What follows belongs to an exercise in optimizing a design on an open flow for small area and a short achievable clock period; a production flow would make more cautious choices. Function was checked by simulation only, so behaviour that the tests miss may differ from the original. The series may have gaps, and a smaller design here may also do less where the tests do not look.

Run 1, metal 1:
Supply wires on this layer in grey.
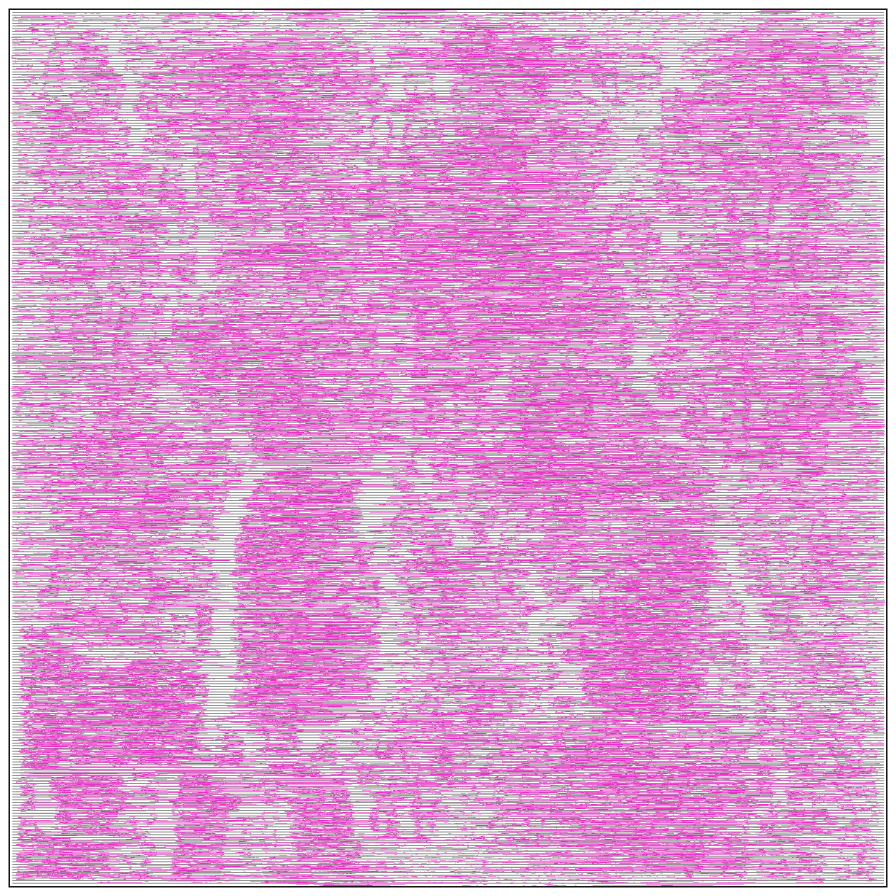
Run 1, metal 2:
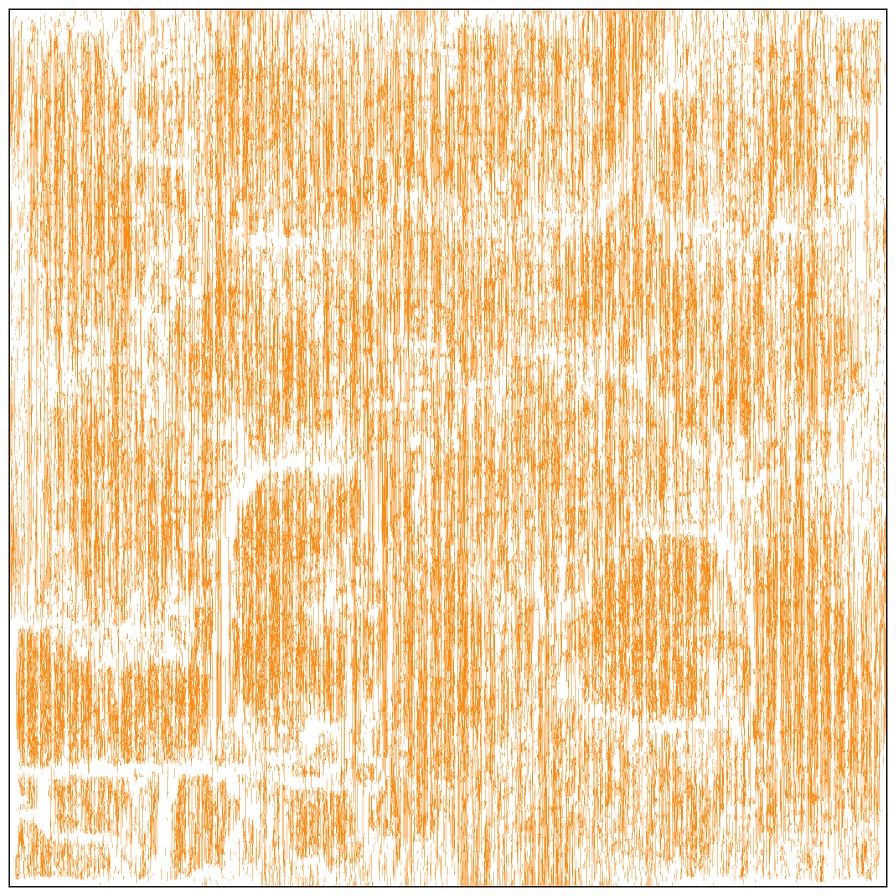
Run 1, metal 3:
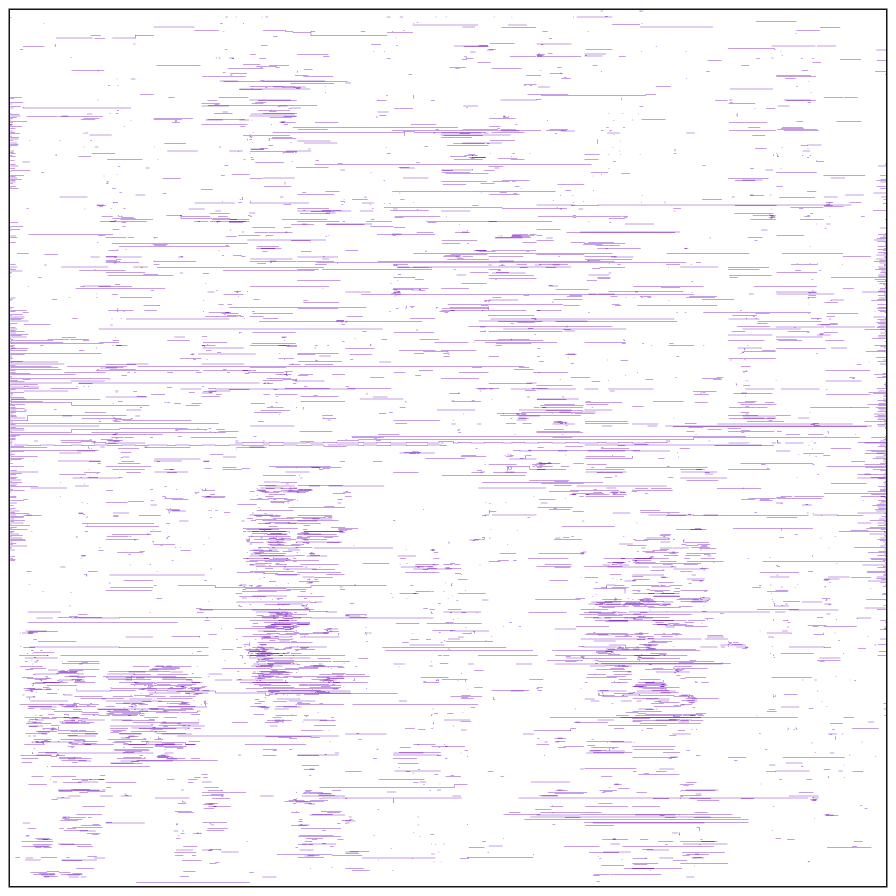
Run 1, met4 routing:
Supply wires on this layer in grey.
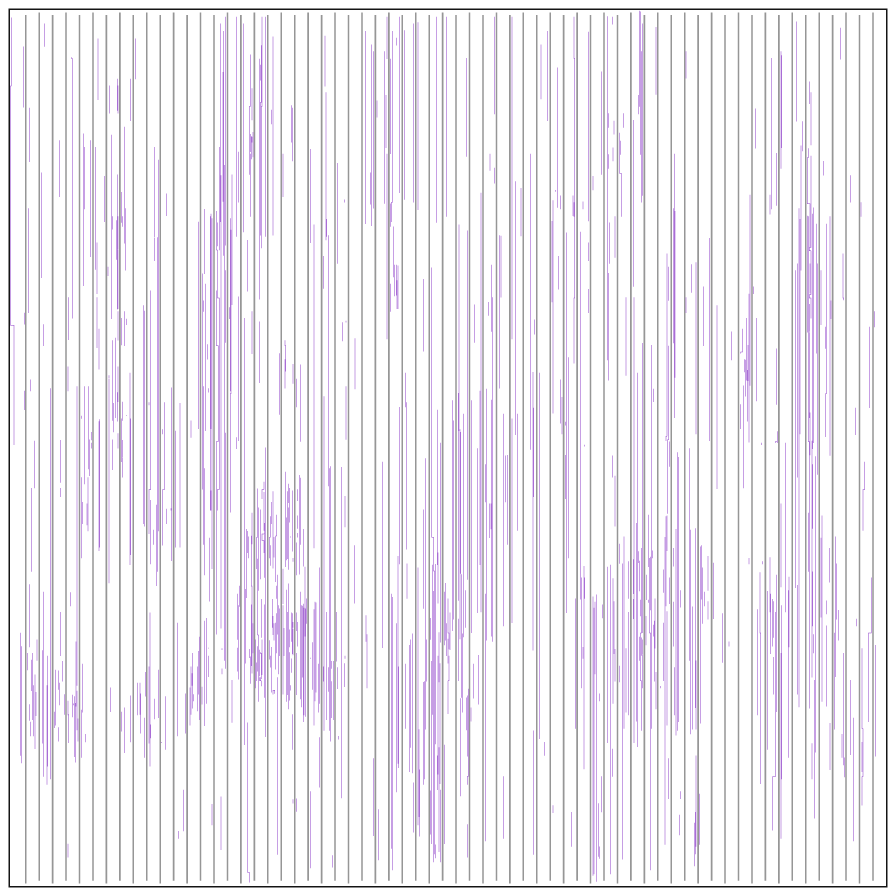
==> flow/design.v <==
`timescale 1ns / 1ps
module gg_deblock_filter
   #(
     parameter int BIT_LEN               = 17,
     parameter int WORD_LEN              = 16
    )
    (
    input  logic clk,  
    input  logic [0:3][0:15][7:0]  blki,   
    output logic [0:3][0:15][7:0]  blko,  
    input  logic [0:2][0:1][2:0] bs,  
    input  logic [0:3][5:0] qpz,  
    input  logic [4:0] FilterOffsetA,  
    input  logic [4:0] FilterOffsetB,  
    input  logic ch_flag  
    );     
    logic [0:15][7:0] cur_blk;
    logic [0:15][7:0] lef_blk;
    logic [0:2][7:0] alpha;
    logic [0:2][7:0] beta;
    logic [0:2][0:1][4:0] tc0;
    logic [0:2][0:1][1:0] bsidx;
    logic [5:0] qpavg[2:0];
    logic [6:0] qpofsA[2:0];
    logic [6:0] qpofsB[2:0];
    logic [5:0] indexA[2:0];
    logic [5:0] indexB[2:0];
    logic xx0, xx1, xx2;  
    logic [0:51][5:0] qpc_table;
    logic [0:51][7:0] alpha_table;
    logic [0:51][7:0] beta_table;
    logic [0:2][0:51][4:0] tc0_table;
    assign qpc_table =  { 6'd0,  6'd1,  6'd2,  6'd3,  6'd4,  6'd5,  6'd6,  6'd7,  6'd8,  6'd9,  6'd10, 6'd11, 
                          6'd12, 6'd13, 6'd14, 6'd15, 6'd16, 6'd17, 6'd18, 6'd19, 6'd20, 6'd21, 6'd22, 6'd23, 
                          6'd24, 6'd25, 6'd26, 6'd27, 6'd28, 6'd29, 6'd29, 6'd30, 6'd31, 6'd32, 6'd32, 6'd33, 
                          6'd34, 6'd34, 6'd35, 6'd35, 6'd36, 6'd36, 6'd37, 6'd37, 6'd37, 6'd38, 6'd38, 6'd38, 
                          6'd39, 6'd39, 6'd39, 6'd39 };
    assign alpha_table = { 8'd0, 8'd0, 8'd0, 8'd0, 8'd0, 8'd0, 8'd0, 8'd0, 8'd0, 8'd0, 8'd0, 8'd0, 
                           8'd0, 8'd0, 8'd0, 8'd0, 8'd4, 8'd4, 8'd5, 8'd6, 8'd7, 8'd8, 8'd9, 8'd10, 
                           8'd12, 8'd13, 8'd15, 8'd17, 8'd20, 8'd22, 8'd25, 8'd28, 8'd32, 8'd36, 8'd40, 8'd45, 
                           8'd50, 8'd56, 8'd63, 8'd71, 8'd80, 8'd90, 8'd101, 8'd113, 8'd127, 8'd144, 8'd162, 8'd182, 
                           8'd203, 8'd226, 8'd255, 8'd255 };
    assign beta_table  = { 8'd0, 8'd0, 8'd0, 8'd0, 8'd0, 8'd0, 8'd0, 8'd0, 8'd0, 8'd0, 8'd0, 8'd0, 
                           8'd0, 8'd0, 8'd0, 8'd0, 8'd2, 8'd2, 8'd2, 8'd3, 8'd3, 8'd3, 8'd3, 8'd4, 
                           8'd4, 8'd4, 8'd6, 8'd6, 8'd7, 8'd7, 8'd8, 8'd8, 8'd9, 8'd9, 8'd10, 8'd10, 
                           8'd11, 8'd11, 8'd12, 8'd12, 8'd13, 8'd13, 8'd14, 8'd14, 8'd15, 8'd15, 8'd16, 8'd16, 
                           8'd17, 8'd17, 8'd18, 8'd18 };
    assign tc0_table =  {{ 5'd0, 5'd0, 5'd0, 5'd0, 5'd0, 5'd0, 5'd0, 5'd0, 5'd0, 5'd0, 5'd0, 5'd0, 
                           5'd0, 5'd0, 5'd0, 5'd0, 5'd0, 5'd0, 5'd0, 5'd0, 5'd0, 5'd0, 5'd0, 5'd1, 
                           5'd1, 5'd1, 5'd1, 5'd1, 5'd1, 5'd1, 5'd1, 5'd1, 5'd1, 5'd2, 5'd2, 5'd2, 
                           5'd2, 5'd3, 5'd3, 5'd3, 5'd4, 5'd4, 5'd4, 5'd5, 5'd6, 5'd6, 5'd7, 5'd8, 
                           5'd9, 5'd10, 5'd11, 5'd13  },
                         { 5'd0, 5'd0, 5'd0, 5'd0, 5'd0, 5'd0, 5'd0, 5'd0, 5'd0, 5'd0, 5'd0, 5'd0, 
                           5'd0, 5'd0, 5'd0, 5'd0, 5'd0, 5'd0, 5'd0, 5'd0, 5'd0, 5'd1, 5'd1, 5'd1, 
                           5'd1, 5'd1, 5'd1, 5'd1, 5'd1, 5'd1, 5'd1, 5'd2, 5'd2, 5'd2, 5'd2, 5'd3, 
                           5'd3, 5'd3, 5'd4, 5'd4, 5'd5, 5'd5, 5'd6, 5'd7, 5'd8, 5'd8, 5'd10, 5'd11, 
                           5'd12, 5'd13, 5'd15, 5'd17 },
                         { 5'd0, 5'd0, 5'd0, 5'd0, 5'd0, 5'd0, 5'd0, 5'd0, 5'd0, 5'd0, 5'd0, 5'd0, 
                           5'd0, 5'd0, 5'd0, 5'd0, 5'd0, 5'd1, 5'd1, 5'd1, 5'd1, 5'd1, 5'd1, 5'd1, 
                           5'd1, 5'd1, 5'd1, 5'd2, 5'd2, 5'd2, 5'd2, 5'd3, 5'd3, 5'd3, 5'd4, 5'd4, 
                           5'd4, 5'd5, 5'd6, 5'd6, 5'd7, 5'd8, 5'd9, 5'd10, 5'd11, 5'd13, 5'd14, 5'd16, 
                           5'd18, 5'd20, 5'd23, 5'd25 } };
    always_comb begin
        { qpavg[0][5:0], xx0 } = ch_flag ? (qpc_table[qpz[2]] + qpc_table[qpz[3]] + 1) : ( qpz[2] + qpz[3] + 1);  
        { qpavg[1][5:0], xx1 } = ch_flag ? (qpc_table[qpz[0]] + qpc_table[qpz[2]] + 1) : ( qpz[0] + qpz[2] + 1);  
        { qpavg[2][5:0], xx2 } = ch_flag ? (qpc_table[qpz[1]] + qpc_table[qpz[3]] + 1) : ( qpz[1] + qpz[3] + 1);  
        for( int ii = 0; ii < 3; ii++ ) begin
            qpofsA[ii][6:0] = { 1'b0, qpavg[ii][5:0] } + { {2{FilterOffsetA[4]}}, FilterOffsetA[4:0] };
            qpofsB[ii][6:0] = { 1'b0, qpavg[ii][5:0] } + { {2{FilterOffsetB[4]}}, FilterOffsetB[4:0] };
            indexA[ii][5:0] = ( qpofsA[ii][6] ) ? 6'd0 : ( qpofsA[ii][5:0] > 6'd51 ) ? 6'd51 : qpofsA[ii][5:0];
            indexB[ii][5:0] = ( qpofsB[ii][6] ) ? 6'd0 : ( qpofsB[ii][5:0] > 6'd51 ) ? 6'd51 : qpofsB[ii][5:0];
            alpha[ii][7:0] = alpha_table[indexA[ii]];
            beta[ii][7:0]  = beta_table[indexB[ii]];
            bsidx[ii][0][1:0] = (bs[ii]==2)?2'd1:(bs[ii][0]==3)?2'd2:2'd0;
            bsidx[ii][1][1:0] = (bs[ii]==2)?2'd1:(bs[ii][1]==3)?2'd2:2'd0;  
            tc0[ii][0][4:0]   = tc0_table[bsidx[ii][0]][indexA[ii]];
            tc0[ii][1][4:0]   = tc0_table[bsidx[ii][1]][indexA[ii]];
         end
    end
    genvar ii;
    generate
        for (ii=0; ii<4; ii=ii+1) begin
            gg_deblock_filter_1x8 _filt0 ( 
                .clk        ( clk      ),
                .ch_flag    ( ch_flag  ),
                .bs         ( ( ii < 2 ) ? bs[0][0] : bs[0][1] ),
                .alpha      ( alpha[0] ),
                .beta       ( beta[0]  ),
                .tc0        ( ( ii < 2 ) ? tc0[0][0] : tc0[0][1] ),
                .qi         ( { blki[3][0+4*ii], blki[3][1+4*ii], blki[3][2+4*ii], blki[3][3+4*ii] } ),
                .pi         ( { blki[2][3+4*ii], blki[2][2+4*ii], blki[2][1+4*ii], blki[2][0+4*ii] } ),
                .qo         ( { cur_blk[0+4*ii], cur_blk[1+4*ii], cur_blk[2+4*ii], cur_blk[3+4*ii] } ),
                .po         ( { lef_blk[3+4*ii], lef_blk[2+4*ii], lef_blk[1+4*ii], lef_blk[0+4*ii] } )
            );
        end
        for (ii=0; ii<4; ii=ii+1) begin
            gg_deblock_filter_1x8 _filt1 ( 
                .clk        ( clk      ),
                .ch_flag    ( ch_flag  ),
                .bs         ( ( ii < 2 ) ? bs[1][0] : bs[1][1] ),
                .alpha      ( alpha[1] ),
                .beta       ( beta[1]  ),
                .tc0        ( ( ii < 2 ) ? tc0[1][0] : tc0[1][1] ),
                .qi         ( { lef_blk[0*4+ii], lef_blk[1*4+ii], lef_blk[2*4+ii], lef_blk[3*4+ii] } ),
                .pi         ( { blki[0][3*4+ii], blki[0][2*4+ii], blki[0][1*4+ii], blki[0][0*4+ii] } ),
                .qo         ( { blko[2][0*4+ii], blko[2][1*4+ii], blko[2][2*4+ii], blko[2][3*4+ii] } ),
                .po         ( { blko[0][3*4+ii], blko[0][2*4+ii], blko[0][1*4+ii], blko[0][0*4+ii] } )
            );
        end
        for (ii=0; ii<4; ii=ii+1) begin
            gg_deblock_filter_1x8 _filt2 ( 
                .clk        ( clk      ),
                .ch_flag    ( ch_flag  ),
                .bs         ( ( ii < 2 ) ? bs[2][0] : bs[2][1] ),
                .alpha      ( alpha[2] ),
                .beta       ( beta[2]  ),
                .tc0        ( ( ii < 2 ) ? tc0[2][0] : tc0[2][1] ),
                .qi         ( { cur_blk[0*4+ii], cur_blk[1*4+ii], cur_blk[2*4+ii], cur_blk[3*4+ii] } ),
                .pi         ( { blki[1][3*4+ii], blki[1][2*4+ii], blki[1][1*4+ii], blki[1][0*4+ii] } ),
                .qo         ( { blko[3][0*4+ii], blko[3][1*4+ii], blko[3][2*4+ii], blko[3][3*4+ii] } ),
                .po         ( { blko[1][3*4+ii], blko[1][2*4+ii], blko[1][1*4+ii], blko[1][0*4+ii] } )
            );
        end
    endgenerate    
endmodule
module gg_deblock_filter_1x8
(
    input logic clk,
    input logic ch_flag,
    input logic [2:0] bs,
    input logic [7:0] alpha,
    input logic [7:0] beta,
    input logic [4:0] tc0,
    input logic [0:3][7:0] pi,
    input logic [0:3][7:0] qi,
    output logic [0:3][7:0] po,
    output logic [0:3][7:0] qo
 );
    logic filterSamplesFlag;
    logic aq1_lt_beta, ap1_lt_beta, aq2_lt_beta, ap2_lt_beta, pq_lt_alpha, pq_lt_alpha_d4;
    logic [4:0]  tc;
    logic [2:0]  dummy1;
    logic [5:0]  delta_clip;
    logic [11:0] delta;
    logic [9:0]  p0pd, q0md;
    logic [7:0]  p0pd_clip, q0md_clip;
    logic [10:0] p1d, q1d;
    logic [5:0]  p1d_clip, q1d_clip;
    logic [7:0]  p1pd, q1pd;
    logic [7:0]  alpha_d4;
    logic [10:0] p0f, p1f, p2f, p0cf;
    logic [10:0] q0f, q1f, q2f, q0cf;
    always_comb begin
        aq2_lt_beta =   ( { 1'b0, qi[2] } - { 1'b0, qi[0] } < { 1'b0, beta  } || 
                         { 1'b0, qi[0] } - { 1'b0, qi[2] } < { 1'b0, beta  } ) ? 1'b1 : 1'b0;
        ap2_lt_beta =   ( { 1'b0, pi[2] } - { 1'b0, pi[0] } < { 1'b0, beta  } || 
                         { 1'b0, pi[0] } - { 1'b0, pi[2] } < { 1'b0, beta  } ) ? 1'b1 : 1'b0;
        aq1_lt_beta =   ( { 1'b0, qi[1] } - { 1'b0, qi[0] } < { 1'b0, beta  } || 
                         { 1'b0, qi[0] } - { 1'b0, qi[1] } < { 1'b0, beta  } ) ? 1'b1 : 1'b0;
        ap1_lt_beta =   ( { 1'b0, pi[1] } - { 1'b0, pi[0] } < { 1'b0, beta  } || 
                         { 1'b0, pi[0] } - { 1'b0, pi[1] } < { 1'b0, beta  } ) ? 1'b1 : 1'b0;
        pq_lt_alpha =  ( { 1'b0, pi[0] } - { 1'b0, qi[0] } < { 1'b0, alpha } || 
                         { 1'b0, qi[0] } - { 1'b0, pi[0] } < { 1'b0, alpha } ) ? 1'b1 : 1'b0 ;
        alpha_d4      = alpha[7:2] + 2;
        pq_lt_alpha_d4 =  ( { 1'b0, pi[0] } - { 1'b0, qi[0] } < { 1'b0, alpha_d4 } || 
                          { 1'b0, qi[0] } - { 1'b0, pi[0] } < { 1'b0, alpha_d4 } ) ? 1'b1 : 1'b0 ;
        filterSamplesFlag = pq_lt_alpha & ap1_lt_beta & aq1_lt_beta;
        tc = tc0 + (( ch_flag ) ? 5'd1 : ({ 4'b0, ap2_lt_beta } + { 4'b0, aq2_lt_beta }));
        delta[11:0] = ( { 2'b00  , qi[0], 2'b00 } - { 2'b00  , pi[0], 2'b00 } ) +
                      ( { 4'b0000, pi[1]        } - { 4'b0000, qi[1]        } ) + 12'd4;
        delta_clip[5:0] = ( !delta[11] && delta[11:3] >  { 4'b0000,  tc[4:0] } ) ? { 1'b0,  tc[4:0] } :
                          (  delta[11] && delta[11:3] <= { 4'b1111, ~tc[4:0] } ) ? { 1'b1, ~tc[4:0] } + 6'd1 : delta[8:3];
        p0pd[9:0] = { 2'b00, pi[0][7:0] } + { {4{delta_clip[5]}}, delta_clip[5:0] } ;
        q0md[9:0] = { 2'b00, qi[0][7:0] } - { {4{delta_clip[5]}}, delta_clip[5:0] } ;
        p0pd_clip[7:0] = ( p0pd[9] ) ? 8'h00 : ( p0pd[8] ) ? 8'hFF : p0pd[7:0];  
        q0md_clip[7:0] = ( q0md[9] ) ? 8'h00 : ( q0md[8] ) ? 8'hFF : q0md[7:0];  
        p1d[10:0] = { 2'b00, pi[2], 1'b1 } + { 3'b000, pi[0] } + { 3'b000, qi[0] } - { 1'b0, pi[1], 2'b00 };
        q1d[10:0] = { 2'b00, qi[2], 1'b1 } + { 3'b000, pi[0] } + { 3'b000, qi[0] } - { 1'b0, qi[1], 2'b00 };
        p1d_clip = ( !p1d[10] && p1d[10:2] >  {5'b00000,  tc0[4:0]} ) ? { 1'b0,  tc0[4:0] } :
                   (  p1d[10] && p1d[10:2] <= {5'b11111, ~tc0[4:0]} ) ? { 1'b1, ~tc0[4:0] } + 6'd1 : p1d[7:2];
        q1d_clip = ( !q1d[10] && q1d[10:2] >  {5'b00000,  tc0[4:0]} ) ? { 1'b0,  tc0[4:0] } :
                   (  q1d[10] && q1d[10:2] <= {5'b11111, ~tc0[4:0]} ) ? { 1'b1, ~tc0[4:0] } + 6'd1 : q1d[7:2];
        p1pd = pi[1] + { {2{p1d_clip[5]}}, p1d_clip };
        q1pd = qi[1] + { {2{q1d_clip[5]}}, q1d_clip };
        p0f  = (pi[2] + {pi[1], 1'b0}) + ({pi[0],1'b0} + {qi[0],1'b0}) + (qi[1] + 4);
        p1f  = (pi[2] + pi[1]) + (pi[0] + qi[0]) + 2;
        p2f  = (({pi[3],1'b0} + {pi[2],1'b0}) + (pi[2] + pi[1])) + ((pi[0] + qi[0]) + 4);
        p0cf = ({pi[1],1'b0} + pi[0]) + (qi[1] + 2);      
        q0f  = (qi[2] + {qi[1], 1'b0}) + ({qi[0],1'b0} + {pi[0],1'b0}) + (pi[1] + 4);
        q1f  = (qi[2] + qi[1]) + (qi[0] + pi[0]) + 2;
        q2f  = (({qi[3],1'b0} + {qi[2],1'b0}) + (qi[2] + qi[1])) + ((qi[0] + pi[0]) + 4);
        q0cf = ({qi[1],1'b0} + qi[0]) + (pi[1] + 2);      
        po = pi;
        qo = qi;
        if( filterSamplesFlag && bs[2:0] == 3'd4 ) begin
            if( ap2_lt_beta && pq_lt_alpha_d4 && !ch_flag ) begin
                po[0] = p0f[10:3];
                po[1] = p1f[9:2];
                po[2] = p2f[10:3];
            end else begin
                po[0] = p0cf[9:2];
            end
            if( aq2_lt_beta && pq_lt_alpha_d4 && !ch_flag ) begin
                qo[0] = q0f[10:3];
                qo[1] = q1f[9:2];
                qo[2] = q2f[10:3];
            end else begin
                qo[0] = q0cf[9:2]; 
            end       
        end
        else if( filterSamplesFlag && bs[2:0] != 3'd0 ) begin
            po[0] = p0pd;
            qo[0] = q0md;
            if( ap2_lt_beta && !ch_flag )
                po[1] = p1pd;
            if( aq2_lt_beta && !ch_flag )
                qo[1] = q1pd;
        end
    end   
endmodule
`timescale 1ns / 1ps
module gg_deblock_filter_top (
    input  logic         clk,
    input  logic [511:0] blki_d,
    input  logic [17:0]  bs_d,
    input  logic [23:0]  qpz_d,
    input  logic [4:0]   FilterOffsetA_d,
    input  logic [4:0]   FilterOffsetB_d,
    input  logic         ch_flag_d,
    output logic [511:0] blko_q
);
    logic [0:3][0:15][7:0] blki;
    logic [0:3][0:15][7:0] blko;
    logic [0:2][0:1][2:0]  bs;
    logic [0:3][5:0]       qpz;
    logic [4:0]            FilterOffsetA;
    logic [4:0]            FilterOffsetB;
    logic                  ch_flag;
    always_ff @(posedge clk) begin
        blki          <= blki_d;
        bs            <= bs_d;
        qpz           <= qpz_d;
        FilterOffsetA <= FilterOffsetA_d;
        FilterOffsetB <= FilterOffsetB_d;
        ch_flag       <= ch_flag_d;
    end
    gg_deblock_filter _core_filter
    (
        .clk           ( clk           ),
        .blki          ( blki          ),
        .blko          ( blko          ),
        .bs            ( bs            ),
        .qpz           ( qpz           ),
        .FilterOffsetA ( FilterOffsetA ),
        .FilterOffsetB ( FilterOffsetB ),
        .ch_flag       ( ch_flag       )
    );
    always_ff @(posedge clk) begin
        blko_q <= blko;
    end
endmodule
==> flow/run.sh <==
#!/bin/bash
# synth_recipe.tcl (not shown) runs the flow's synth.tcl, then flattens the netlist and writes it again
# the make line also repeats each setting of config.mk as NAME=value (left out here)
make -C /OpenROAD-flow-scripts/flow DESIGN_CONFIG=/design/flow/config.mk WORK_HOME=/design/flow/orfs CLKGATE_MAP_FILE= SYNTH_SCRIPT=/design/flow/synth_recipe.tcl finish
==> flow/config.mk <==
export PLATFORM = sky130hd
export DESIGN_NAME = gg_deblock_filter_top
export DESIGN_NICKNAME = gg_deblock_filter_top
export VERILOG_FILES = /design/flow/design.v
export SDC_FILE = /design/flow/constraint.sdc
export NUM_CORES = 4
export LEC_CHECK = 0
export CAP_MARGIN = 20
export CORE_MARGIN = 2
export CORE_UTILIZATION = 30
export PLACE_DENSITY = 0.35
export SLEW_MARGIN = 20
==> flow/constraint.sdc <==
create_clock -name core_clock -period 27.0 [get_ports {clk}]
set_input_delay 5.4000 -clock core_clock [delete_from_list [all_inputs] [get_ports {clk}]]
set_output_delay 5.4000 -clock core_clock [all_outputs]
set_load 0.01 [all_outputs]
==> notes.md, run 1 <==
The routed wire length on met3 is 73700 um, and the first-pass GRT wire length is 1820000 um. In the final layout, flip-flops and latches occupy 21600 sq um. Across all setup checks in the final design, the least slack found is 1600 ps.

The post-synthesis register bit count was 1077; the post-layout utilization of the core was 0.347. During synthesis, Yosys emitted a total of 8 warnings. Across the run, the number of max-cap violations was 0. In the final design, more cell area goes to multi-input combinational cells than to any other class. The slowest stage of the critical path belongs to the cell sky130_fd_sc_hd__a2111oi_0.

After synthesis the cells add up to 232000 sq um. The final worst-path cycle share came out at 0.941. In this run the critical register-to-register path is launched from qpz[2]. In this run the top signal layer used is met5. The number of standard cells after synthesis came out at 28.7k. Along the worst hold path, the cell count comes to 0. Setup violations remaining at the end of the flow were counted as 0. Input and output buffers added on the ports amount to 1077. Kind of capture point of the worst setup path: a register.

The xor-xnor portion of the synthesized cell area is 0.0809, and the global-route total usage across every layer is 0.326. The boundary pin count came out at 1078.

The layout net count was 36.7k; the largest fanout on the critical path was 24. Once detail routing completed, the nets flagged for antenna violations numbered 0. The number of placement rows was 323. Measured in cells, the most critical reg-to-reg path has a length of 103. The tools report the kind of start point of the critical path as a register. The share of final layout cell area taken by non-clock buffers works out to 0.0717. Number of buffers other than clock buffers in the final layout: 2193. The die span in y was 884 um; the post-placement cell count was 40.2k. The number of antenna diodes in the final layout is 131.

The congestion estimate from routability-driven global placement came to 0.968. After synthesis, the largest family of logic cells by area is adder cells.

The largest stage delay on the critical path was 900 ps. The synthesized area per cell came out at 8.10 sq um. Leaving out fill and tap cells, the most frequent cell in the layout is sky130_fd_sc_hd__ha_1.

The share of final-layout standard cells stronger than drive strength 1 works out to 0.0669. The run gives 773000 sq um as the core footprint. Hold repair after CTS inserted 0 buffers. met2 is the most crowded layer.

The tools report the number of buffers created by CTS as 153. The effective utilization at floorplan is 0.301, and the clock skew is 150 ps. The number of setup buffers added after CTS is 0. Prior to clock tree synthesis, the placed netlist has a worst setup slack of -880 ps.

The number of global-route vias before repair was 224k; the required time of the worst setup path was 27850 ps. Together, buffers and inverters on the worst path number 14. For the area of placed instances, the log shows 262000 sq um.

TritonCTS built the clock tree. The routed wire length per instance is 32.7 um. Number of tap cells inserted: 10.2k. The die covers 781000 sq um. Fraction of synthesized cell area taken by the top area cell type: 0.250. The maximum achievable frequency is 0.0394 GHz. The hold violation total from the final report came out at 0.

The critical hold path startpoint is blki[1]. The width of the die is 884 um. After synthesis, the netlist uses 136 different library cells. Summed over all layers, the global routing overflow is 0.

Data arrives at the worst endpoint at 26250 ps. The path with the worst hold slack has its endpoint at blko_q[1]. Relative to the synthesized area, the layout overhead comes to 15.4%. Clock tree synthesis selected as its root buffer the cell sky130_fd_sc_hd__clkbuf_16. The number of antenna violations at the first check in global routing is 152, and the HPWL after detailed placement is 1100000 um. In this run, post-CTS repair resized a total of 10 instances. The basic-gate share of the synthesized area counting and, or, nand and nor cells is 0.131, and the CTS sink count is 1077. The run finished with no timing, DRC or antenna violations. The number of enable-type register cells in the synthesized netlist is 0.

## Picture notes: 'metal 1'
share of all routed wire: 44%
longest straight run: 189 um
nets with wire on the layer: 34648
main direction: horizontal
wire length on this layer: 585 mm
met1 Usage GRT: 0.433
number of vias in the routed layout: 227k
wire length after detailed routing: 1330000 um

## Picture notes: 'metal 2'
main direction: vertical
longest straight run: 299 um
share of all routed wire: 45%
nets with wire on the layer: 29475
wire length on this layer: 597 mm
met2 Resource Use GR: 0.530

## Picture notes: 'metal 3'
longest straight run: 397 um
nets with wire on the layer: 2835
wire length on this layer: 73.7 mm
main direction: horizontal
share of all routed wire: 5.6%

## Picture notes: 'met4 routing'
longest straight run: 503 um
nets with wire on the layer: 565
main direction: vertical
share of all routed wire: 5.3%

run 1: flip-flops by register name, indices dropped and copies added (netlist names):
signal	flops
FilterOffsetB	5
blko_q	512
qpz	24
blki	512
FilterOffsetA	5
bs	18
ch_flag	1
run 1: synth_stat cells (56+ instances only):
cell type	n
sky130_fd_sc_hd__a21oi_1	2526
sky130_fd_sc_hd__o311ai_0	61
sky130_fd_sc_hd__o31ai_1	117
sky130_fd_sc_hd__o211ai_1	227
sky130_fd_sc_hd__buf_2	58
sky130_fd_sc_hd__o21ai_0	1639
sky130_fd_sc_hd__o221ai_1	99
sky130_fd_sc_hd__nand3_1	405
sky130_fd_sc_hd__or3_1	101
sky130_fd_sc_hd__o22ai_1	198
sky130_fd_sc_hd__clkbuf_1	785
sky130_fd_sc_hd__fa_1	1423
sky130_fd_sc_hd__a41oi_1	56
sky130_fd_sc_hd__a31oi_1	306
sky130_fd_sc_hd__inv_1	2963
sky130_fd_sc_hd__mux2_2	87
sky130_fd_sc_hd__buf_1	69
sky130_fd_sc_hd__a211oi_1	282
sky130_fd_sc_hd__and3_1	145
sky130_fd_sc_hd__nor2b_1	463
sky130_fd_sc_hd__nand2b_1	358
sky130_fd_sc_hd__a211o_1	68
sky130_fd_sc_hd__or2_2	106
sky130_fd_sc_hd__a22oi_1	144
sky130_fd_sc_hd__nand2_1	1457
sky130_fd_sc_hd__mux2i_1	252
sky130_fd_sc_hd__a221oi_1	123
sky130_fd_sc_hd__a21o_1	1105
sky130_fd_sc_hd__xnor2_1	1369
sky130_fd_sc_hd__a21boi_0	81
sky130_fd_sc_hd__nor3_1	580
sky130_fd_sc_hd__xor2_1	761
sky130_fd_sc_hd__a2111oi_0	96
sky130_fd_sc_hd__o21bai_1	496
sky130_fd_sc_hd__ha_1	4637
sky130_fd_sc_hd__nor2_1	2195
sky130_fd_sc_hd__o2111ai_1	65
sky130_fd_sc_hd__nor4_1	99
sky130_fd_sc_hd__o21a_1	303
sky130_fd_sc_hd__nand4_1	230
sky130_fd_sc_hd__and2_1	92
sky130_fd_sc_hd__dfxtp_1	1077
sky130_fd_sc_hd__a311oi_1	73
run 1: cell families after synthesis:
group / after synthesis
multiplexers: 348
AND/OR/NAND/NOR: 6440
adder cells (fa/ha/maj): 6064
AO/OA/AOI/OAI: 8663
flip-flops: 1077
other: 1
buffers and inverters: 3948
XOR/XNOR: 2137
==> run 2: a larger rewrite; changed files in full <==
==> flow/design.v <==
`timescale 1ns / 1ps
module gg_deblock_filter
(
    input  logic [0:3][0:15][7:0] blki,
    output logic [0:3][0:15][7:0] blko,
    input  logic [1:2][7:0]       alpha,
    input  logic [1:2][4:0]       beta,
    input  logic [0:2][0:1][4:0]  tc0,
    input  logic [1:2][0:1]       is4,
    input  logic [1:2][0:1]       is13,
    input  logic [0:3][4:0]       vflg,
    input  logic                  ch_flag
);
    logic [0:15][7:0] cur_blk;
    logic [0:15][7:0] lef_blk;
    logic [0:7][4:0]  hflg;
    genvar ii;
    generate
        for (ii = 0; ii < 4; ii++) begin : g_v
            gg_deblock_dp _dp (
                .ch_flag ( ch_flag ), .tc0 ( tc0[0][ii/2] ), .flags ( vflg[ii] ),
                .pi ( { blki[2][3+4*ii], blki[2][2+4*ii], blki[2][1+4*ii], blki[2][0+4*ii] } ),
                .qi ( { blki[3][0+4*ii], blki[3][1+4*ii], blki[3][2+4*ii], blki[3][3+4*ii] } ),
                .po ( { lef_blk[3+4*ii], lef_blk[2+4*ii], lef_blk[1+4*ii], lef_blk[0+4*ii] } ),
                .qo ( { cur_blk[0+4*ii], cur_blk[1+4*ii], cur_blk[2+4*ii], cur_blk[3+4*ii] } )
            );
        end
        for (ii = 0; ii < 4; ii++) begin : g_h1
            gg_deblock_dec _dec (
                .alpha ( alpha[1] ), .beta ( beta[1] ),
                .is4 ( is4[1][ii/2] ), .is13 ( is13[1][ii/2] ),
                .pi ( { blki[0][3*4+ii], blki[0][2*4+ii], blki[0][1*4+ii], blki[0][0*4+ii] } ),
                .qi ( { lef_blk[0*4+ii], lef_blk[1*4+ii], lef_blk[2*4+ii], lef_blk[3*4+ii] } ),
                .flags ( hflg[ii] )
            );
            gg_deblock_dp _dp (
                .ch_flag ( ch_flag ), .tc0 ( tc0[1][ii/2] ), .flags ( hflg[ii] ),
                .pi ( { blki[0][3*4+ii], blki[0][2*4+ii], blki[0][1*4+ii], blki[0][0*4+ii] } ),
                .qi ( { lef_blk[0*4+ii], lef_blk[1*4+ii], lef_blk[2*4+ii], lef_blk[3*4+ii] } ),
                .po ( { blko[0][3*4+ii], blko[0][2*4+ii], blko[0][1*4+ii], blko[0][0*4+ii] } ),
                .qo ( { blko[2][0*4+ii], blko[2][1*4+ii], blko[2][2*4+ii], blko[2][3*4+ii] } )
            );
        end
        for (ii = 0; ii < 4; ii++) begin : g_h2
            gg_deblock_dec _dec (
                .alpha ( alpha[2] ), .beta ( beta[2] ),
                .is4 ( is4[2][ii/2] ), .is13 ( is13[2][ii/2] ),
                .pi ( { blki[1][3*4+ii], blki[1][2*4+ii], blki[1][1*4+ii], blki[1][0*4+ii] } ),
                .qi ( { cur_blk[0*4+ii], cur_blk[1*4+ii], cur_blk[2*4+ii], cur_blk[3*4+ii] } ),
                .flags ( hflg[4+ii] )
            );
            gg_deblock_dp _dp (
                .ch_flag ( ch_flag ), .tc0 ( tc0[2][ii/2] ), .flags ( hflg[4+ii] ),
                .pi ( { blki[1][3*4+ii], blki[1][2*4+ii], blki[1][1*4+ii], blki[1][0*4+ii] } ),
                .qi ( { cur_blk[0*4+ii], cur_blk[1*4+ii], cur_blk[2*4+ii], cur_blk[3*4+ii] } ),
                .po ( { blko[1][3*4+ii], blko[1][2*4+ii], blko[1][1*4+ii], blko[1][0*4+ii] } ),
                .qo ( { blko[3][0*4+ii], blko[3][1*4+ii], blko[3][2*4+ii], blko[3][3*4+ii] } )
            );
        end
    endgenerate
endmodule
module gg_deblock_params
(
    input  logic [0:3][5:0] qpz,
    input  logic [4:0] FilterOffsetA,
    input  logic [4:0] FilterOffsetB,
    input  logic ch_flag,
    input  logic [0:2][0:1][2:0] bs,
    output logic [0:2][7:0]      alpha,
    output logic [0:2][4:0]      beta,
    output logic [0:2][0:1][4:0] tc0,
    output logic [0:2][0:1]      is4,
    output logic [0:2][0:1]      is13
);
    function automatic logic [5:0] qpc(input logic [5:0] q);
        case (q)
            6'd30: qpc = 6'd29; 6'd31: qpc = 6'd30; 6'd32: qpc = 6'd31; 6'd33: qpc = 6'd32;
            6'd34: qpc = 6'd32; 6'd35: qpc = 6'd33; 6'd36: qpc = 6'd34; 6'd37: qpc = 6'd34;
            6'd38: qpc = 6'd35; 6'd39: qpc = 6'd35; 6'd40: qpc = 6'd36; 6'd41: qpc = 6'd36;
            6'd42: qpc = 6'd37; 6'd43: qpc = 6'd37; 6'd44: qpc = 6'd37; 6'd45: qpc = 6'd38;
            6'd46: qpc = 6'd38; 6'd47: qpc = 6'd38; 6'd48: qpc = 6'd39; 6'd49: qpc = 6'd39;
            6'd50: qpc = 6'd39; 6'd51: qpc = 6'd39;
            default: qpc = q;
        endcase
    endfunction
    function automatic logic [7:0] alpha_f(input logic [5:0] i);
        case (i)
            16: alpha_f = 4;   17: alpha_f = 4;   18: alpha_f = 5;   19: alpha_f = 6;
            20: alpha_f = 7;   21: alpha_f = 8;   22: alpha_f = 9;   23: alpha_f = 10;
            24: alpha_f = 12;  25: alpha_f = 13;  26: alpha_f = 15;  27: alpha_f = 17;
            28: alpha_f = 20;  29: alpha_f = 22;  30: alpha_f = 25;  31: alpha_f = 28;
            32: alpha_f = 32;  33: alpha_f = 36;  34: alpha_f = 40;  35: alpha_f = 45;
            36: alpha_f = 50;  37: alpha_f = 56;  38: alpha_f = 63;  39: alpha_f = 71;
            40: alpha_f = 80;  41: alpha_f = 90;  42: alpha_f = 101; 43: alpha_f = 113;
            44: alpha_f = 127; 45: alpha_f = 144; 46: alpha_f = 162; 47: alpha_f = 182;
            48: alpha_f = 203; 49: alpha_f = 226; 50: alpha_f = 255; 51: alpha_f = 255;
            default: alpha_f = 0;
        endcase
    endfunction
    function automatic logic [4:0] beta_f(input logic [5:0] i);
        case (i)
            16: beta_f = 2;  17: beta_f = 2;  18: beta_f = 2;  19: beta_f = 3;
            20: beta_f = 3;  21: beta_f = 3;  22: beta_f = 3;  23: beta_f = 4;
            24: beta_f = 4;  25: beta_f = 4;  26: beta_f = 6;  27: beta_f = 6;
            28: beta_f = 7;  29: beta_f = 7;  30: beta_f = 8;  31: beta_f = 8;
            32: beta_f = 9;  33: beta_f = 9;  34: beta_f = 10; 35: beta_f = 10;
            36: beta_f = 11; 37: beta_f = 11; 38: beta_f = 12; 39: beta_f = 12;
            40: beta_f = 13; 41: beta_f = 13; 42: beta_f = 14; 43: beta_f = 14;
            44: beta_f = 15; 45: beta_f = 15; 46: beta_f = 16; 47: beta_f = 16;
            48: beta_f = 17; 49: beta_f = 17; 50: beta_f = 18; 51: beta_f = 18;
            default: beta_f = 0;
        endcase
    endfunction
    function automatic logic [4:0] tc0_f(input logic [1:0] r, input logic [5:0] i);
        logic [4:0] v0, v1, v2;
        case (i)
            23: begin v0 = 1;  v1 = 1;  v2 = 1;  end
            24: begin v0 = 1;  v1 = 1;  v2 = 1;  end
            25: begin v0 = 1;  v1 = 1;  v2 = 1;  end
            26: begin v0 = 1;  v1 = 1;  v2 = 1;  end
            27: begin v0 = 1;  v1 = 1;  v2 = 2;  end
            28: begin v0 = 1;  v1 = 1;  v2 = 2;  end
            29: begin v0 = 1;  v1 = 1;  v2 = 2;  end
            30: begin v0 = 1;  v1 = 1;  v2 = 2;  end
            31: begin v0 = 1;  v1 = 2;  v2 = 3;  end
            32: begin v0 = 1;  v1 = 2;  v2 = 3;  end
            33: begin v0 = 2;  v1 = 2;  v2 = 3;  end
            34: begin v0 = 2;  v1 = 2;  v2 = 4;  end
            35: begin v0 = 2;  v1 = 3;  v2 = 4;  end
            36: begin v0 = 2;  v1 = 3;  v2 = 4;  end
            37: begin v0 = 3;  v1 = 3;  v2 = 5;  end
            38: begin v0 = 3;  v1 = 4;  v2 = 6;  end
            39: begin v0 = 3;  v1 = 4;  v2 = 6;  end
            40: begin v0 = 4;  v1 = 5;  v2 = 7;  end
            41: begin v0 = 4;  v1 = 5;  v2 = 8;  end
            42: begin v0 = 4;  v1 = 6;  v2 = 9;  end
            43: begin v0 = 5;  v1 = 7;  v2 = 10; end
            44: begin v0 = 6;  v1 = 8;  v2 = 11; end
            45: begin v0 = 6;  v1 = 8;  v2 = 13; end
            46: begin v0 = 7;  v1 = 10; v2 = 14; end
            47: begin v0 = 8;  v1 = 11; v2 = 16; end
            48: begin v0 = 9;  v1 = 12; v2 = 18; end
            49: begin v0 = 10; v1 = 13; v2 = 20; end
            50: begin v0 = 11; v1 = 15; v2 = 23; end
            51: begin v0 = 13; v1 = 17; v2 = 25; end
            default: begin
                v0 = 0;
                v1 = (i >= 21) ? 5'd1 : 5'd0;
                v2 = (i >= 17) ? 5'd1 : 5'd0;
            end
        endcase
        tc0_f = (r == 2'd1) ? v1 : (r == 2'd2) ? v2 : v0;
    endfunction
    logic [5:0] qa [0:3];
    logic [6:0] qsum [0:2];
    logic [5:0] qavg [0:2];
    logic [6:0] ofsA, ofsB;
    logic [5:0] idxA, idxB;
    logic [1:0] r0, r1;
    always_comb begin
        for (int b = 0; b < 4; b++) qa[b] = ch_flag ? qpc(qpz[b]) : qpz[b];
        qsum[0] = qa[2] + qa[3] + 7'd1;
        qsum[1] = qa[0] + qa[2] + 7'd1;
        qsum[2] = qa[1] + qa[3] + 7'd1;
        for (int e = 0; e < 3; e++) begin
            qavg[e] = qsum[e][6:1];
            ofsA = { 1'b0, qavg[e] } + { {2{FilterOffsetA[4]}}, FilterOffsetA };
            ofsB = { 1'b0, qavg[e] } + { {2{FilterOffsetB[4]}}, FilterOffsetB };
            idxA = ofsA[6] ? 6'd0 : (ofsA[5:0] > 6'd51) ? 6'd51 : ofsA[5:0];
            idxB = ofsB[6] ? 6'd0 : (ofsB[5:0] > 6'd51) ? 6'd51 : ofsB[5:0];
            alpha[e] = alpha_f(idxA);
            beta[e]  = beta_f(idxB);
            r0 = (bs[e][0] == 3'd3) ? 2'd2 : 2'd0;
            r1 = (bs[e][0] == 3'd0 && bs[e][1] == 3'd2) ? 2'd1 : (bs[e][1] == 3'd3) ? 2'd2 : 2'd0;
            tc0[e][0] = tc0_f(r0, idxA);
            tc0[e][1] = tc0_f(r1, idxA);
            for (int h = 0; h < 2; h++) begin
                is4[e][h]  = bs[e][h] == 3'd4;
                is13[e][h] = bs[e][h] != 3'd4 && bs[e][h] != 3'd0;
            end
        end
    end
endmodule
module gg_deblock_dec
(
    input  logic [7:0] alpha,
    input  logic [4:0] beta,
    input  logic is4,
    input  logic is13,
    input  logic [0:3][7:0] pi,
    input  logic [0:3][7:0] qi,
    output logic [4:0] flags
);
    function automatic logic absd_lt(input logic [7:0] a, input logic [7:0] b, input logic [7:0] thr);
        logic [8:0] d;
        logic [7:0] m;
        d = {1'b0, a} - {1'b0, b};
        m = d[7:0] ^ {8{d[8]}};           
        absd_lt = d[8] ? ((thr != 8'd0) && (m < thr - 8'd1)) : (m < thr);
    endfunction
    logic [7:0] alpha4;
    logic f, ap1, aq1, ap2, aq2, pq_a, pq_a4;
    always_comb begin
        alpha4 = {2'b0, alpha[7:2]} + 8'd2;
        pq_a  = absd_lt(pi[0], qi[0], alpha);
        pq_a4 = absd_lt(pi[0], qi[0], alpha4);
        ap1   = absd_lt(pi[1], pi[0], {3'd0, beta});
        aq1   = absd_lt(qi[1], qi[0], {3'd0, beta});
        ap2   = absd_lt(pi[2], pi[0], {3'd0, beta});
        aq2   = absd_lt(qi[2], qi[0], {3'd0, beta});
        f = pq_a & ap1 & aq1;
        flags = { f & is4, f & is13, ap2, aq2, pq_a4 };
    end
endmodule
module gg_deblock_dp
(
    input  logic ch_flag,
    input  logic [4:0] tc0,
    input  logic [4:0] flags,
    input  logic [0:3][7:0] pi,
    input  logic [0:3][7:0] qi,
    output logic [0:3][7:0] po,
    output logic [0:3][7:0] qo
);
    logic [7:0] p0, p1, p2, p3, q0, q1, q2, q3;
    assign { p0, p1, p2, p3 } = pi;
    assign { q0, q1, q2, q3 } = qi;
    logic str_en, nrm_en, ap2, aq2, sm, pstr, qstr;
    logic [4:0] tc;
    logic [8:0] d0, e;
    logic [9:0] dl;
    logic [8:0] dsh;
    logic [5:0] dclip;
    logic [8:0] S1;
    logic [9:0] X, Xq, A1, Aq1, B1, C2, Cq2, p0cf, q0cf;
    logic [8:0] T, Tq, D1, D1q;
    logic [10:0] p0f, q0f, p2f, q2f;
    logic [5:0] c1, c1q;
    logic [7:0] p0n, q0n, p1n, q1n;
    always_comb begin
        { str_en, nrm_en, ap2, aq2, sm } = flags;
        pstr = ap2 & sm & !ch_flag;
        qstr = aq2 & sm & !ch_flag;
        tc = tc0 + (ch_flag ? 5'd1 : ({4'd0, ap2} + {4'd0, aq2}));
        d0 = {1'b0, q0} - {1'b0, p0};
        e  = {1'b0, p1} - {1'b0, q1};
        dl = {d0[8], d0} + {{3{e[8]}}, e[8:2]} + 10'd1;      
        dsh = dl[9:1];
        dclip = (!dsh[8] && dsh[7:0] > {3'd0, tc}) ? {1'b0, tc} :
                ( dsh[8] && ~dsh[7:0] >= {3'd0, tc}) ? (6'd0 - {1'b0, tc}) : dsh[5:0];
        p0n = p0 + {{2{dclip[5]}}, dclip};
        q0n = q0 - {{2{dclip[5]}}, dclip};
        S1 = {1'b0, p0} + {1'b0, q0} + 9'd1;
        X  = {1'b0, p2, 1'b0} + {1'b0, S1};                 
        Xq = {1'b0, q2, 1'b0} + {1'b0, S1};
        D1  = {1'b0, X[9:2]}  - {1'b0, p1};
        D1q = {1'b0, Xq[9:2]} - {1'b0, q1};
        c1  = D1[8]  ? (6'd0 - {1'b0, tc0}) : (D1[7:0]  > {3'd0, tc0}) ? {1'b0, tc0} : D1[5:0];
        c1q = D1q[8] ? (6'd0 - {1'b0, tc0}) : (D1q[7:0] > {3'd0, tc0}) ? {1'b0, tc0} : D1q[5:0];
        p1n = p1 + {{2{c1[5]}}, c1};
        q1n = q1 + {{2{c1q[5]}}, c1q};
        A1  = {1'b0, S1} + {2'd0, p1};                      
        Aq1 = {1'b0, S1} + {2'd0, q1};
        B1  = A1 + {2'd0, q1};                              
        C2  = A1 + {2'd0, p2} + 10'd1;                      
        Cq2 = Aq1 + {2'd0, q2} + 10'd1;
        T   = {1'b0, p3} + {1'b0, p2};
        Tq  = {1'b0, q3} + {1'b0, q2};
        p0f = {1'b0, C2} + {1'b0, B1} + 11'd1;              
        q0f = {1'b0, Cq2} + {1'b0, B1} + 11'd1;
        p2f = {1'b0, T, 1'b0} + {1'b0, C2} + 11'd2;         
        q2f = {1'b0, Tq, 1'b0} + {1'b0, Cq2} + 11'd2;
        p0cf = {1'b0, p1, 1'b0} + {2'd0, p0} + {2'd0, q1} + 10'd2;
        q0cf = {1'b0, q1, 1'b0} + {2'd0, q0} + {2'd0, p1} + 10'd2;
        po = pi;
        qo = qi;
        if (str_en) begin
            if (pstr) begin
                po[0] = p0f[10:3]; po[1] = C2[9:2]; po[2] = p2f[10:3];
            end else
                po[0] = p0cf[9:2];
            if (qstr) begin
                qo[0] = q0f[10:3]; qo[1] = Cq2[9:2]; qo[2] = q2f[10:3];
            end else
                qo[0] = q0cf[9:2];
        end else if (nrm_en) begin
            po[0] = p0n;
            qo[0] = q0n;
            if (ap2 && !ch_flag) po[1] = p1n;
            if (aq2 && !ch_flag) qo[1] = q1n;
        end
    end
endmodule
`timescale 1ns / 1ps
module gg_deblock_filter_top (
    input  logic         clk,
    input  logic [511:0] blki_d,
    input  logic [17:0]  bs_d,
    input  logic [23:0]  qpz_d,
    input  logic [4:0]   FilterOffsetA_d,
    input  logic [4:0]   FilterOffsetB_d,
    input  logic         ch_flag_d,
    output logic [511:0] blko_q
);
    logic [0:3][0:15][7:0] blki_w;
    logic [0:2][0:1][2:0]  bs_w;
    logic [0:3][5:0]       qpz_w;
    assign blki_w = blki_d;
    assign bs_w   = bs_d;
    assign qpz_w  = qpz_d;
    logic [0:2][7:0]      alpha_w;
    logic [0:2][4:0]      beta_w;
    logic [0:2][0:1][4:0] tc0_w;
    logic [0:2][0:1]      is4_w, is13_w;
    logic [0:3][4:0]      vflg_w;    
    gg_deblock_params _par (
        .qpz(qpz_w), .FilterOffsetA(FilterOffsetA_d), .FilterOffsetB(FilterOffsetB_d),
        .ch_flag(ch_flag_d), .bs(bs_w),
        .alpha(alpha_w), .beta(beta_w), .tc0(tc0_w), .is4(is4_w), .is13(is13_w)
    );
    genvar ii;
    generate
        for (ii = 0; ii < 4; ii++) begin : g_vdec
            gg_deblock_dec _dec (
                .alpha ( alpha_w[0] ), .beta ( beta_w[0] ),
                .is4   ( is4_w[0][ii/2] ), .is13 ( is13_w[0][ii/2] ),
                .pi    ( { blki_w[2][3+4*ii], blki_w[2][2+4*ii], blki_w[2][1+4*ii], blki_w[2][0+4*ii] } ),
                .qi    ( { blki_w[3][0+4*ii], blki_w[3][1+4*ii], blki_w[3][2+4*ii], blki_w[3][3+4*ii] } ),
                .flags ( vflg_w[ii] )
            );
        end
    endgenerate
    logic [0:3][0:15][7:0] blki;
    logic [1:2][7:0]       alpha;
    logic [1:2][4:0]       beta;
    logic [0:2][0:1][4:0]  tc0;
    logic [1:2][0:1]       is4, is13;
    logic [0:3][4:0]       vflg;
    logic                  ch_flag;
    always_ff @(posedge clk) begin
        blki    <= blki_w;
        alpha   <= alpha_w[1:2];
        beta    <= beta_w[1:2];
        tc0     <= tc0_w;
        is4     <= is4_w[1:2];
        is13    <= is13_w[1:2];
        vflg    <= vflg_w;
        ch_flag <= ch_flag_d;
    end
    logic [0:3][0:15][7:0] blko;
    gg_deblock_filter _core_filter (
        .blki ( blki ), .blko ( blko ),
        .alpha ( alpha ), .beta ( beta ), .tc0 ( tc0 ),
        .is4 ( is4 ), .is13 ( is13 ), .vflg ( vflg ), .ch_flag ( ch_flag )
    );
    always_ff @(posedge clk) begin
        blko_q <= blko;
    end
endmodule
Run 2, met4 routing:
Scale: 1 px per um. Supply wires on this layer in grey.
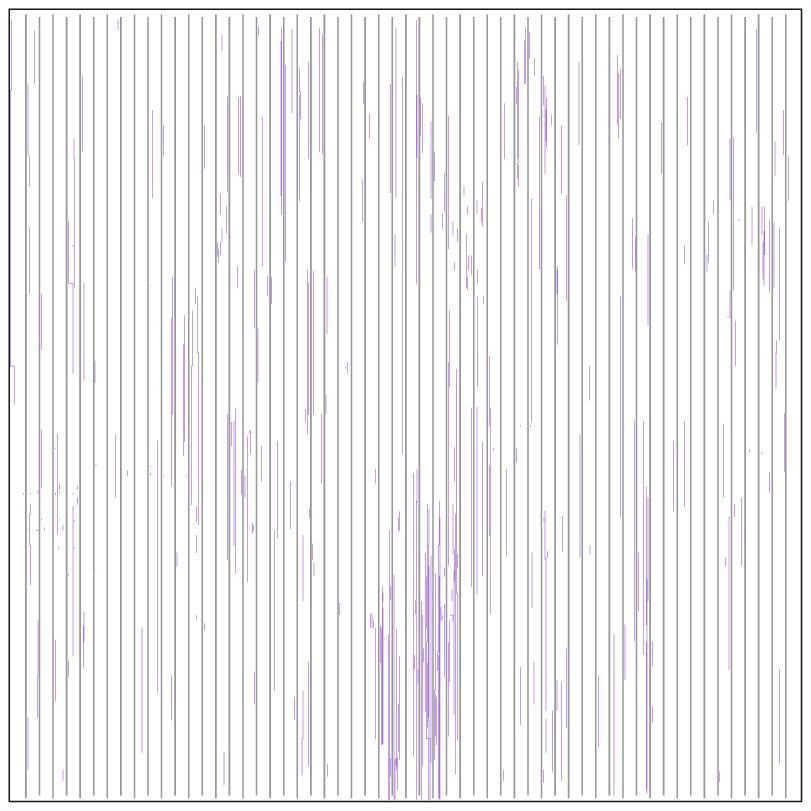
wire length on this layer: 23.0 mm
main direction: vertical
number of vias in the routed layout: 170k
wire length after detailed routing: 904000 um

Run 2, metal 1:
Scale: 1 px per um. Supply wires on this layer in grey.
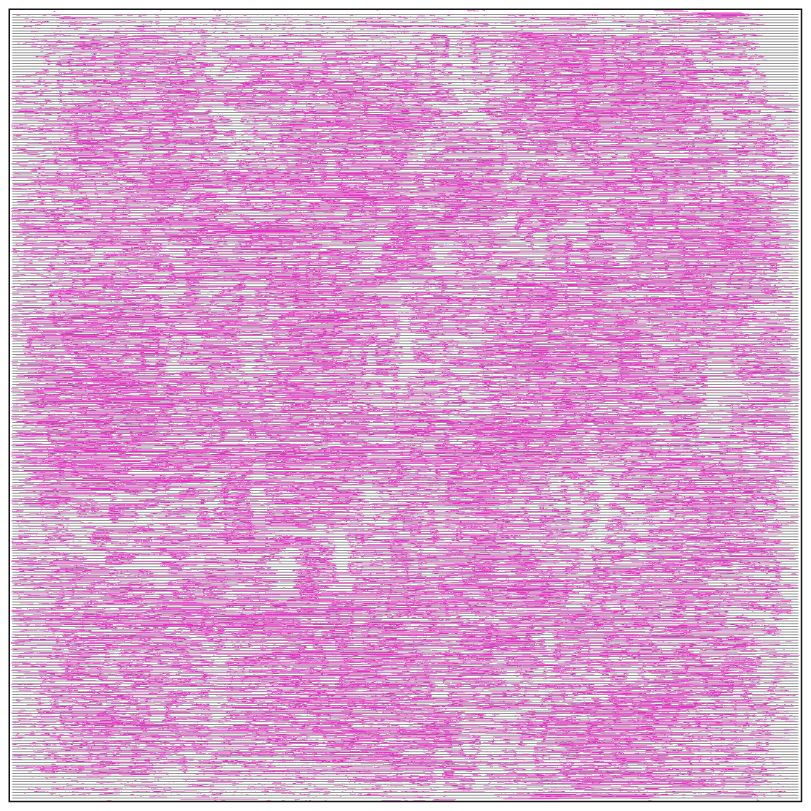
share of all routed wire: 49%
main direction: horizontal
longest straight run: 214 um
wire length on this layer: 446 mm
nets with wire on the layer: 27877

==> notes.md, run 2 <==
The logs give 210000 sq um for the area of placed instances and 0 ps for the aggregate negative setup slack. STA classifies the critical path startpoint as a register. For the hold buffer count at CTS, the log shows 0.

The proportion of register bits with asynchronous set or reset after synthesis works out to 0. The tools report the global-route total usage across every layer as 0.279.

The synthesized design contains 0 enable-type register cells. After global routing, the most crowded layer is met2. In this run the worst path has a maximum fanout of 12. The synthesized-area fraction occupied by ao, oa, aoi and oai cells was 0.227. The die span in y is 791 um, and the number of buffers created by CTS is 159.

For the worst flop-to-flop path, the logic depth is 74. The root buffer cell chosen for the clock tree is sky130_fd_sc_hd__clkbuf_16. Number of global-route vias before repair: 165k. The kind of capture point of the worst setup path is a register. The leading cell type in the layout, fill and taps excluded is sky130_fd_sc_hd__ha_1. Including well taps, the total number of placed cells is 32.0k. The buffer levels on the longest clock path came out at 4. The logs give 0 for the number of remaining DRC errors and 22.6k for the number of standard cells after synthesis.

The cell count along the critical path was 74; the basic-gate share of the synthesized area counting and, or, nand and nor cells was 0.126. In the synthesized netlist, the cells that appear most often are sky130_fd_sc_hd__ha_1 (4208), sky130_fd_sc_hd__inv_1 (2254), sky130_fd_sc_hd__a21oi_1 (1906), sky130_fd_sc_hd__xnor2_1 (1678), sky130_fd_sc_hd__nor2_1 (1412). Counting both buffers and inverters, the worst setup path holds a total of 4. The pre-antenna-repair detailed-routing pass consisted of 6 iterations. The tools report the HPWL after detailed placement as 761000 um. After synthesis, the largest family of logic cells by area is adder cells.

The path class of the tightest hold or removal check is reg -> reg. Buffers added to address setup during post-CTS repair amount to 0. In this run the critical register-to-register path is captured at blko_q[231]. After synthesis, the mean cell area works out to 8.21 sq um.

For hold timing, the worst endpoint is blko_q[354]. In this run the tool buffered the top-level ports with 1077 buffer cells. Counting distinct cell types in the post-synthesis netlist gives 103.

Clock-pin slew was measured on the worst setup and hold paths at 60 ps. The logs give 0 for the number of gates resized after CTS and 54.8 ps for the clock skew. H-tree depth: 4.

The flow ran to the end and the layout has no timing, DRC or antenna violations. The ratio of routed vias to standard cells is 5.27, and the fraction of synthesized cell area taken by the top area cell type is 0.284. The time the worst path needs with I/O delays and setup was 17650 ps. After the last flow step, the layout net total stands at 29.3k. The share of final-layout standard cells stronger than drive strength 1 is 0.0502. Number of inserted filler cells in the final layout: 64.5k. Setup slack on the worst reg-to-reg path comes out at 9350 ps. The largest registers in the layout are blki: 512 flops, blko_q: 512 flops, tc0: 30 flops. On the critical path, the stage with the largest delay is an instance of sky130_fd_sc_hd__a211oi_2. The first routing iteration left 12.9k violations.

The number of warnings printed during yosys synthesis is 7. The area of the mapped netlist is 186000 sq um. The effective utilization at floorplan was 0.301; the number of instances on the worst hold path was 0.

The required time of the worst setup path was 27860 ps; the number of antenna violations at the first check in global routing was 221. The kind of cell with the highest combined delay along the critical path is compound AO/OA/AOI/OAI gates. The final worst-path cycle share was 0.654; the filler-free cell count of the finished design was 32.3k.

TritonCTS built the clock tree. The largest single stage delay on the critical path is 740 ps. The floorplan step defined a die boundary enclosing 625000 sq um. In this run the count of I/O pins placed on the die edge is 1078. Setup repair after global routing left no endpoint under its margin. Core footprint: 616000 sq um. Global-route met1 utilization: 0.408.

The largest total area in the synthesized netlist belongs to sky130_fd_sc_hd__ha_1. The share of cell area taken by muxes after synthesis was 0.0185; the total setup violations reported at the end of the flow was 0. Most common cell in the netlist: sky130_fd_sc_hd__ha_1. Dividing the detail-routed wire length by the instance count gives 28.0 um. Most repeated library cell on the critical path: sky130_fd_sc_hd__ha_1. The finished cells cover 215000 sq um.

The total count of max-transition violations in the final report came out at 0. Yosys attributes the largest share of cell area to sky130_fd_sc_hd__ha_1 (28%), sky130_fd_sc_hd__dfxtp_1 (12%), sky130_fd_sc_hd__xnor2_1 (7.9%). The xor-xnor portion of the synthesized cell area was 0.113; the number of placement rows was 288.

The floorplan step set the die width to 791 um. Once routing completed, OpenROAD measured the worst setup slack at 9350 ps. Prior to clock tree synthesis, the placed netlist has a worst setup slack of 9340 ps. In this run the remaining antenna-violating nets after routing total 0. Across the run, the number of max-cap violations was 0. The clock net in this run drives a total of 1109 sinks. Relative slew slack: 0.181. The tools report the maximum achievable frequency as 0.0567 GHz. The tools report the critical hold path startpoint as blki[354]. Post-synthesis share of cell area spent on full adders, half adders and majority gates: 0.342. STA puts the critical path data arrival time at 18500 ps. The layout overhead on the synthesized area is 15.9%. The startpoint identified for the worst register-to-register timing path is blki[113]. The post-synthesis register bit count came out at 1109. Routability-driven placement finished with a final weighted congestion of 0.925. The aggregate global routing overflow was 0; the hold violation total from the final report was 0. The first-pass GRT wire length came out at 1260000 um. The met2 track demand over resource in global routing came out at 0.435.

The part of the Yosys area used for sequential elements came out at 0.120.
run 2: layer usage:
layer | up-vias | routed length [um] | part of all wire
met5 | - | 405 | 0.00045
met4 | 60 | 23000 | 0.025
met3 | 714 | 46700 | 0.052
met2 | 4236 | 388000 | 0.43
met1 | 81803 | 446000 | 0.49
li1 | 83325 | - | -
run 2: cell type report:
| class | count | area (sq um) | share of cell area |
|---|---|---|---|
| clock inverters | 74 | 815 | 0.00379 |
| well taps | 8120 | 10200 | 0.0472 |
| flip-flops and latches | 1109 | 22200 | 0.103 |
| repair buffers | 1604 | 14800 | 0.0686 |
| inverters | 2258 | 8480 | 0.0394 |
| diodes | 67 | 168 | 0.000779 |
| clock buffers | 210 | 4430 | 0.0206 |
| multi-input cells | 18872 | 154000 | 0.716 |
run 2: worst max-delay path by stage:
| stage | startpoint | end | slack (ps) |
|---|---|---|---|
| global placement | blki[113] | blko_q[231] | 9290 |
| CTS | blki[113] | blko_q[231] | 9240 |
| detailed placement | blki[113] | blko_q[231] | 9340 |
| floorplan | blki[120] | blko_q[119] | 12120 |
| finish | blki[113] | blko_q[231] | 9350 |
| global route | blki[113] | blko_q[231] | 7730 |
run 2: logic make-up after synthesis:
family          Yosys count
compound gates         6603
simple gates           4791
fa+ha+maj              4747
buf+inv                2633
xor+xnor               2405
flops                  1109
mux                     326
run 2: stage by stage:
stage,utilization
after floorplan,-
after global placement,0.340
after detailed placement,0.340
after CTS,0.349
after global routing,0.349
final,0.349
Run 2, metal 3:
Scale: 1 px per um.
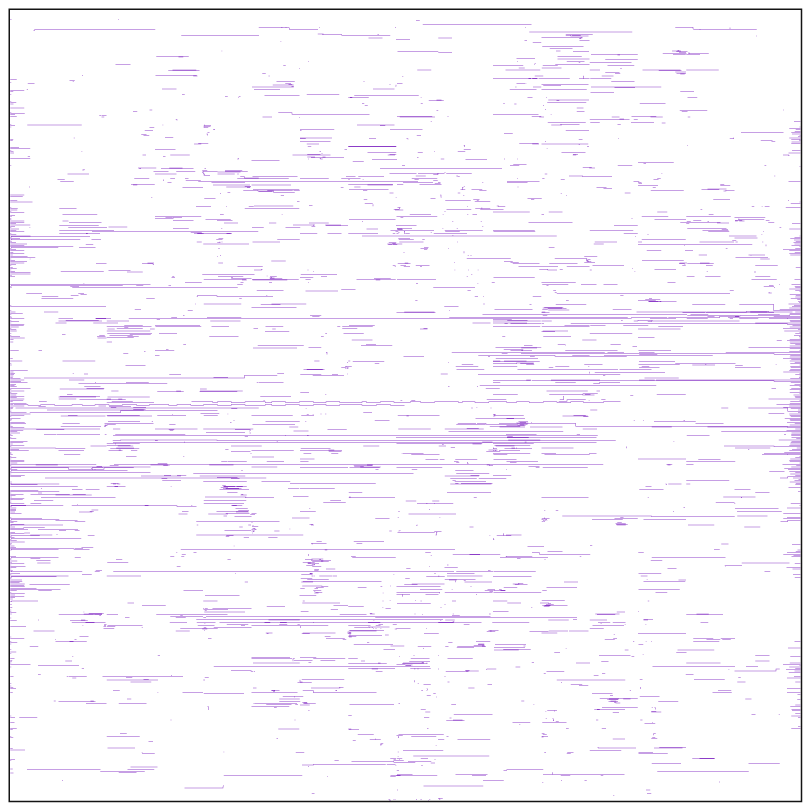

--- run 3: outline of the changes from run 2 ---
flow/design.v: 359 -> 929 lines; modules unchanged: 0
  gg_deblock_stage2: new, 51 lines
  gg_deblock_stage3: new, 28 lines
  gg_deblock_index: new, 84 lines
  gg_deblock_params: edited, 122 -> 550 lines
  gg_deblock_dec: edited, 31 -> 44 lines
  gg_deblock_dp: edited, 79 -> 112 lines
  gg_deblock_filter_top: edited, 65 -> 58 lines
  removed: gg_deblock_filter
==> module gg_deblock_stage2 as of run 3 <==
module gg_deblock_stage2
(
    input  logic [0:3][0:15][7:0] blki,
    output logic [0:3][0:15][7:0] blkm,    
    input  logic [0:2][41:0]      thr,
    input  logic [0:2][0:1][14:0] tcs,
    input  logic [0:2][0:1]       is4,
    input  logic [0:2][0:1]       is13,
    input  logic                  ch_flag,
    output logic [0:7][4:0]       hflg
);
    logic [0:15][7:0] cur_blk;
    logic [0:15][7:0] lef_blk;
    logic [0:3][4:0]  vflg;
    assign blkm[0] = blki[0];
    assign blkm[1] = blki[1];
    assign blkm[2] = lef_blk;
    assign blkm[3] = cur_blk;
    genvar ii;
    generate
        for (ii = 0; ii < 4; ii++) begin : g_v
            gg_deblock_dec _dec (
                .thr ( thr[0] ), .is4 ( is4[0][ii/2] ), .is13 ( is13[0][ii/2] ),
                .pi ( { blki[2][3+4*ii], blki[2][2+4*ii], blki[2][1+4*ii], blki[2][0+4*ii] } ),
                .qi ( { blki[3][0+4*ii], blki[3][1+4*ii], blki[3][2+4*ii], blki[3][3+4*ii] } ),
                .flags ( vflg[ii] )
            );
            gg_deblock_dp #(.PAR(0)) _dp (
                .ch_flag ( ch_flag ), .tcs ( tcs[0][ii/2] ), .flags ( vflg[ii] ),
                .pi ( { blki[2][3+4*ii], blki[2][2+4*ii], blki[2][1+4*ii], blki[2][0+4*ii] } ),
                .qi ( { blki[3][0+4*ii], blki[3][1+4*ii], blki[3][2+4*ii], blki[3][3+4*ii] } ),
                .po ( { lef_blk[3+4*ii], lef_blk[2+4*ii], lef_blk[1+4*ii], lef_blk[0+4*ii] } ),
                .qo ( { cur_blk[0+4*ii], cur_blk[1+4*ii], cur_blk[2+4*ii], cur_blk[3+4*ii] } )
            );
        end
        for (ii = 0; ii < 4; ii++) begin : g_h
            gg_deblock_dec _dec1 (
                .thr ( thr[1] ), .is4 ( is4[1][ii/2] ), .is13 ( is13[1][ii/2] ),
                .pi ( { blki[0][3*4+ii], blki[0][2*4+ii], blki[0][1*4+ii], blki[0][0*4+ii] } ),
                .qi ( { lef_blk[0*4+ii], lef_blk[1*4+ii], lef_blk[2*4+ii], lef_blk[3*4+ii] } ),
                .flags ( hflg[ii] )
            );
            gg_deblock_dec _dec2 (
                .thr ( thr[2] ), .is4 ( is4[2][ii/2] ), .is13 ( is13[2][ii/2] ),
                .pi ( { blki[1][3*4+ii], blki[1][2*4+ii], blki[1][1*4+ii], blki[1][0*4+ii] } ),
                .qi ( { cur_blk[0*4+ii], cur_blk[1*4+ii], cur_blk[2*4+ii], cur_blk[3*4+ii] } ),
                .flags ( hflg[4+ii] )
            );
        end
    endgenerate
endmodule
==> module gg_deblock_dec as of run 3 <==
module gg_deblock_dec
(
    input  logic [41:0] thr,
    input  logic is4,
    input  logic is13,
    input  logic [0:3][7:0] pi,
    input  logic [0:3][7:0] qi,
    output logic [4:0] flags
);
    function automatic logic absd_lt5(input logic [7:0] a, input logic [7:0] b,
                                      input logic [4:0] t, input logic [4:0] t_m1);
        logic [8:0] d;
        logic [4:0] m;
        d = {1'b0, a} - {1'b0, b};
        m = d[4:0] ^ {5{d[8]}};
        absd_lt5 = (d[8:5] == {4{d[8]}}) && (d[8] ? (m < t_m1) : (m < t));
    endfunction
    logic [7:0] alpha, alpha_m1;
    logic [6:0] alpha4, alpha4_m1;
    logic [4:0] beta, beta_m1;
    logic [8:0] d0;
    logic [7:0] m8;
    logic [6:0] m7;
    logic f, ap1, aq1, ap2, aq2, pq_a, pq_a4;
    always_comb begin
        alpha     = thr[41:34];
        alpha_m1  = thr[33:26];
        alpha4    = thr[24:18];
        alpha4_m1 = thr[16:10];
        beta      = thr[9:5];
        beta_m1   = thr[4:0];
        d0  = {1'b0, qi[0]} - {1'b0, pi[0]};
        m8  = d0[7:0] ^ {8{d0[8]}};
        m7  = m8[6:0];
        pq_a  = d0[8] ? (m8 < alpha_m1) : (m8 < alpha);
        pq_a4 = (d0[8:7] == {2{d0[8]}}) && (d0[8] ? (m7 < alpha4_m1) : (m7 < alpha4));
        ap1   = absd_lt5(pi[1], pi[0], beta, beta_m1);
        aq1   = absd_lt5(qi[1], qi[0], beta, beta_m1);
        ap2   = absd_lt5(pi[2], pi[0], beta, beta_m1);
        aq2   = absd_lt5(qi[2], qi[0], beta, beta_m1);
        f = pq_a & ap1 & aq1;
        flags = { f & is4, f & is13, ap2, aq2, pq_a4 };
    end
endmodule
==> module gg_deblock_stage3 as of run 3 <==
module gg_deblock_stage3
(
    input  logic [0:3][0:15][7:0] blkm,
    output logic [0:3][0:15][7:0] blko,
    input  logic [1:2][0:1][14:0] tcs,
    input  logic                  ch_flag,
    input  logic [0:7][4:0]       hflg
);
    genvar ii;
    generate
        for (ii = 0; ii < 4; ii++) begin : g_h
            gg_deblock_dp #(.PAR(1)) _dp1 (
                .ch_flag ( ch_flag ), .tcs ( tcs[1][ii/2] ), .flags ( hflg[ii] ),
                .pi ( { blkm[0][3*4+ii], blkm[0][2*4+ii], blkm[0][1*4+ii], blkm[0][0*4+ii] } ),
                .qi ( { blkm[2][0*4+ii], blkm[2][1*4+ii], blkm[2][2*4+ii], blkm[2][3*4+ii] } ),
                .po ( { blko[0][3*4+ii], blko[0][2*4+ii], blko[0][1*4+ii], blko[0][0*4+ii] } ),
                .qo ( { blko[2][0*4+ii], blko[2][1*4+ii], blko[2][2*4+ii], blko[2][3*4+ii] } )
            );
            gg_deblock_dp #(.PAR(1)) _dp2 (
                .ch_flag ( ch_flag ), .tcs ( tcs[2][ii/2] ), .flags ( hflg[4+ii] ),
                .pi ( { blkm[1][3*4+ii], blkm[1][2*4+ii], blkm[1][1*4+ii], blkm[1][0*4+ii] } ),
                .qi ( { blkm[3][0*4+ii], blkm[3][1*4+ii], blkm[3][2*4+ii], blkm[3][3*4+ii] } ),
                .po ( { blko[1][3*4+ii], blko[1][2*4+ii], blko[1][1*4+ii], blko[1][0*4+ii] } ),
                .qo ( { blko[3][0*4+ii], blko[3][1*4+ii], blko[3][2*4+ii], blko[3][3*4+ii] } )
            );
        end
    endgenerate
endmodule
==> module gg_deblock_dp as of run 3 <==
module gg_deblock_dp
#(
    parameter int PAR = 0
)
(
    input  logic ch_flag,
    input  logic [14:0] tcs,         
    input  logic [4:0] flags,
    input  logic [0:3][7:0] pi,
    input  logic [0:3][7:0] qi,
    output logic [0:3][7:0] po,
    output logic [0:3][7:0] qo
);
    function automatic logic [11:0] csa_s(input logic [11:0] a, input logic [11:0] b, input logic [11:0] c);
        csa_s = a ^ b ^ c;
    endfunction
    function automatic logic [11:0] csa_c(input logic [11:0] a, input logic [11:0] b, input logic [11:0] c);
        csa_c = ((a & b) | (a & c) | (b & c)) << 1;
    endfunction
    logic [11:0] p0, p1, p2, p3, q0, q1, q2, q3;
    assign p0 = {4'd0, pi[0]};  assign p1 = {4'd0, pi[1]};  assign p2 = {4'd0, pi[2]};  assign p3 = {4'd0, pi[3]};
    assign q0 = {4'd0, qi[0]};  assign q1 = {4'd0, qi[1]};  assign q2 = {4'd0, qi[2]};  assign q3 = {4'd0, qi[3]};
    logic str_en, nrm_en, ap2, aq2, sm, pstr, qstr;
    logic [4:0] tc0, tc;
    logic [11:0] d0, e, dl, S, X, Xq, D1, D1q, Y, Yq;
    logic [11:0] s1, c1, s2, c2, s3, c3;
    logic [11:0] C2, Cq2, p0f, q0f, p2f, q2f, p0cf, q0cf;
    logic [8:0] dsh;
    logic hi, lo;
    logic [5:0] dclip, k1, k1q;
    logic [7:0] p0n, q0n, p1n, q1n;
    always_comb begin
        { str_en, nrm_en, ap2, aq2, sm } = flags;
        pstr = ap2 & sm & !ch_flag;
        qstr = aq2 & sm & !ch_flag;
        tc0 = tcs[14:10];
        tc  = ch_flag ? tcs[9:5] : (ap2 & aq2) ? tcs[4:0] : (ap2 | aq2) ? tcs[9:5] : tcs[14:10];
        d0 = q0 - p0;
        e  = p1 - q1;
        S  = p0 + q0;
        dl = d0 + {{2{e[11]}}, e[11:2]} + 12'd1;           
        dsh = dl[9:1];
        hi = !dsh[8] && (dsh[7:0] > {3'd0, tc});
        lo =  dsh[8] && (~dsh[7:0] >= {3'd0, tc});
        if (PAR) begin
            Y  = S + {{2{e[11]}}, e[11:2]} + 12'd1;         
            Yq = S + {{2{~e[11]}}, ~e[11:2]} + 12'd1;       
            p0n = hi ? pi[0] + {3'd0, tc} : lo ? pi[0] - {3'd0, tc} : Y[8:1];
            q0n = hi ? qi[0] - {3'd0, tc} : lo ? qi[0] + {3'd0, tc} : Yq[8:1];
        end else begin
            dclip = hi ? {1'b0, tc} : lo ? (6'd0 - {1'b0, tc}) : dsh[5:0];
            p0n = pi[0] + {{2{dclip[5]}}, dclip};
            q0n = qi[0] - {{2{dclip[5]}}, dclip};
        end
        X   = {p2[10:0], 1'b1} + S;
        Xq  = {q2[10:0], 1'b1} + S;
        D1  = {2'd0, X[11:2]}  - p1;
        D1q = {2'd0, Xq[11:2]} - q1;
        if (PAR) begin
            p1n = D1[11]  ? pi[1] - {3'd0, tc0} : (D1[7:0]  > {3'd0, tc0}) ? pi[1] + {3'd0, tc0} : X[9:2];
            q1n = D1q[11] ? qi[1] - {3'd0, tc0} : (D1q[7:0] > {3'd0, tc0}) ? qi[1] + {3'd0, tc0} : Xq[9:2];
        end else begin
            k1  = D1[11]  ? (6'd0 - {1'b0, tc0}) : (D1[7:0]  > {3'd0, tc0}) ? {1'b0, tc0} : D1[5:0];
            k1q = D1q[11] ? (6'd0 - {1'b0, tc0}) : (D1q[7:0] > {3'd0, tc0}) ? {1'b0, tc0} : D1q[5:0];
            p1n = pi[1] + {{2{k1[5]}}, k1};
            q1n = qi[1] + {{2{k1q[5]}}, k1q};
        end
        s1 = csa_s(p2, p1, S);  c1 = csa_c(p2, p1, S);
        s2 = csa_s(s1, c1, 12'd2);  c2 = csa_c(s1, c1, 12'd2);
        C2 = s2 + c2;
        s1 = csa_s(q2, q1, S);  c1 = csa_c(q2, q1, S);
        s2 = csa_s(s1, c1, 12'd2);  c2 = csa_c(s1, c1, 12'd2);
        Cq2 = s2 + c2;
        s1 = csa_s(p2, p1 << 1, S << 1);  c1 = csa_c(p2, p1 << 1, S << 1);
        s2 = csa_s(s1, c1, q1);  c2 = csa_c(s1, c1, q1);
        s3 = csa_s(s2, c2, 12'd4);  c3 = csa_c(s2, c2, 12'd4);
        p0f = s3 + c3;
        s1 = csa_s(q2, q1 << 1, S << 1);  c1 = csa_c(q2, q1 << 1, S << 1);
        s2 = csa_s(s1, c1, p1);  c2 = csa_c(s1, c1, p1);
        s3 = csa_s(s2, c2, 12'd4);  c3 = csa_c(s2, c2, 12'd4);
        q0f = s3 + c3;
        s1 = csa_s(p3 << 1, p2 << 1, C2);  c1 = csa_c(p3 << 1, p2 << 1, C2);
        s2 = csa_s(s1, c1, 12'd2);  c2 = csa_c(s1, c1, 12'd2);
        p2f = s2 + c2;
        s1 = csa_s(q3 << 1, q2 << 1, Cq2);  c1 = csa_c(q3 << 1, q2 << 1, Cq2);
        s2 = csa_s(s1, c1, 12'd2);  c2 = csa_c(s1, c1, 12'd2);
        q2f = s2 + c2;
        s1 = csa_s(p1 << 1, p0, q1);  c1 = csa_c(p1 << 1, p0, q1);
        s2 = csa_s(s1, c1, 12'd2);  c2 = csa_c(s1, c1, 12'd2);
        p0cf = s2 + c2;
        s1 = csa_s(q1 << 1, q0, p1);  c1 = csa_c(q1 << 1, q0, p1);
        s2 = csa_s(s1, c1, 12'd2);  c2 = csa_c(s1, c1, 12'd2);
        q0cf = s2 + c2;
        po = pi;
        qo = qi;
        if (str_en) begin
            if (pstr) begin
                po[0] = p0f[10:3]; po[1] = C2[9:2]; po[2] = p2f[10:3];
            end else
                po[0] = p0cf[9:2];
            if (qstr) begin
                qo[0] = q0f[10:3]; qo[1] = Cq2[9:2]; qo[2] = q2f[10:3];
            end else
                qo[0] = q0cf[9:2];
        end else if (nrm_en) begin
            po[0] = p0n;
            qo[0] = q0n;
            if (ap2 && !ch_flag) po[1] = p1n;
            if (aq2 && !ch_flag) qo[1] = q1n;
        end
    end
endmodule
==> module gg_deblock_filter_top as of run 3 <==
module gg_deblock_filter_top (
    input  logic         clk,
    input  logic [511:0] blki_d,
    input  logic [17:0]  bs_d,
    input  logic [23:0]  qpz_d,
    input  logic [4:0]   FilterOffsetA_d,
    input  logic [4:0]   FilterOffsetB_d,
    input  logic         ch_flag_d,
    output logic [511:0] blko_q
);
    logic [0:3][5:0]       qpz_w;
    logic [0:2][6:0]       tA_w, tB_w;
    assign qpz_w = qpz_d;
    gg_deblock_index _idx (
        .qpz(qpz_w), .FilterOffsetA(FilterOffsetA_d), .FilterOffsetB(FilterOffsetB_d),
        .ch_flag(ch_flag_d), .tA(tA_w), .tB(tB_w)
    );
    logic [0:3][0:15][7:0] blki;
    logic [0:2][6:0]       tA, tB;
    logic [0:2][0:1][2:0]  bs;
    logic                  ch_flag;
    always_ff @(posedge clk) begin
        blki    <= blki_d;
        tA      <= tA_w;
        tB      <= tB_w;
        bs      <= bs_d;
        ch_flag <= ch_flag_d;
    end
    logic [0:3][0:15][7:0] blkm_w;
    logic [0:7][4:0]       hflg_w;
    logic [0:2][41:0]      thr;
    logic [0:2][0:1][14:0] tcs;
    logic [0:2][0:1]       is4, is13;
    gg_deblock_params _par (
        .tA(tA), .tB(tB), .bs(bs),
        .thr(thr), .tcs(tcs), .is4(is4), .is13(is13)
    );
    gg_deblock_stage2 _st2 (
        .blki ( blki ), .blkm ( blkm_w ),
        .thr ( thr ), .tcs ( tcs ), .is4 ( is4 ), .is13 ( is13 ),
        .ch_flag ( ch_flag ), .hflg ( hflg_w )
    );
    logic [0:3][0:15][7:0] blkm;
    logic [0:7][4:0]       hflg;
    logic [1:2][0:1][14:0] tcs_h;
    logic                  ch_flag_h;
    always_ff @(posedge clk) begin
        blkm      <= blkm_w;
        hflg      <= hflg_w;
        tcs_h     <= tcs[1:2];
        ch_flag_h <= ch_flag;
    end
    logic [0:3][0:15][7:0] blko;
    gg_deblock_stage3 _st3 (
        .blkm ( blkm ), .blko ( blko ), .tcs ( tcs_h ), .ch_flag ( ch_flag_h ), .hflg ( hflg )
    );
    assign blko_q = blko;
endmodule
Run 3, metal 3:
Scale: 1 px per um.
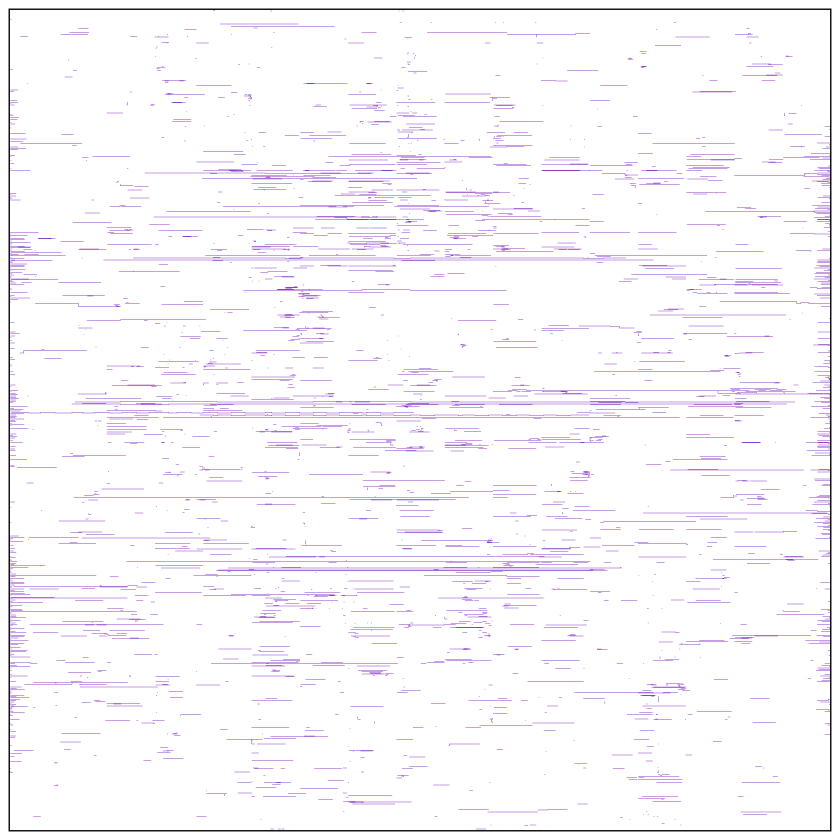
nets with wire on the layer: 1864
wire length on this layer: 43.0 mm
fraction of met3 tracks used by global routing: 0.0273
number of vias in the routed layout: 176k
wire length after detailed routing: 962000 um

Run 3, metal 2:
Scale: 1 px per um.
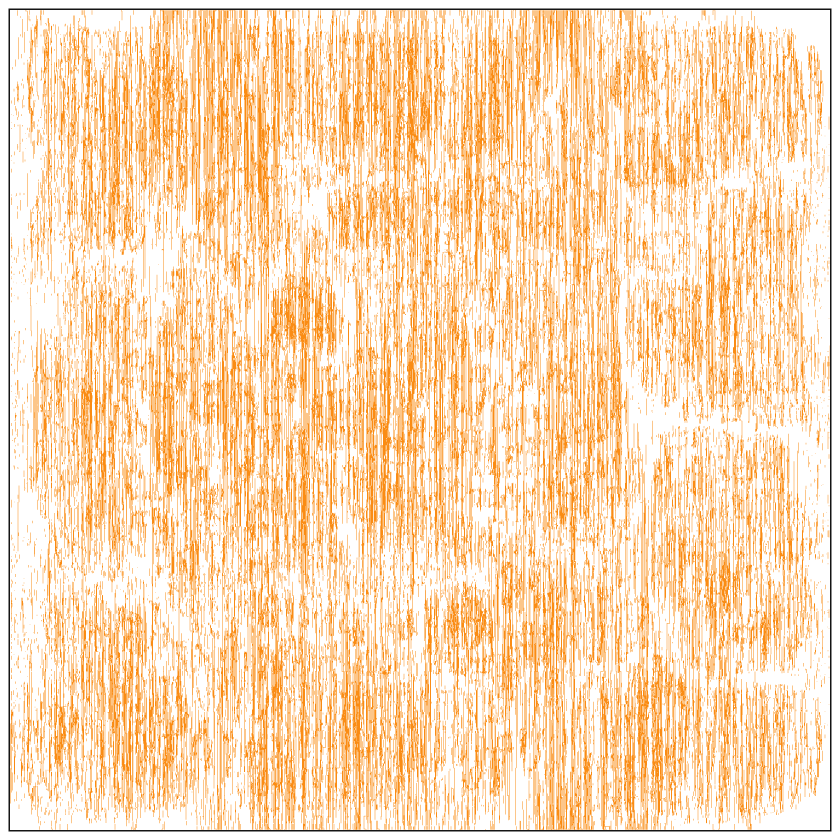
wire length on this layer: 423 mm
main direction: vertical
longest straight run: 250 um
nets with wire on the layer: 25149
met2 Resource Use GR: 0.440

==> notes.md, run 3 <==
The run finished with no timing, DRC or antenna violations. In the final routed layout, each cell accounts on average for 27.8 um. The tools report the core footprint as 663000 sq um. The wire-length estimate of the detail-placed layout is 821000 um.

The global-route total usage across every layer came out at 0.277. During I/O placement, the number of pins put on the boundary was 1078. For the total count of max-transition violations in the final report, the log shows 0. After clock tree synthesis, the setup repair step added 0 buffers. The synthesized-area fraction occupied by ao, oa, aoi and oai cells was 0.201; the largest stage delay on the critical path was 710 ps.

The tools report the CTS sink count as 1182. Worst min-delay path class: reg -> reg. The final worst-path cycle share is 0.535, and the xor-xnor portion of the synthesized cell area is 0.0886.

The post-synthesis share of cell area spent on full adders, half adders and majority gates is 0.387. Across the routed clock network, the largest skew measured is 76.5 ps. Share of cell area taken by muxes after synthesis: 0.0118.

The part of the Yosys area used for sequential elements is 0.118. The endpoint arrival time on the critical path was 9030 ps. The proportion of register bits with asynchronous set or reset after synthesis is 0.

The longest clock path from root to sink contains 4 buffers. The first TritonRoute pass finished after 6 iterations. The first global-routing pass estimated 1330000 um of wire.

The number of clock buffers added by TritonCTS is 179. The effective utilization at floorplan is 0.301. The slowest stage of the critical path belongs to the cell sky130_fd_sc_hd__a211o_1. The congestion estimate from routability-driven global placement came to 0.933. The number of global-route vias before repair came out at 174k.

The worst setup path is launched from a register. The tools report the number of antenna violations at the first check in global routing as 176. Yosys printed 7 warnings.

In the final layout, the registers with the most flip-flops are blki: 512 flops, blkm: 512 flops, tcs_h: 56 flops. The H-tree was split into 4 levels. Setup repair after global routing left no endpoint under its margin. The layout overhead on the synthesized area came out at 15.3%.

After filler insertion, the fill cell instance count of the layout stands at 70.0k. Across the run, the number of max-cap violations was 0. The width of the die was 820 um; the synthesized area per cell was 8.28 sq um. Time the worst path needs with I/O delays and setup: 14430 ps.

The post-layout utilization of the core is 0.347. In the synthesized netlist, the cells that appear most often are sky130_fd_sc_hd__ha_1 (4245), sky130_fd_sc_hd__inv_1 (3491), sky130_fd_sc_hd__a21oi_1 (1966), sky130_fd_sc_hd__nor2_1 (1584), sky130_fd_sc_hd__xnor2_1 (1450).
==> run 3: cell types whose count changed after synthesis, moves of 127 or more <==
cell,change
sky130_fd_sc_hd__xnor2_1,-228
sky130_fd_sc_hd__buf_4,+127
sky130_fd_sc_hd__a21o_1,-282
sky130_fd_sc_hd__fa_1,+671
sky130_fd_sc_hd__nor2_1,+172
sky130_fd_sc_hd__xor2_1,-158
sky130_fd_sc_hd__nor3_1,-165
sky130_fd_sc_hd__inv_1,+1237
==> run 3: per-stage QoR <==
stage	instances	hold WS [ps]	instance area (sq um)	setup slack [ps]
6_report	34591	324	230000	12570
5_1_grt	34531	327	230000	11930
3_5_place_dp	34066	312	223000	13110
3_3_place_gp	34066	310	223000	13160
2_1_floorplan	24147	310	200000	15800
4_1_cts	34393	324	230000	12530
==> run 3: area by class of cell <==
type | count | area (sq um) | share of cell area
Tap cell | 8879 | 11100 | 0.0482
Sequential cell | 1182 | 23700 | 0.103
Antenna cell | 197 | 493 | 0.00214
Clock inverter | 106 | 1460 | 0.00634
Inverter | 3505 | 13200 | 0.0571
Timing Repair Buffer | 1602 | 14700 | 0.0639
Clock buffer | 221 | 4900 | 0.0213
Multi-Input combinational cell | 18899 | 161000 | 0.698
==> run 3: final timing paths <==
check,startpoint,end,slack [ps],cells after the start
hold reg to reg,blki[357],blkm[357],320,0
setup / recovery,blkm[217],blko_q[251],12570,25
setup reg to reg,tA[19],hflg[19],12840,48
hold / removal,blki[357],blkm[357],320,0
==> run 3: kinds of logic (layout without fill, tap and decap cells) <==
group | Yosys count | count (layout)
other | 0 | 197
AO/OA/AOI/OAI | 6398 | 6398
XOR/XNOR | 2020 | 2020
multiplexers | 225 | 225
AND/OR/NAND/NOR | 4793 | 4793
flip-flops | 1182 | 1182
adder cells (fa/ha/maj) | 5463 | 5463
buffers and inverters | 4066 | 5434
==> run 3: metal layers <==
layer / share of wire / global-route usage / vias up
li1: - / - / 85415
met1: 0.49 / 0.400 / 85535
met2: 0.44 / 0.440 / 4209
met3: 0.045 / 0.0273 / 729
met4: 0.028 / 0.0697 / 18
met5: 0.00012 / 0 / -
Run 3, metal 1:
Scale: 1 px per um. Supply wires on this layer in grey.
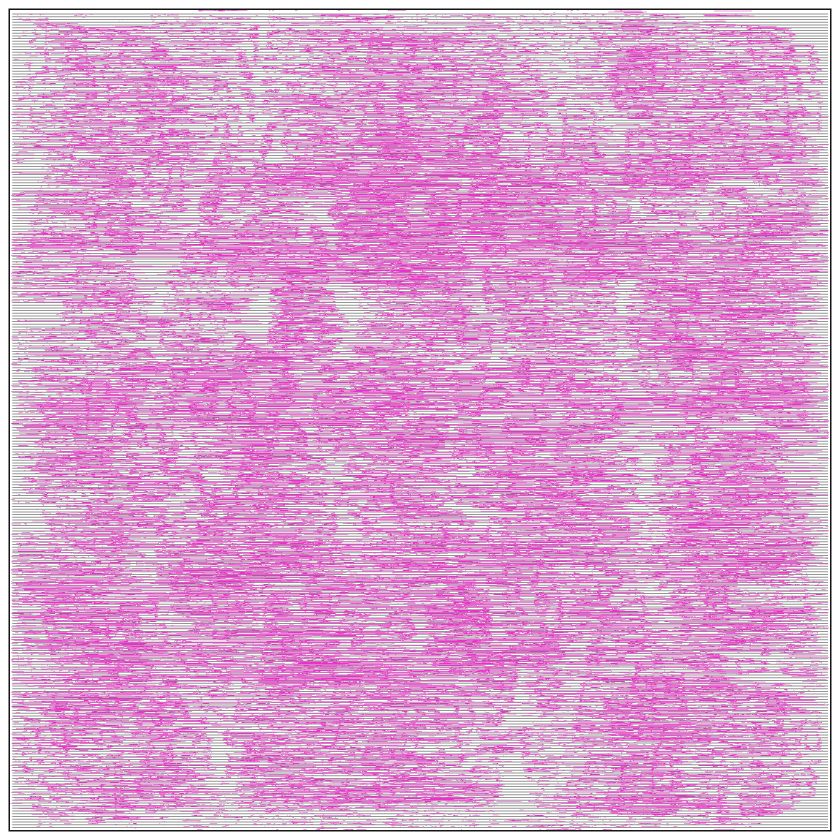

## Run 4: large edit since run 3, in outline
flow/design.v: 929 -> 1032 lines; modules unchanged: 3
  gg_deblock_stage1: new, 20 lines
  gg_deblock_stage2: edited, 51 -> 58 lines
  gg_deblock_stage3: edited, 28 -> 29 lines
  gg_deblock_dp: edited, 112 -> 121 lines
  gg_deblock_clip: new, 45 lines
  gg_deblock_filter_top: edited, 58 -> 79 lines
==> module gg_deblock_filter_top as of run 4 <==
module gg_deblock_filter_top (
    input  logic         clk,
    input  logic [511:0] blki_d,
    input  logic [17:0]  bs_d,
    input  logic [23:0]  qpz_d,
    input  logic [4:0]   FilterOffsetA_d,
    input  logic [4:0]   FilterOffsetB_d,
    input  logic         ch_flag_d,
    output logic [511:0] blko_q
);
    logic [0:3][0:15][7:0] blki_w;
    logic [0:3][5:0]       qpz_w;
    logic [0:2][0:1][2:0]  bs_w;
    logic [0:2][6:0]       tA_w, tB_w;
    logic [0:2][41:0]      thr_w;
    logic [0:2][0:1][14:0] tcs_w;
    logic [0:2][0:1]       is4_w, is13_w;
    logic [0:3][4:0]       vflg_w;
    assign blki_w = blki_d;
    assign qpz_w  = qpz_d;
    assign bs_w   = bs_d;
    gg_deblock_index _idx (
        .qpz(qpz_w), .FilterOffsetA(FilterOffsetA_d), .FilterOffsetB(FilterOffsetB_d),
        .ch_flag(ch_flag_d), .tA(tA_w), .tB(tB_w)
    );
    gg_deblock_params _par1 (
        .tA(tA_w), .tB(tB_w), .bs(bs_w),
        .thr(thr_w), .tcs(tcs_w), .is4(is4_w), .is13(is13_w)
    );
    gg_deblock_stage1 _st1 (
        .blki ( blki_w ), .thr ( thr_w ), .is4 ( is4_w ), .is13 ( is13_w ), .vflg ( vflg_w )
    );
    logic [0:3][0:15][7:0] blki;
    logic [0:2][6:0]       tA, tB;
    logic [0:2][0:1][2:0]  bs;
    logic                  ch_flag;
    logic [0:3][4:0]       vflg;
    always_ff @(posedge clk) begin
        blki    <= blki_d;
        tA      <= tA_w;
        tB      <= tB_w;
        bs      <= bs_d;
        ch_flag <= ch_flag_d;
        vflg    <= vflg_w;
    end
    logic [0:2][41:0]      thr;
    logic [0:2][0:1][14:0] tcs;
    logic [0:2][0:1]       is4, is13;
    logic [0:3][0:15][7:0] blkm_w;
    logic [0:7][4:0]       hflg_w;
    logic [0:7][17:0]      hclp_w;
    gg_deblock_params _par2 (
        .tA(tA), .tB(tB), .bs(bs),
        .thr(thr), .tcs(tcs), .is4(is4), .is13(is13)
    );
    gg_deblock_stage2 _st2 (
        .blki ( blki ), .blkm ( blkm_w ),
        .thr ( thr ), .tcs ( tcs ), .is4 ( is4 ), .is13 ( is13 ),
        .ch_flag ( ch_flag ), .vflg ( vflg ), .hflg ( hflg_w ), .hclp ( hclp_w )
    );
    logic [0:3][0:15][7:0] blkm;
    logic [0:7][4:0]       hflg;
    logic [0:7][17:0]      hclp;
    logic [1:2][0:1][14:0] tcs_h;
    logic                  ch_flag_h;
    always_ff @(posedge clk) begin
        blkm      <= blkm_w;
        hflg      <= hflg_w;
        hclp      <= hclp_w;
        tcs_h     <= tcs[1:2];
        ch_flag_h <= ch_flag;
    end
    logic [0:3][0:15][7:0] blko;
    gg_deblock_stage3 _st3 (
        .blkm ( blkm ), .blko ( blko ), .tcs ( tcs_h ), .ch_flag ( ch_flag_h ),
        .hflg ( hflg ), .hclp ( hclp )
    );
    assign blko_q = blko;
endmodule
==> module gg_deblock_clip as of run 4 <==
module gg_deblock_clip
(
    input  logic ch_flag,
    input  logic [14:0] tcs,         
    input  logic [4:0] flags,
    input  logic [0:3][7:0] pi,
    input  logic [0:3][7:0] qi,
    output logic [17:0] clp
);
    function automatic logic [11:0] csa_s(input logic [11:0] a, input logic [11:0] b, input logic [11:0] c);
        csa_s = a ^ b ^ c;
    endfunction
    function automatic logic [11:0] csa_c(input logic [11:0] a, input logic [11:0] b, input logic [11:0] c);
        csa_c = ((a & b) | (a & c) | (b & c)) << 1;
    endfunction
    logic [11:0] p0, p1, p2, q0, q1, q2;
    assign p0 = {4'd0, pi[0]};  assign p1 = {4'd0, pi[1]};  assign p2 = {4'd0, pi[2]};
    assign q0 = {4'd0, qi[0]};  assign q1 = {4'd0, qi[1]};  assign q2 = {4'd0, qi[2]};
    logic ap2, aq2;
    logic [4:0] tc0, tc;
    logic [11:0] a1, b1, a2, b2, dnum, p1d, q1d;
    logic [8:0] dsh;
    logic hi, lo;
    always_comb begin
        ap2 = flags[2];
        aq2 = flags[1];
        tc0 = tcs[14:10];
        tc  = ch_flag ? tcs[9:5] : (ap2 & aq2) ? tcs[4:0] : (ap2 | aq2) ? tcs[9:5] : tcs[14:10];
        a1 = csa_s((q0 << 2) | 12'd3, (~p0 << 2) | 12'd3, p1);  b1 = csa_c((q0 << 2) | 12'd3, (~p0 << 2) | 12'd3, p1);
        a2 = csa_s(a1, b1 | 12'd1, ~q1);  b2 = csa_c(a1, b1 | 12'd1, ~q1);
        dnum = a2 + (b2 | 12'd1) + 12'd1;
        dsh = dnum[11:3];
        a1 = csa_s((p2 << 1) | 12'd1, p0, q0);  b1 = csa_c((p2 << 1) | 12'd1, p0, q0);
        a2 = csa_s(a1, b1 | 12'd1, (~p1 << 2) | 12'd3);  b2 = csa_c(a1, b1 | 12'd1, (~p1 << 2) | 12'd3);
        p1d = a2 + b2;
        a1 = csa_s((q2 << 1) | 12'd1, p0, q0);  b1 = csa_c((q2 << 1) | 12'd1, p0, q0);
        a2 = csa_s(a1, b1 | 12'd1, (~q1 << 2) | 12'd3);  b2 = csa_c(a1, b1 | 12'd1, (~q1 << 2) | 12'd3);
        q1d = a2 + b2;
        hi = !dsh[8] && (dsh[7:0] > {3'd0, tc});
        lo =  dsh[8] && (~dsh[7:0] >= {3'd0, tc});
        clp[17:12] = hi ? {1'b0, tc} : lo ? (6'd0 - {1'b0, tc}) : dsh[5:0];
        clp[11:6]  = p1d[11] ? (6'd0 - {1'b0, tc0}) : (p1d[10:2] > {4'd0, tc0}) ? {1'b0, tc0} : p1d[7:2];
        clp[5:0]   = q1d[11] ? (6'd0 - {1'b0, tc0}) : (q1d[10:2] > {4'd0, tc0}) ? {1'b0, tc0} : q1d[7:2];
    end
endmodule
==> module gg_deblock_stage3 as of run 4 <==
module gg_deblock_stage3
(
    input  logic [0:3][0:15][7:0] blkm,
    output logic [0:3][0:15][7:0] blko,
    input  logic [1:2][0:1][14:0] tcs,
    input  logic                  ch_flag,
    input  logic [0:7][4:0]       hflg,
    input  logic [0:7][17:0]      hclp
);
    genvar ii;
    generate
        for (ii = 0; ii < 4; ii++) begin : g_h
            gg_deblock_dp #(.MODE(2)) _dp1 (
                .ch_flag ( ch_flag ), .tcs ( tcs[1][ii/2] ), .flags ( hflg[ii] ), .clp ( hclp[ii] ),
                .pi ( { blkm[0][3*4+ii], blkm[0][2*4+ii], blkm[0][1*4+ii], blkm[0][0*4+ii] } ),
                .qi ( { blkm[2][0*4+ii], blkm[2][1*4+ii], blkm[2][2*4+ii], blkm[2][3*4+ii] } ),
                .po ( { blko[0][3*4+ii], blko[0][2*4+ii], blko[0][1*4+ii], blko[0][0*4+ii] } ),
                .qo ( { blko[2][0*4+ii], blko[2][1*4+ii], blko[2][2*4+ii], blko[2][3*4+ii] } )
            );
            gg_deblock_dp #(.MODE(2)) _dp2 (
                .ch_flag ( ch_flag ), .tcs ( tcs[2][ii/2] ), .flags ( hflg[4+ii] ), .clp ( hclp[4+ii] ),
                .pi ( { blkm[1][3*4+ii], blkm[1][2*4+ii], blkm[1][1*4+ii], blkm[1][0*4+ii] } ),
                .qi ( { blkm[3][0*4+ii], blkm[3][1*4+ii], blkm[3][2*4+ii], blkm[3][3*4+ii] } ),
                .po ( { blko[1][3*4+ii], blko[1][2*4+ii], blko[1][1*4+ii], blko[1][0*4+ii] } ),
                .qo ( { blko[3][0*4+ii], blko[3][1*4+ii], blko[3][2*4+ii], blko[3][3*4+ii] } )
            );
        end
    endgenerate
endmodule
==> module gg_deblock_stage1 as of run 4 <==
module gg_deblock_stage1
(
    input  logic [0:3][0:15][7:0] blki,
    input  logic [0:2][41:0]      thr,
    input  logic [0:2][0:1]       is4,
    input  logic [0:2][0:1]       is13,
    output logic [0:3][4:0]       vflg
);
    genvar ii;
    generate
        for (ii = 0; ii < 4; ii++) begin : g_v
            gg_deblock_dec _dec (
                .thr ( thr[0] ), .is4 ( is4[0][ii/2] ), .is13 ( is13[0][ii/2] ),
                .pi ( { blki[2][3+4*ii], blki[2][2+4*ii], blki[2][1+4*ii], blki[2][0+4*ii] } ),
                .qi ( { blki[3][0+4*ii], blki[3][1+4*ii], blki[3][2+4*ii], blki[3][3+4*ii] } ),
                .flags ( vflg[ii] )
            );
        end
    endgenerate
endmodule
--- a/flow/config.mk
+++ b/flow/config.mk
@@ -6,4 +6,5 @@
 export NUM_CORES = 4
 export LEC_CHECK = 0
+export ABC_AREA = 1
 export CAP_MARGIN = 20
 export CORE_MARGIN = 2
Run 4, metal 1:
Scale: 1 px per um. Supply wires on this layer in grey.
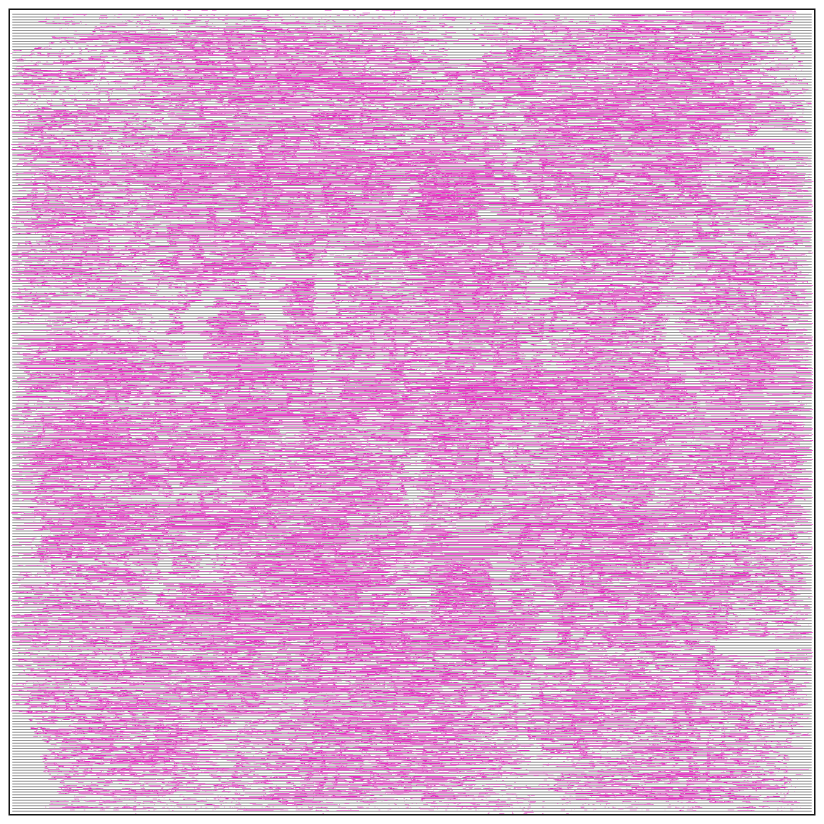
nets with wire on the layer: 29774
share of all routed wire: 50%
longest straight run: 342 um
main direction: horizontal

==> notes.md, run 4 <==
The flow ran to the end and the layout has no timing, DRC or antenna violations. The number of enable-type register cells in the synthesized netlist is 0. For the distinct cell type count of the synthesized netlist, the log shows 98. The top cell types in the final layout, fill and taps aside, are sky130_fd_sc_hd__inv_1 (4885), sky130_fd_sc_hd__nand2_1 (3248), sky130_fd_sc_hd__ha_1 (3216), sky130_fd_sc_hd__nor2_1 (2095), sky130_fd_sc_hd__fa_1 (2034). For this run, the number of Yosys warnings is 8. The insertion delay of the later-clocked pin in the worst-skew pair came out at 1020 ps. The largest registers in the layout are blki: 512 flops, blkm: 512 flops, hclp: 144 flops. The number of antenna violations at the first check in global routing was 212; the endpoint arrival time on the critical path was 14080 ps. Top cell type by total area after synthesis: sky130_fd_sc_hd__fa_1.

Counting the fill cells in the layout gives 67.6k. Worst min-delay path class: reg -> reg. The startpoint identified for the worst hold timing path is blki[379].

The die span in y works out to 804 um. No sink is reached through more buffers than the 4 on the longest clock path. TritonCTS created 198 clock buffers. The path with the worst hold slack has its endpoint at blkm[379]. At the pin with the least slew margin, the transition time is 1230 ps.

Once detail routing completed, the nets flagged for antenna violations numbered 0. In the final timing run, aggregate negative setup slack is 0 ps. The run gives 0.177 as the relative slew slack. The worst setup path is launched from a register. The detailed-routing iteration count for the pre-antenna-repair pass came out at 5.

Counting stages on the worst path, the most repeated cell is sky130_fd_sc_hd__nand2_1. The area of all sequential standard cells is 25700 sq um, and the synthesized area per cell is 7.90 sq um. The count of buffers added on input and output ports is 1077. The run gives 0 as the hold violation total from the final report.

The clock-pin transition on the worst setup and hold timing paths is 60 ps. The launch instance of the worst register-to-register path was tA[18]. The number of placement rows came out at 293. The time the worst path needs with I/O delays and setup is 13250 ps, and the CTS sink count is 1283. Setup repair after global routing left no endpoint under its margin. TritonCTS built the clock tree.

Pin placement for this block handled 1078 I/O pins. The maximum achievable frequency was 0.0755 GHz. The depth of the worst register-to-register path works out to 78. In this run the worst path has a maximum fanout of 11.

Dividing the detail-routed via count by the number of cells gives 4.85. In the synthesized netlist, the number of instances is 24.3k. Hold repair after CTS inserted 0 buffers. The width of the die came out at 804 um. The register-to-register path setup slack came out at 13750 ps. CTS built an H-tree with a depth of 4.

The area enclosed by the die boundary was 646000 sq um. The effective utilization at floorplan came out at 0.301. After synthesis, the most frequently instantiated cells are sky130_fd_sc_hd__inv_1 (4886), sky130_fd_sc_hd__nand2_1 (3248), sky130_fd_sc_hd__ha_1 (3216), sky130_fd_sc_hd__nor2_1 (2099), sky130_fd_sc_hd__fa_1 (2034).

The tools report the kind of capture point of the worst setup path as a register. Setup violations remaining at the end of the flow were counted as 0. At the end of routability-driven placement, the weighted congestion stood at 0.905.

The tools report the layout net count as 31.4k. The leading cell type in the layout, fill and taps excluded was sky130_fd_sc_hd__inv_1. The final worst-path cycle share is 0.491. Among all cell types in the netlist, the one instantiated most often is sky130_fd_sc_hd__inv_1.

In the routed design, unresolved DRC markers number 0. Once the clock tree was built, the setup fixing pass inserted 0 buffers. Area of all placed cells without fillers: 221000 sq um. Relative to the synthesized area, the layout overhead comes to 15.4%. The tools report the HPWL after detailed placement as 764000 um. The global-route total usage across every layer is 0.269, and the proportion of register bits with asynchronous set or reset after synthesis is 0.

The clock skew was 70.2 ps; the share of final-layout standard cells stronger than drive strength 1 was 0.0413. The tools report the number of global-route vias before repair as 165k. The largest stage delay on the critical path works out to 480 ps.

In this run the critical register-to-register path is captured at hclp[68]. The worst hold path was traced through 0 stages. The maximum number of pins on one net before global-route repair is 55.

The root buffer cell chosen for the clock tree is sky130_fd_sc_hd__clkbuf_16. In the post-synthesis netlist, the biggest area contributors are sky130_fd_sc_hd__fa_1 (21%), sky130_fd_sc_hd__ha_1 (21%), sky130_fd_sc_hd__dfxtp_1 (13%). Among all stages on the critical path, the largest delay is contributed by sky130_fd_sc_hd__inv_1.

Summing every instance area after synthesis gives 192000 sq um. Most instantiated flip-flop cell in the synthesis netlist: sky130_fd_sc_hd__dfxtp_1. The type of the worst setup path was reg -> reg. The tool flagged a number of max-cap violations equal to 0.

The multi-input combinational cells in the finished layout cover a total of 146000 sq um. At the worst endpoint, the required time is 27830 ps. In this run the standard cell core region covers 637000 sq um. Hold timing on the final database bottoms out at a slack of 298 ps. The total count of max-transition violations in the final report is 0.

The routed wire length per instance is 26.0 um, and the first-pass GRT wire length is 1250000 um. The post-synthesis register bit count works out to 1283. The starting DRC count in detailed routing is 11.5k. Number of gates resized after CTS: 0. The fraction of synthesized cell area taken by the top area cell type works out to 0.212. After global routing the overflow that remains totals 0. The part of the Yosys area used for sequential elements was 0.134; the area of placed instances was 214000 sq um.
Run 4, met4 routing:
Scale: 1 px per um. Supply wires on this layer in grey.
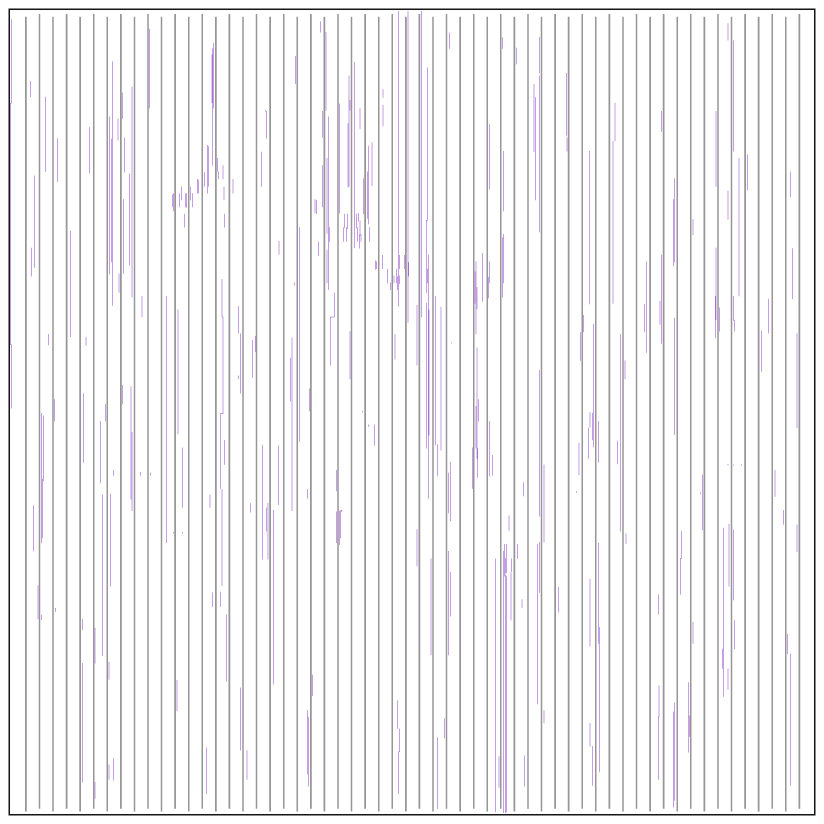
nets with wire on the layer: 213
longest straight run: 311 um
wire length on this layer: 17200 um
number of vias in the routed layout: 166k
wire length after detailed routing: 890000 um

-- run 4: cell type report --
cell class,instances,area share
diodes,58,0.000655
clock buffers,254,0.0251
clock inverters,106,0.00600
inverters,4968,0.0842
multi-input cells,17686,0.660
flip-flops and latches,1283,0.116
well taps,8407,0.0475
repair buffers,1424,0.0604
-- run 4: layer usage --
layer  global-route usage  part of all wire  up-vias
li1                     -                 -    80982
met1                0.403              0.50    80233
met2                0.419              0.43     3838
met3               0.0299             0.045      684
met4               0.0496             0.019       30
met5                    0           0.00022        -
-- run 4: logic make-up (layout without fill, tap and decap cells) --
logic type	after synthesis	after routing	share of synthesized area
buffers and inverters	5327	6752	0.107
flip-flops	1283	1283	0.134
adder cells (fa/ha/maj)	5250	5250	0.422
AO/OA/AOI/OAI	4736	4736	0.143
XOR/XNOR	1210	1210	0.0554
AND/OR/NAND/NOR	6471	6471	0.138
multiplexers	19	19	0.000997
other	0	58	0
-- run 4: worst max-delay path by stage --
| stage | end | depth (start not counted) | startpoint |
|---|---|---|---|
| 4_1_cts | hclp[70] | 77 | tA[18] |
| 3_3_place_gp | hclp[68] | 78 | tA[18] |
| 2_1_floorplan | vflg[13] | 29 | qpz_d[1] |
| 6_report | hclp[68] | 78 | tA[18] |
| 3_5_place_dp | hclp[68] | 78 | tA[18] |
| 5_1_grt | hclp[68] | 76 | tA[18] |
-- run 4: critical path, delay by kind of cell (launching register included) --
kind            cells  cell delay (ps)
fa+ha+maj           8             2450
compound gates     24             3980
simple gates       35             4170
buf+inv             9             1570
flops               1              470
xor+xnor            2              390
-- run 4: metrics by stage --
| stage | utilization | setup slack [ps] | std cells |
|---|---|---|---|
| 6_report | 0.348 | 13750 | 34186 |
| 5_1_grt | 0.347 | 12390 | 34147 |
| 4_1_cts | 0.347 | 13880 | 34128 |
| 3_5_place_dp | 0.337 | 13950 | 33768 |
| 3_3_place_gp | 0.337 | 14030 | 33767 |
| 2_1_floorplan | - | 15790 | 24296 |
Run 4, metal 3:
Scale: 1 px per um.
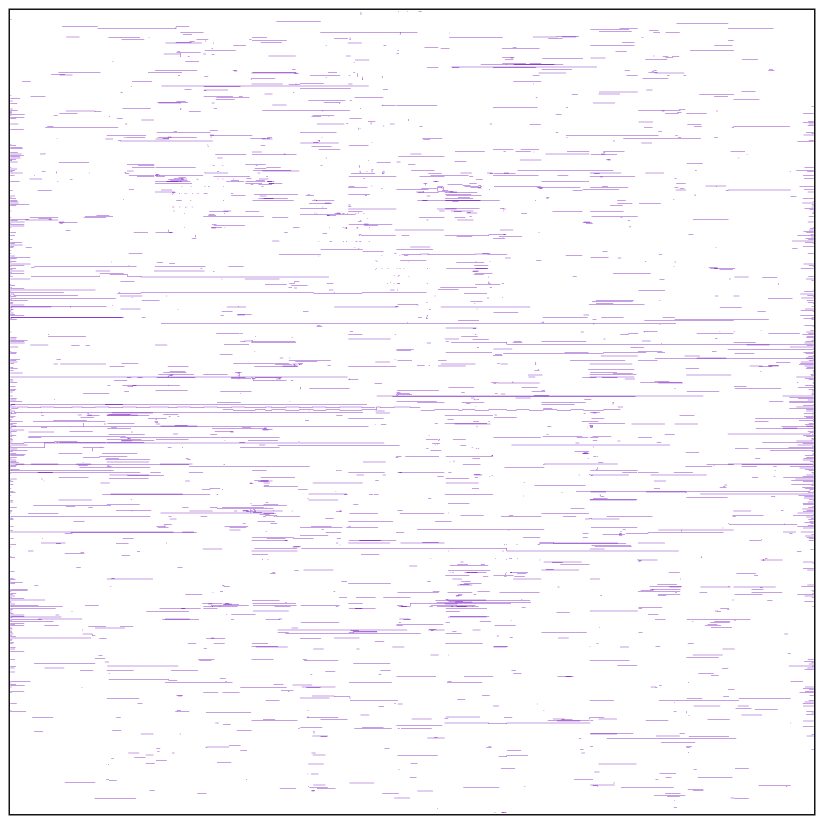

## Run 5: what changed since run 4
--- a/flow/design.v
+++ b/flow/design.v
@@ -988,6 +988,7 @@
     logic [0:2][0:1][2:0]  bs;
     logic                  ch_flag;
     logic [0:3][4:0]       vflg;
+    logic [0:1][14:0]      tcs0;
     always_ff @(posedge clk) begin
         blki    <= blki_d;
         tA      <= tA_w;
@@ -995,9 +996,10 @@
         bs      <= bs_d;
         ch_flag <= ch_flag_d;
         vflg    <= vflg_w;
+        tcs0    <= tcs_w[0];
     end
     logic [0:2][41:0]      thr;
-    logic [0:2][0:1][14:0] tcs;
+    logic [0:2][0:1][14:0] tcs, tcs_s2;
     logic [0:2][0:1]       is4, is13;
     logic [0:3][0:15][7:0] blkm_w;
     logic [0:7][4:0]       hflg_w;
@@ -1006,9 +1008,10 @@
         .tA(tA), .tB(tB), .bs(bs),
         .thr(thr), .tcs(tcs), .is4(is4), .is13(is13)
     );
+    assign tcs_s2 = { tcs0, tcs[1], tcs[2] };
     gg_deblock_stage2 _st2 (
         .blki ( blki ), .blkm ( blkm_w ),
-        .thr ( thr ), .tcs ( tcs ), .is4 ( is4 ), .is13 ( is13 ),
+        .thr ( thr ), .tcs ( tcs_s2 ), .is4 ( is4 ), .is13 ( is13 ),
         .ch_flag ( ch_flag ), .vflg ( vflg ), .hflg ( hflg_w ), .hclp ( hclp_w )
     );
     logic [0:3][0:15][7:0] blkm;
Run 5, metal 3:
Scale: 1 px per um.
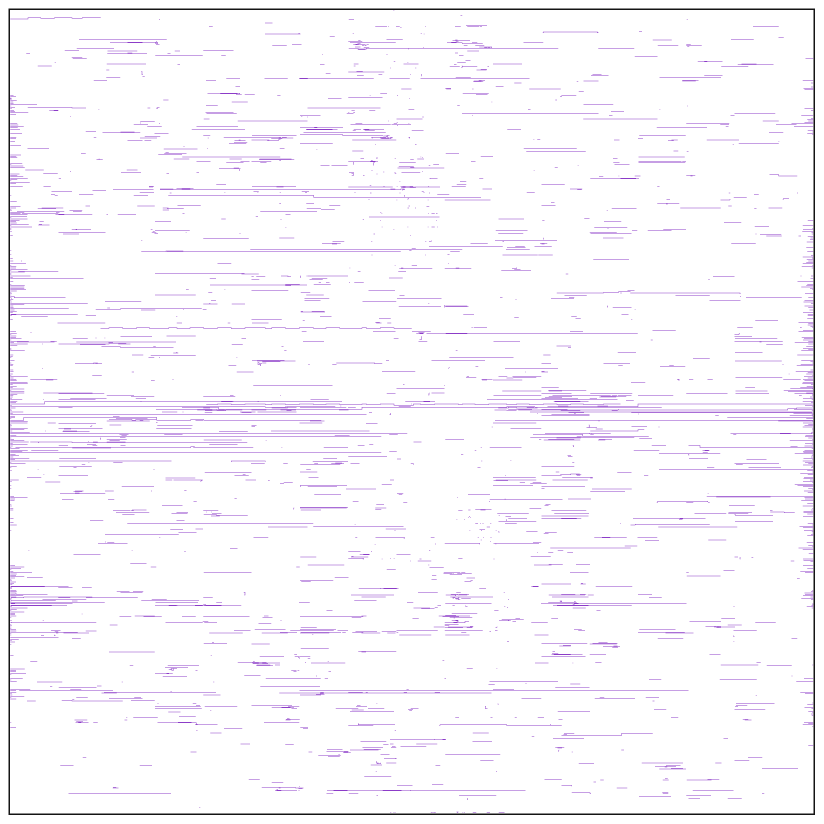
share of all routed wire: 4.3%
nets with wire on the layer: 1704
wire length on this layer: 38.5 mm
main direction: horizontal
longest straight run: 397 um

Run 5, metal 2:
Scale: 1 px per um.
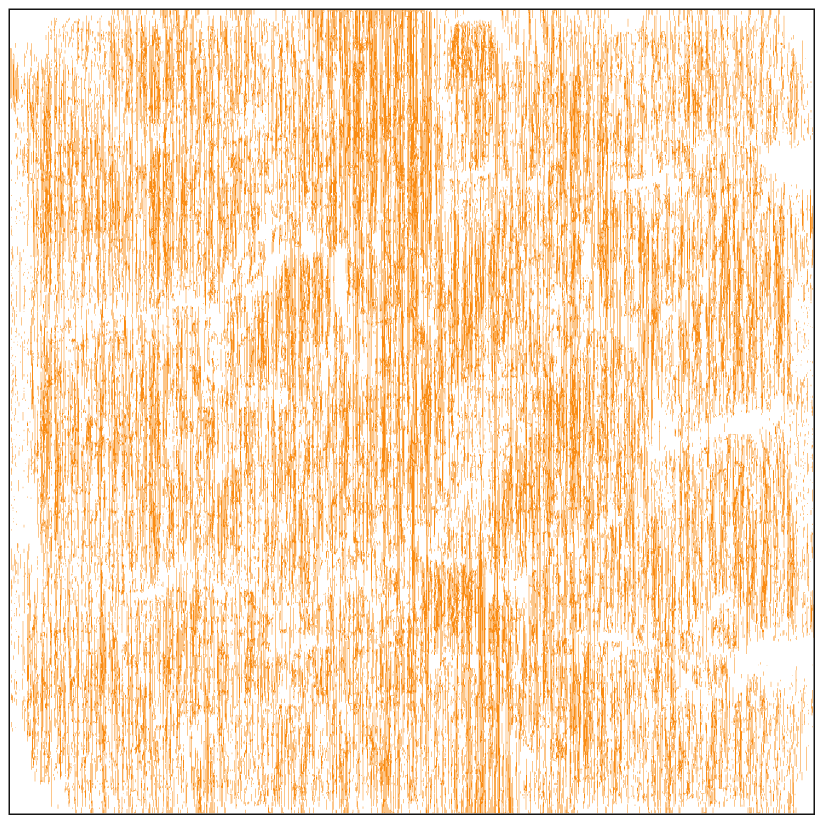
main direction: vertical
wire length on this layer: 392 mm

==> notes.md, run 5 <==
The run finished with no timing, DRC or antenna violations. The cell that appears most often on the critical path is sky130_fd_sc_hd__nand2_1. The tools report the total count of max-transition violations in the final report as 0.

The launch instance of the worst register-to-register path was blki[57]. Prior to clock tree synthesis, the placed netlist has a worst setup slack of 13960 ps. Counting flops with a built-in enable in the synthesized netlist gives 0. The CTS sink count is 1298. The logs give 13140 ps for the endpoint arrival time on the critical path and 193 for the number of buffers created by CTS. Leaving out fill and tap cells, the most frequent cells in the layout are sky130_fd_sc_hd__inv_1 (4826), sky130_fd_sc_hd__nand2_1 (3273), sky130_fd_sc_hd__ha_1 (3217), sky130_fd_sc_hd__nor2_1 (2039), sky130_fd_sc_hd__fa_1 (2034). The library cell used most frequently in the layout, excluding fill and tap cells, is sky130_fd_sc_hd__inv_1.

The starting DRC count in detailed routing was 11.0k. The tools report the kind of start point of the critical path as a register. After synthesis the cells add up to 192000 sq um. The post-route worst setup slack is 14690 ps, and the layout overhead on the synthesized area is 15.4%. The detailed-routing iteration count for the pre-antenna-repair pass is 9, and the number of max-cap violations is 0. At the pin with the least slew margin, the transition time is 1240 ps. The largest registers in the layout are blki: 512 flops, blkm: 512 flops, hclp: 144 flops.

Routed wire length per instance: 26.1 um. The final worst-path cycle share was 0.456; the proportion of register bits with asynchronous set or reset after synthesis was 0. In this run the critical register-to-register path is captured at hclp[86]. Buffers placed on the I/O ports in this run total 1077.

The logs give 0 for the aggregate global routing overflow and 637000 sq um for the core footprint. The die is 804 um wide. For the register-to-register path setup slack, the log shows 14690 ps.

The routed design has 893000 um of wire. Yosys printed 8 warnings. The logs give 65.0 ps for the clock skew and 1000 ps for the insertion delay of the later-clocked pin in the worst-skew pair. The number of antenna violations at the first check in global routing came out at 194. The tools report the number of gates resized after CTS as 0.

Entering global routing, the biggest net connects 52 pins. The ratio of routed vias to standard cells works out to 4.83.

Post-layout utilization of the core: 0.348.
## run 5: worst max path at each step
| stage | cells after the start | start | slack, ps | to |
|---|---|---|---|---|
| 6_report | 61 | blki[57] | 14690 | hclp[86] |
| 5_1_grt | 61 | blki[235] | 13550 | hclp[69] |
| 4_1_cts | 61 | blki[235] | 14610 | hclp[69] |
| 3_5_place_dp | 30 | ch_flag_d | 13960 | vflg[18] |
| 3_3_place_gp | 28 | ch_flag_d | 13960 | vflg[18] |
| 2_1_floorplan | 31 | ch_flag_d | 15850 | vflg[4] |
## run 5: cell type report
cell class                 count  area (sq um)
clock buffer                 232          5220
inverter                    4926         18500
timing repair buffer        1415         13300
clock inverter               116          1570
fill                       67287        415000
multi-input combinational  17615        146000
antenna                      131           328
sequential                  1298         26000
tap                         8407         10500
## run 5: critical path: cells and delay by family (launching register included)
family,cells,cell delay [ps]
AND/OR/NAND/NOR,22,2600
buffers and inverters,8,1070
adder cells (fa/ha/maj),9,3430
XOR/XNOR,2,380
flip-flops,1,550
AO/OA/AOI/OAI,20,4050
## run 5: routing by layer
| layer | GRT usage | share of wire | up-vias |
|---|---|---|---|
| met5 | 0 | 0.00028 | - |
| met4 | 0.0625 | 0.025 | 40 |
| met3 | 0.0289 | 0.043 | 639 |
| met2 | 0.425 | 0.44 | 3609 |
| met1 | 0.396 | 0.49 | 79768 |
| li1 | - | - | 80724 |
## run 5: logic make-up after synthesis
group,after synthesis,synth area share
xor+xnor,1207,0.0554
mux,23,0.00121
compound gates,4723,0.143
simple gates,6411,0.137
flops,1298,0.135
fa+ha+maj,5251,0.422
buf+inv,5289,0.106
## run 5: metrics by stage
step	cells	area, sq um	hold slack, ps
3_3_place_gp	33661	214000	310
5_1_grt	34100	221000	316
3_5_place_dp	33661	214000	312
6_report	34140	221000	314
2_1_floorplan	24202	192000	310
4_1_cts	34009	221000	304

==> static timing again, ports no longer ideal <==
No port has a modelled driver above. Below, the same layouts with a new extraction and two added sets of constraints.
Step 1 assumes that a clkbuf_16 drives the clock port and a buf_2 every other input.
Step 2 also shifts input and output timing later by t, the mid clock arrival at the registers, as if the neighbouring blocks saw the same clock.
Slacks: ideal ports / drivers / drivers and shift; pairs: ideal ports / drivers.
run | shift t [ns] | slack for setup (ns) | latest minus earliest clock arrival (ns) | slew at the worst register clock pin (ns) | pins driven straight from the clock port
run 1 | 1.095 | 1.601 / 1.601 / 1.601 | 0.151 / 0.151 | 0.08 / 0.08 | 1
run 2 | 1.065 | 9.355 / 9.355 / 9.355 | 0.068 / 0.067 | 0.08 / 0.08 | 1
run 3 | 1.115 | 12.566 / 12.429 / 12.838 | 0.092 / 0.091 | 0.08 / 0.08 | 1
run 4 | 1.110 | 13.752 / 13.752 / 13.752 | 0.079 / 0.080 | 0.07 / 0.07 | 1
run 5 | 1.111 | 14.688 / 14.688 / 13.970 | 0.069 / 0.070 | 0.08 / 0.08 | 1
After both steps setup and hold are still met in every run listed. The setup slack of run 5, which loses most, moves by 0.000 ns with the drivers and by -0.718 ns with both steps.
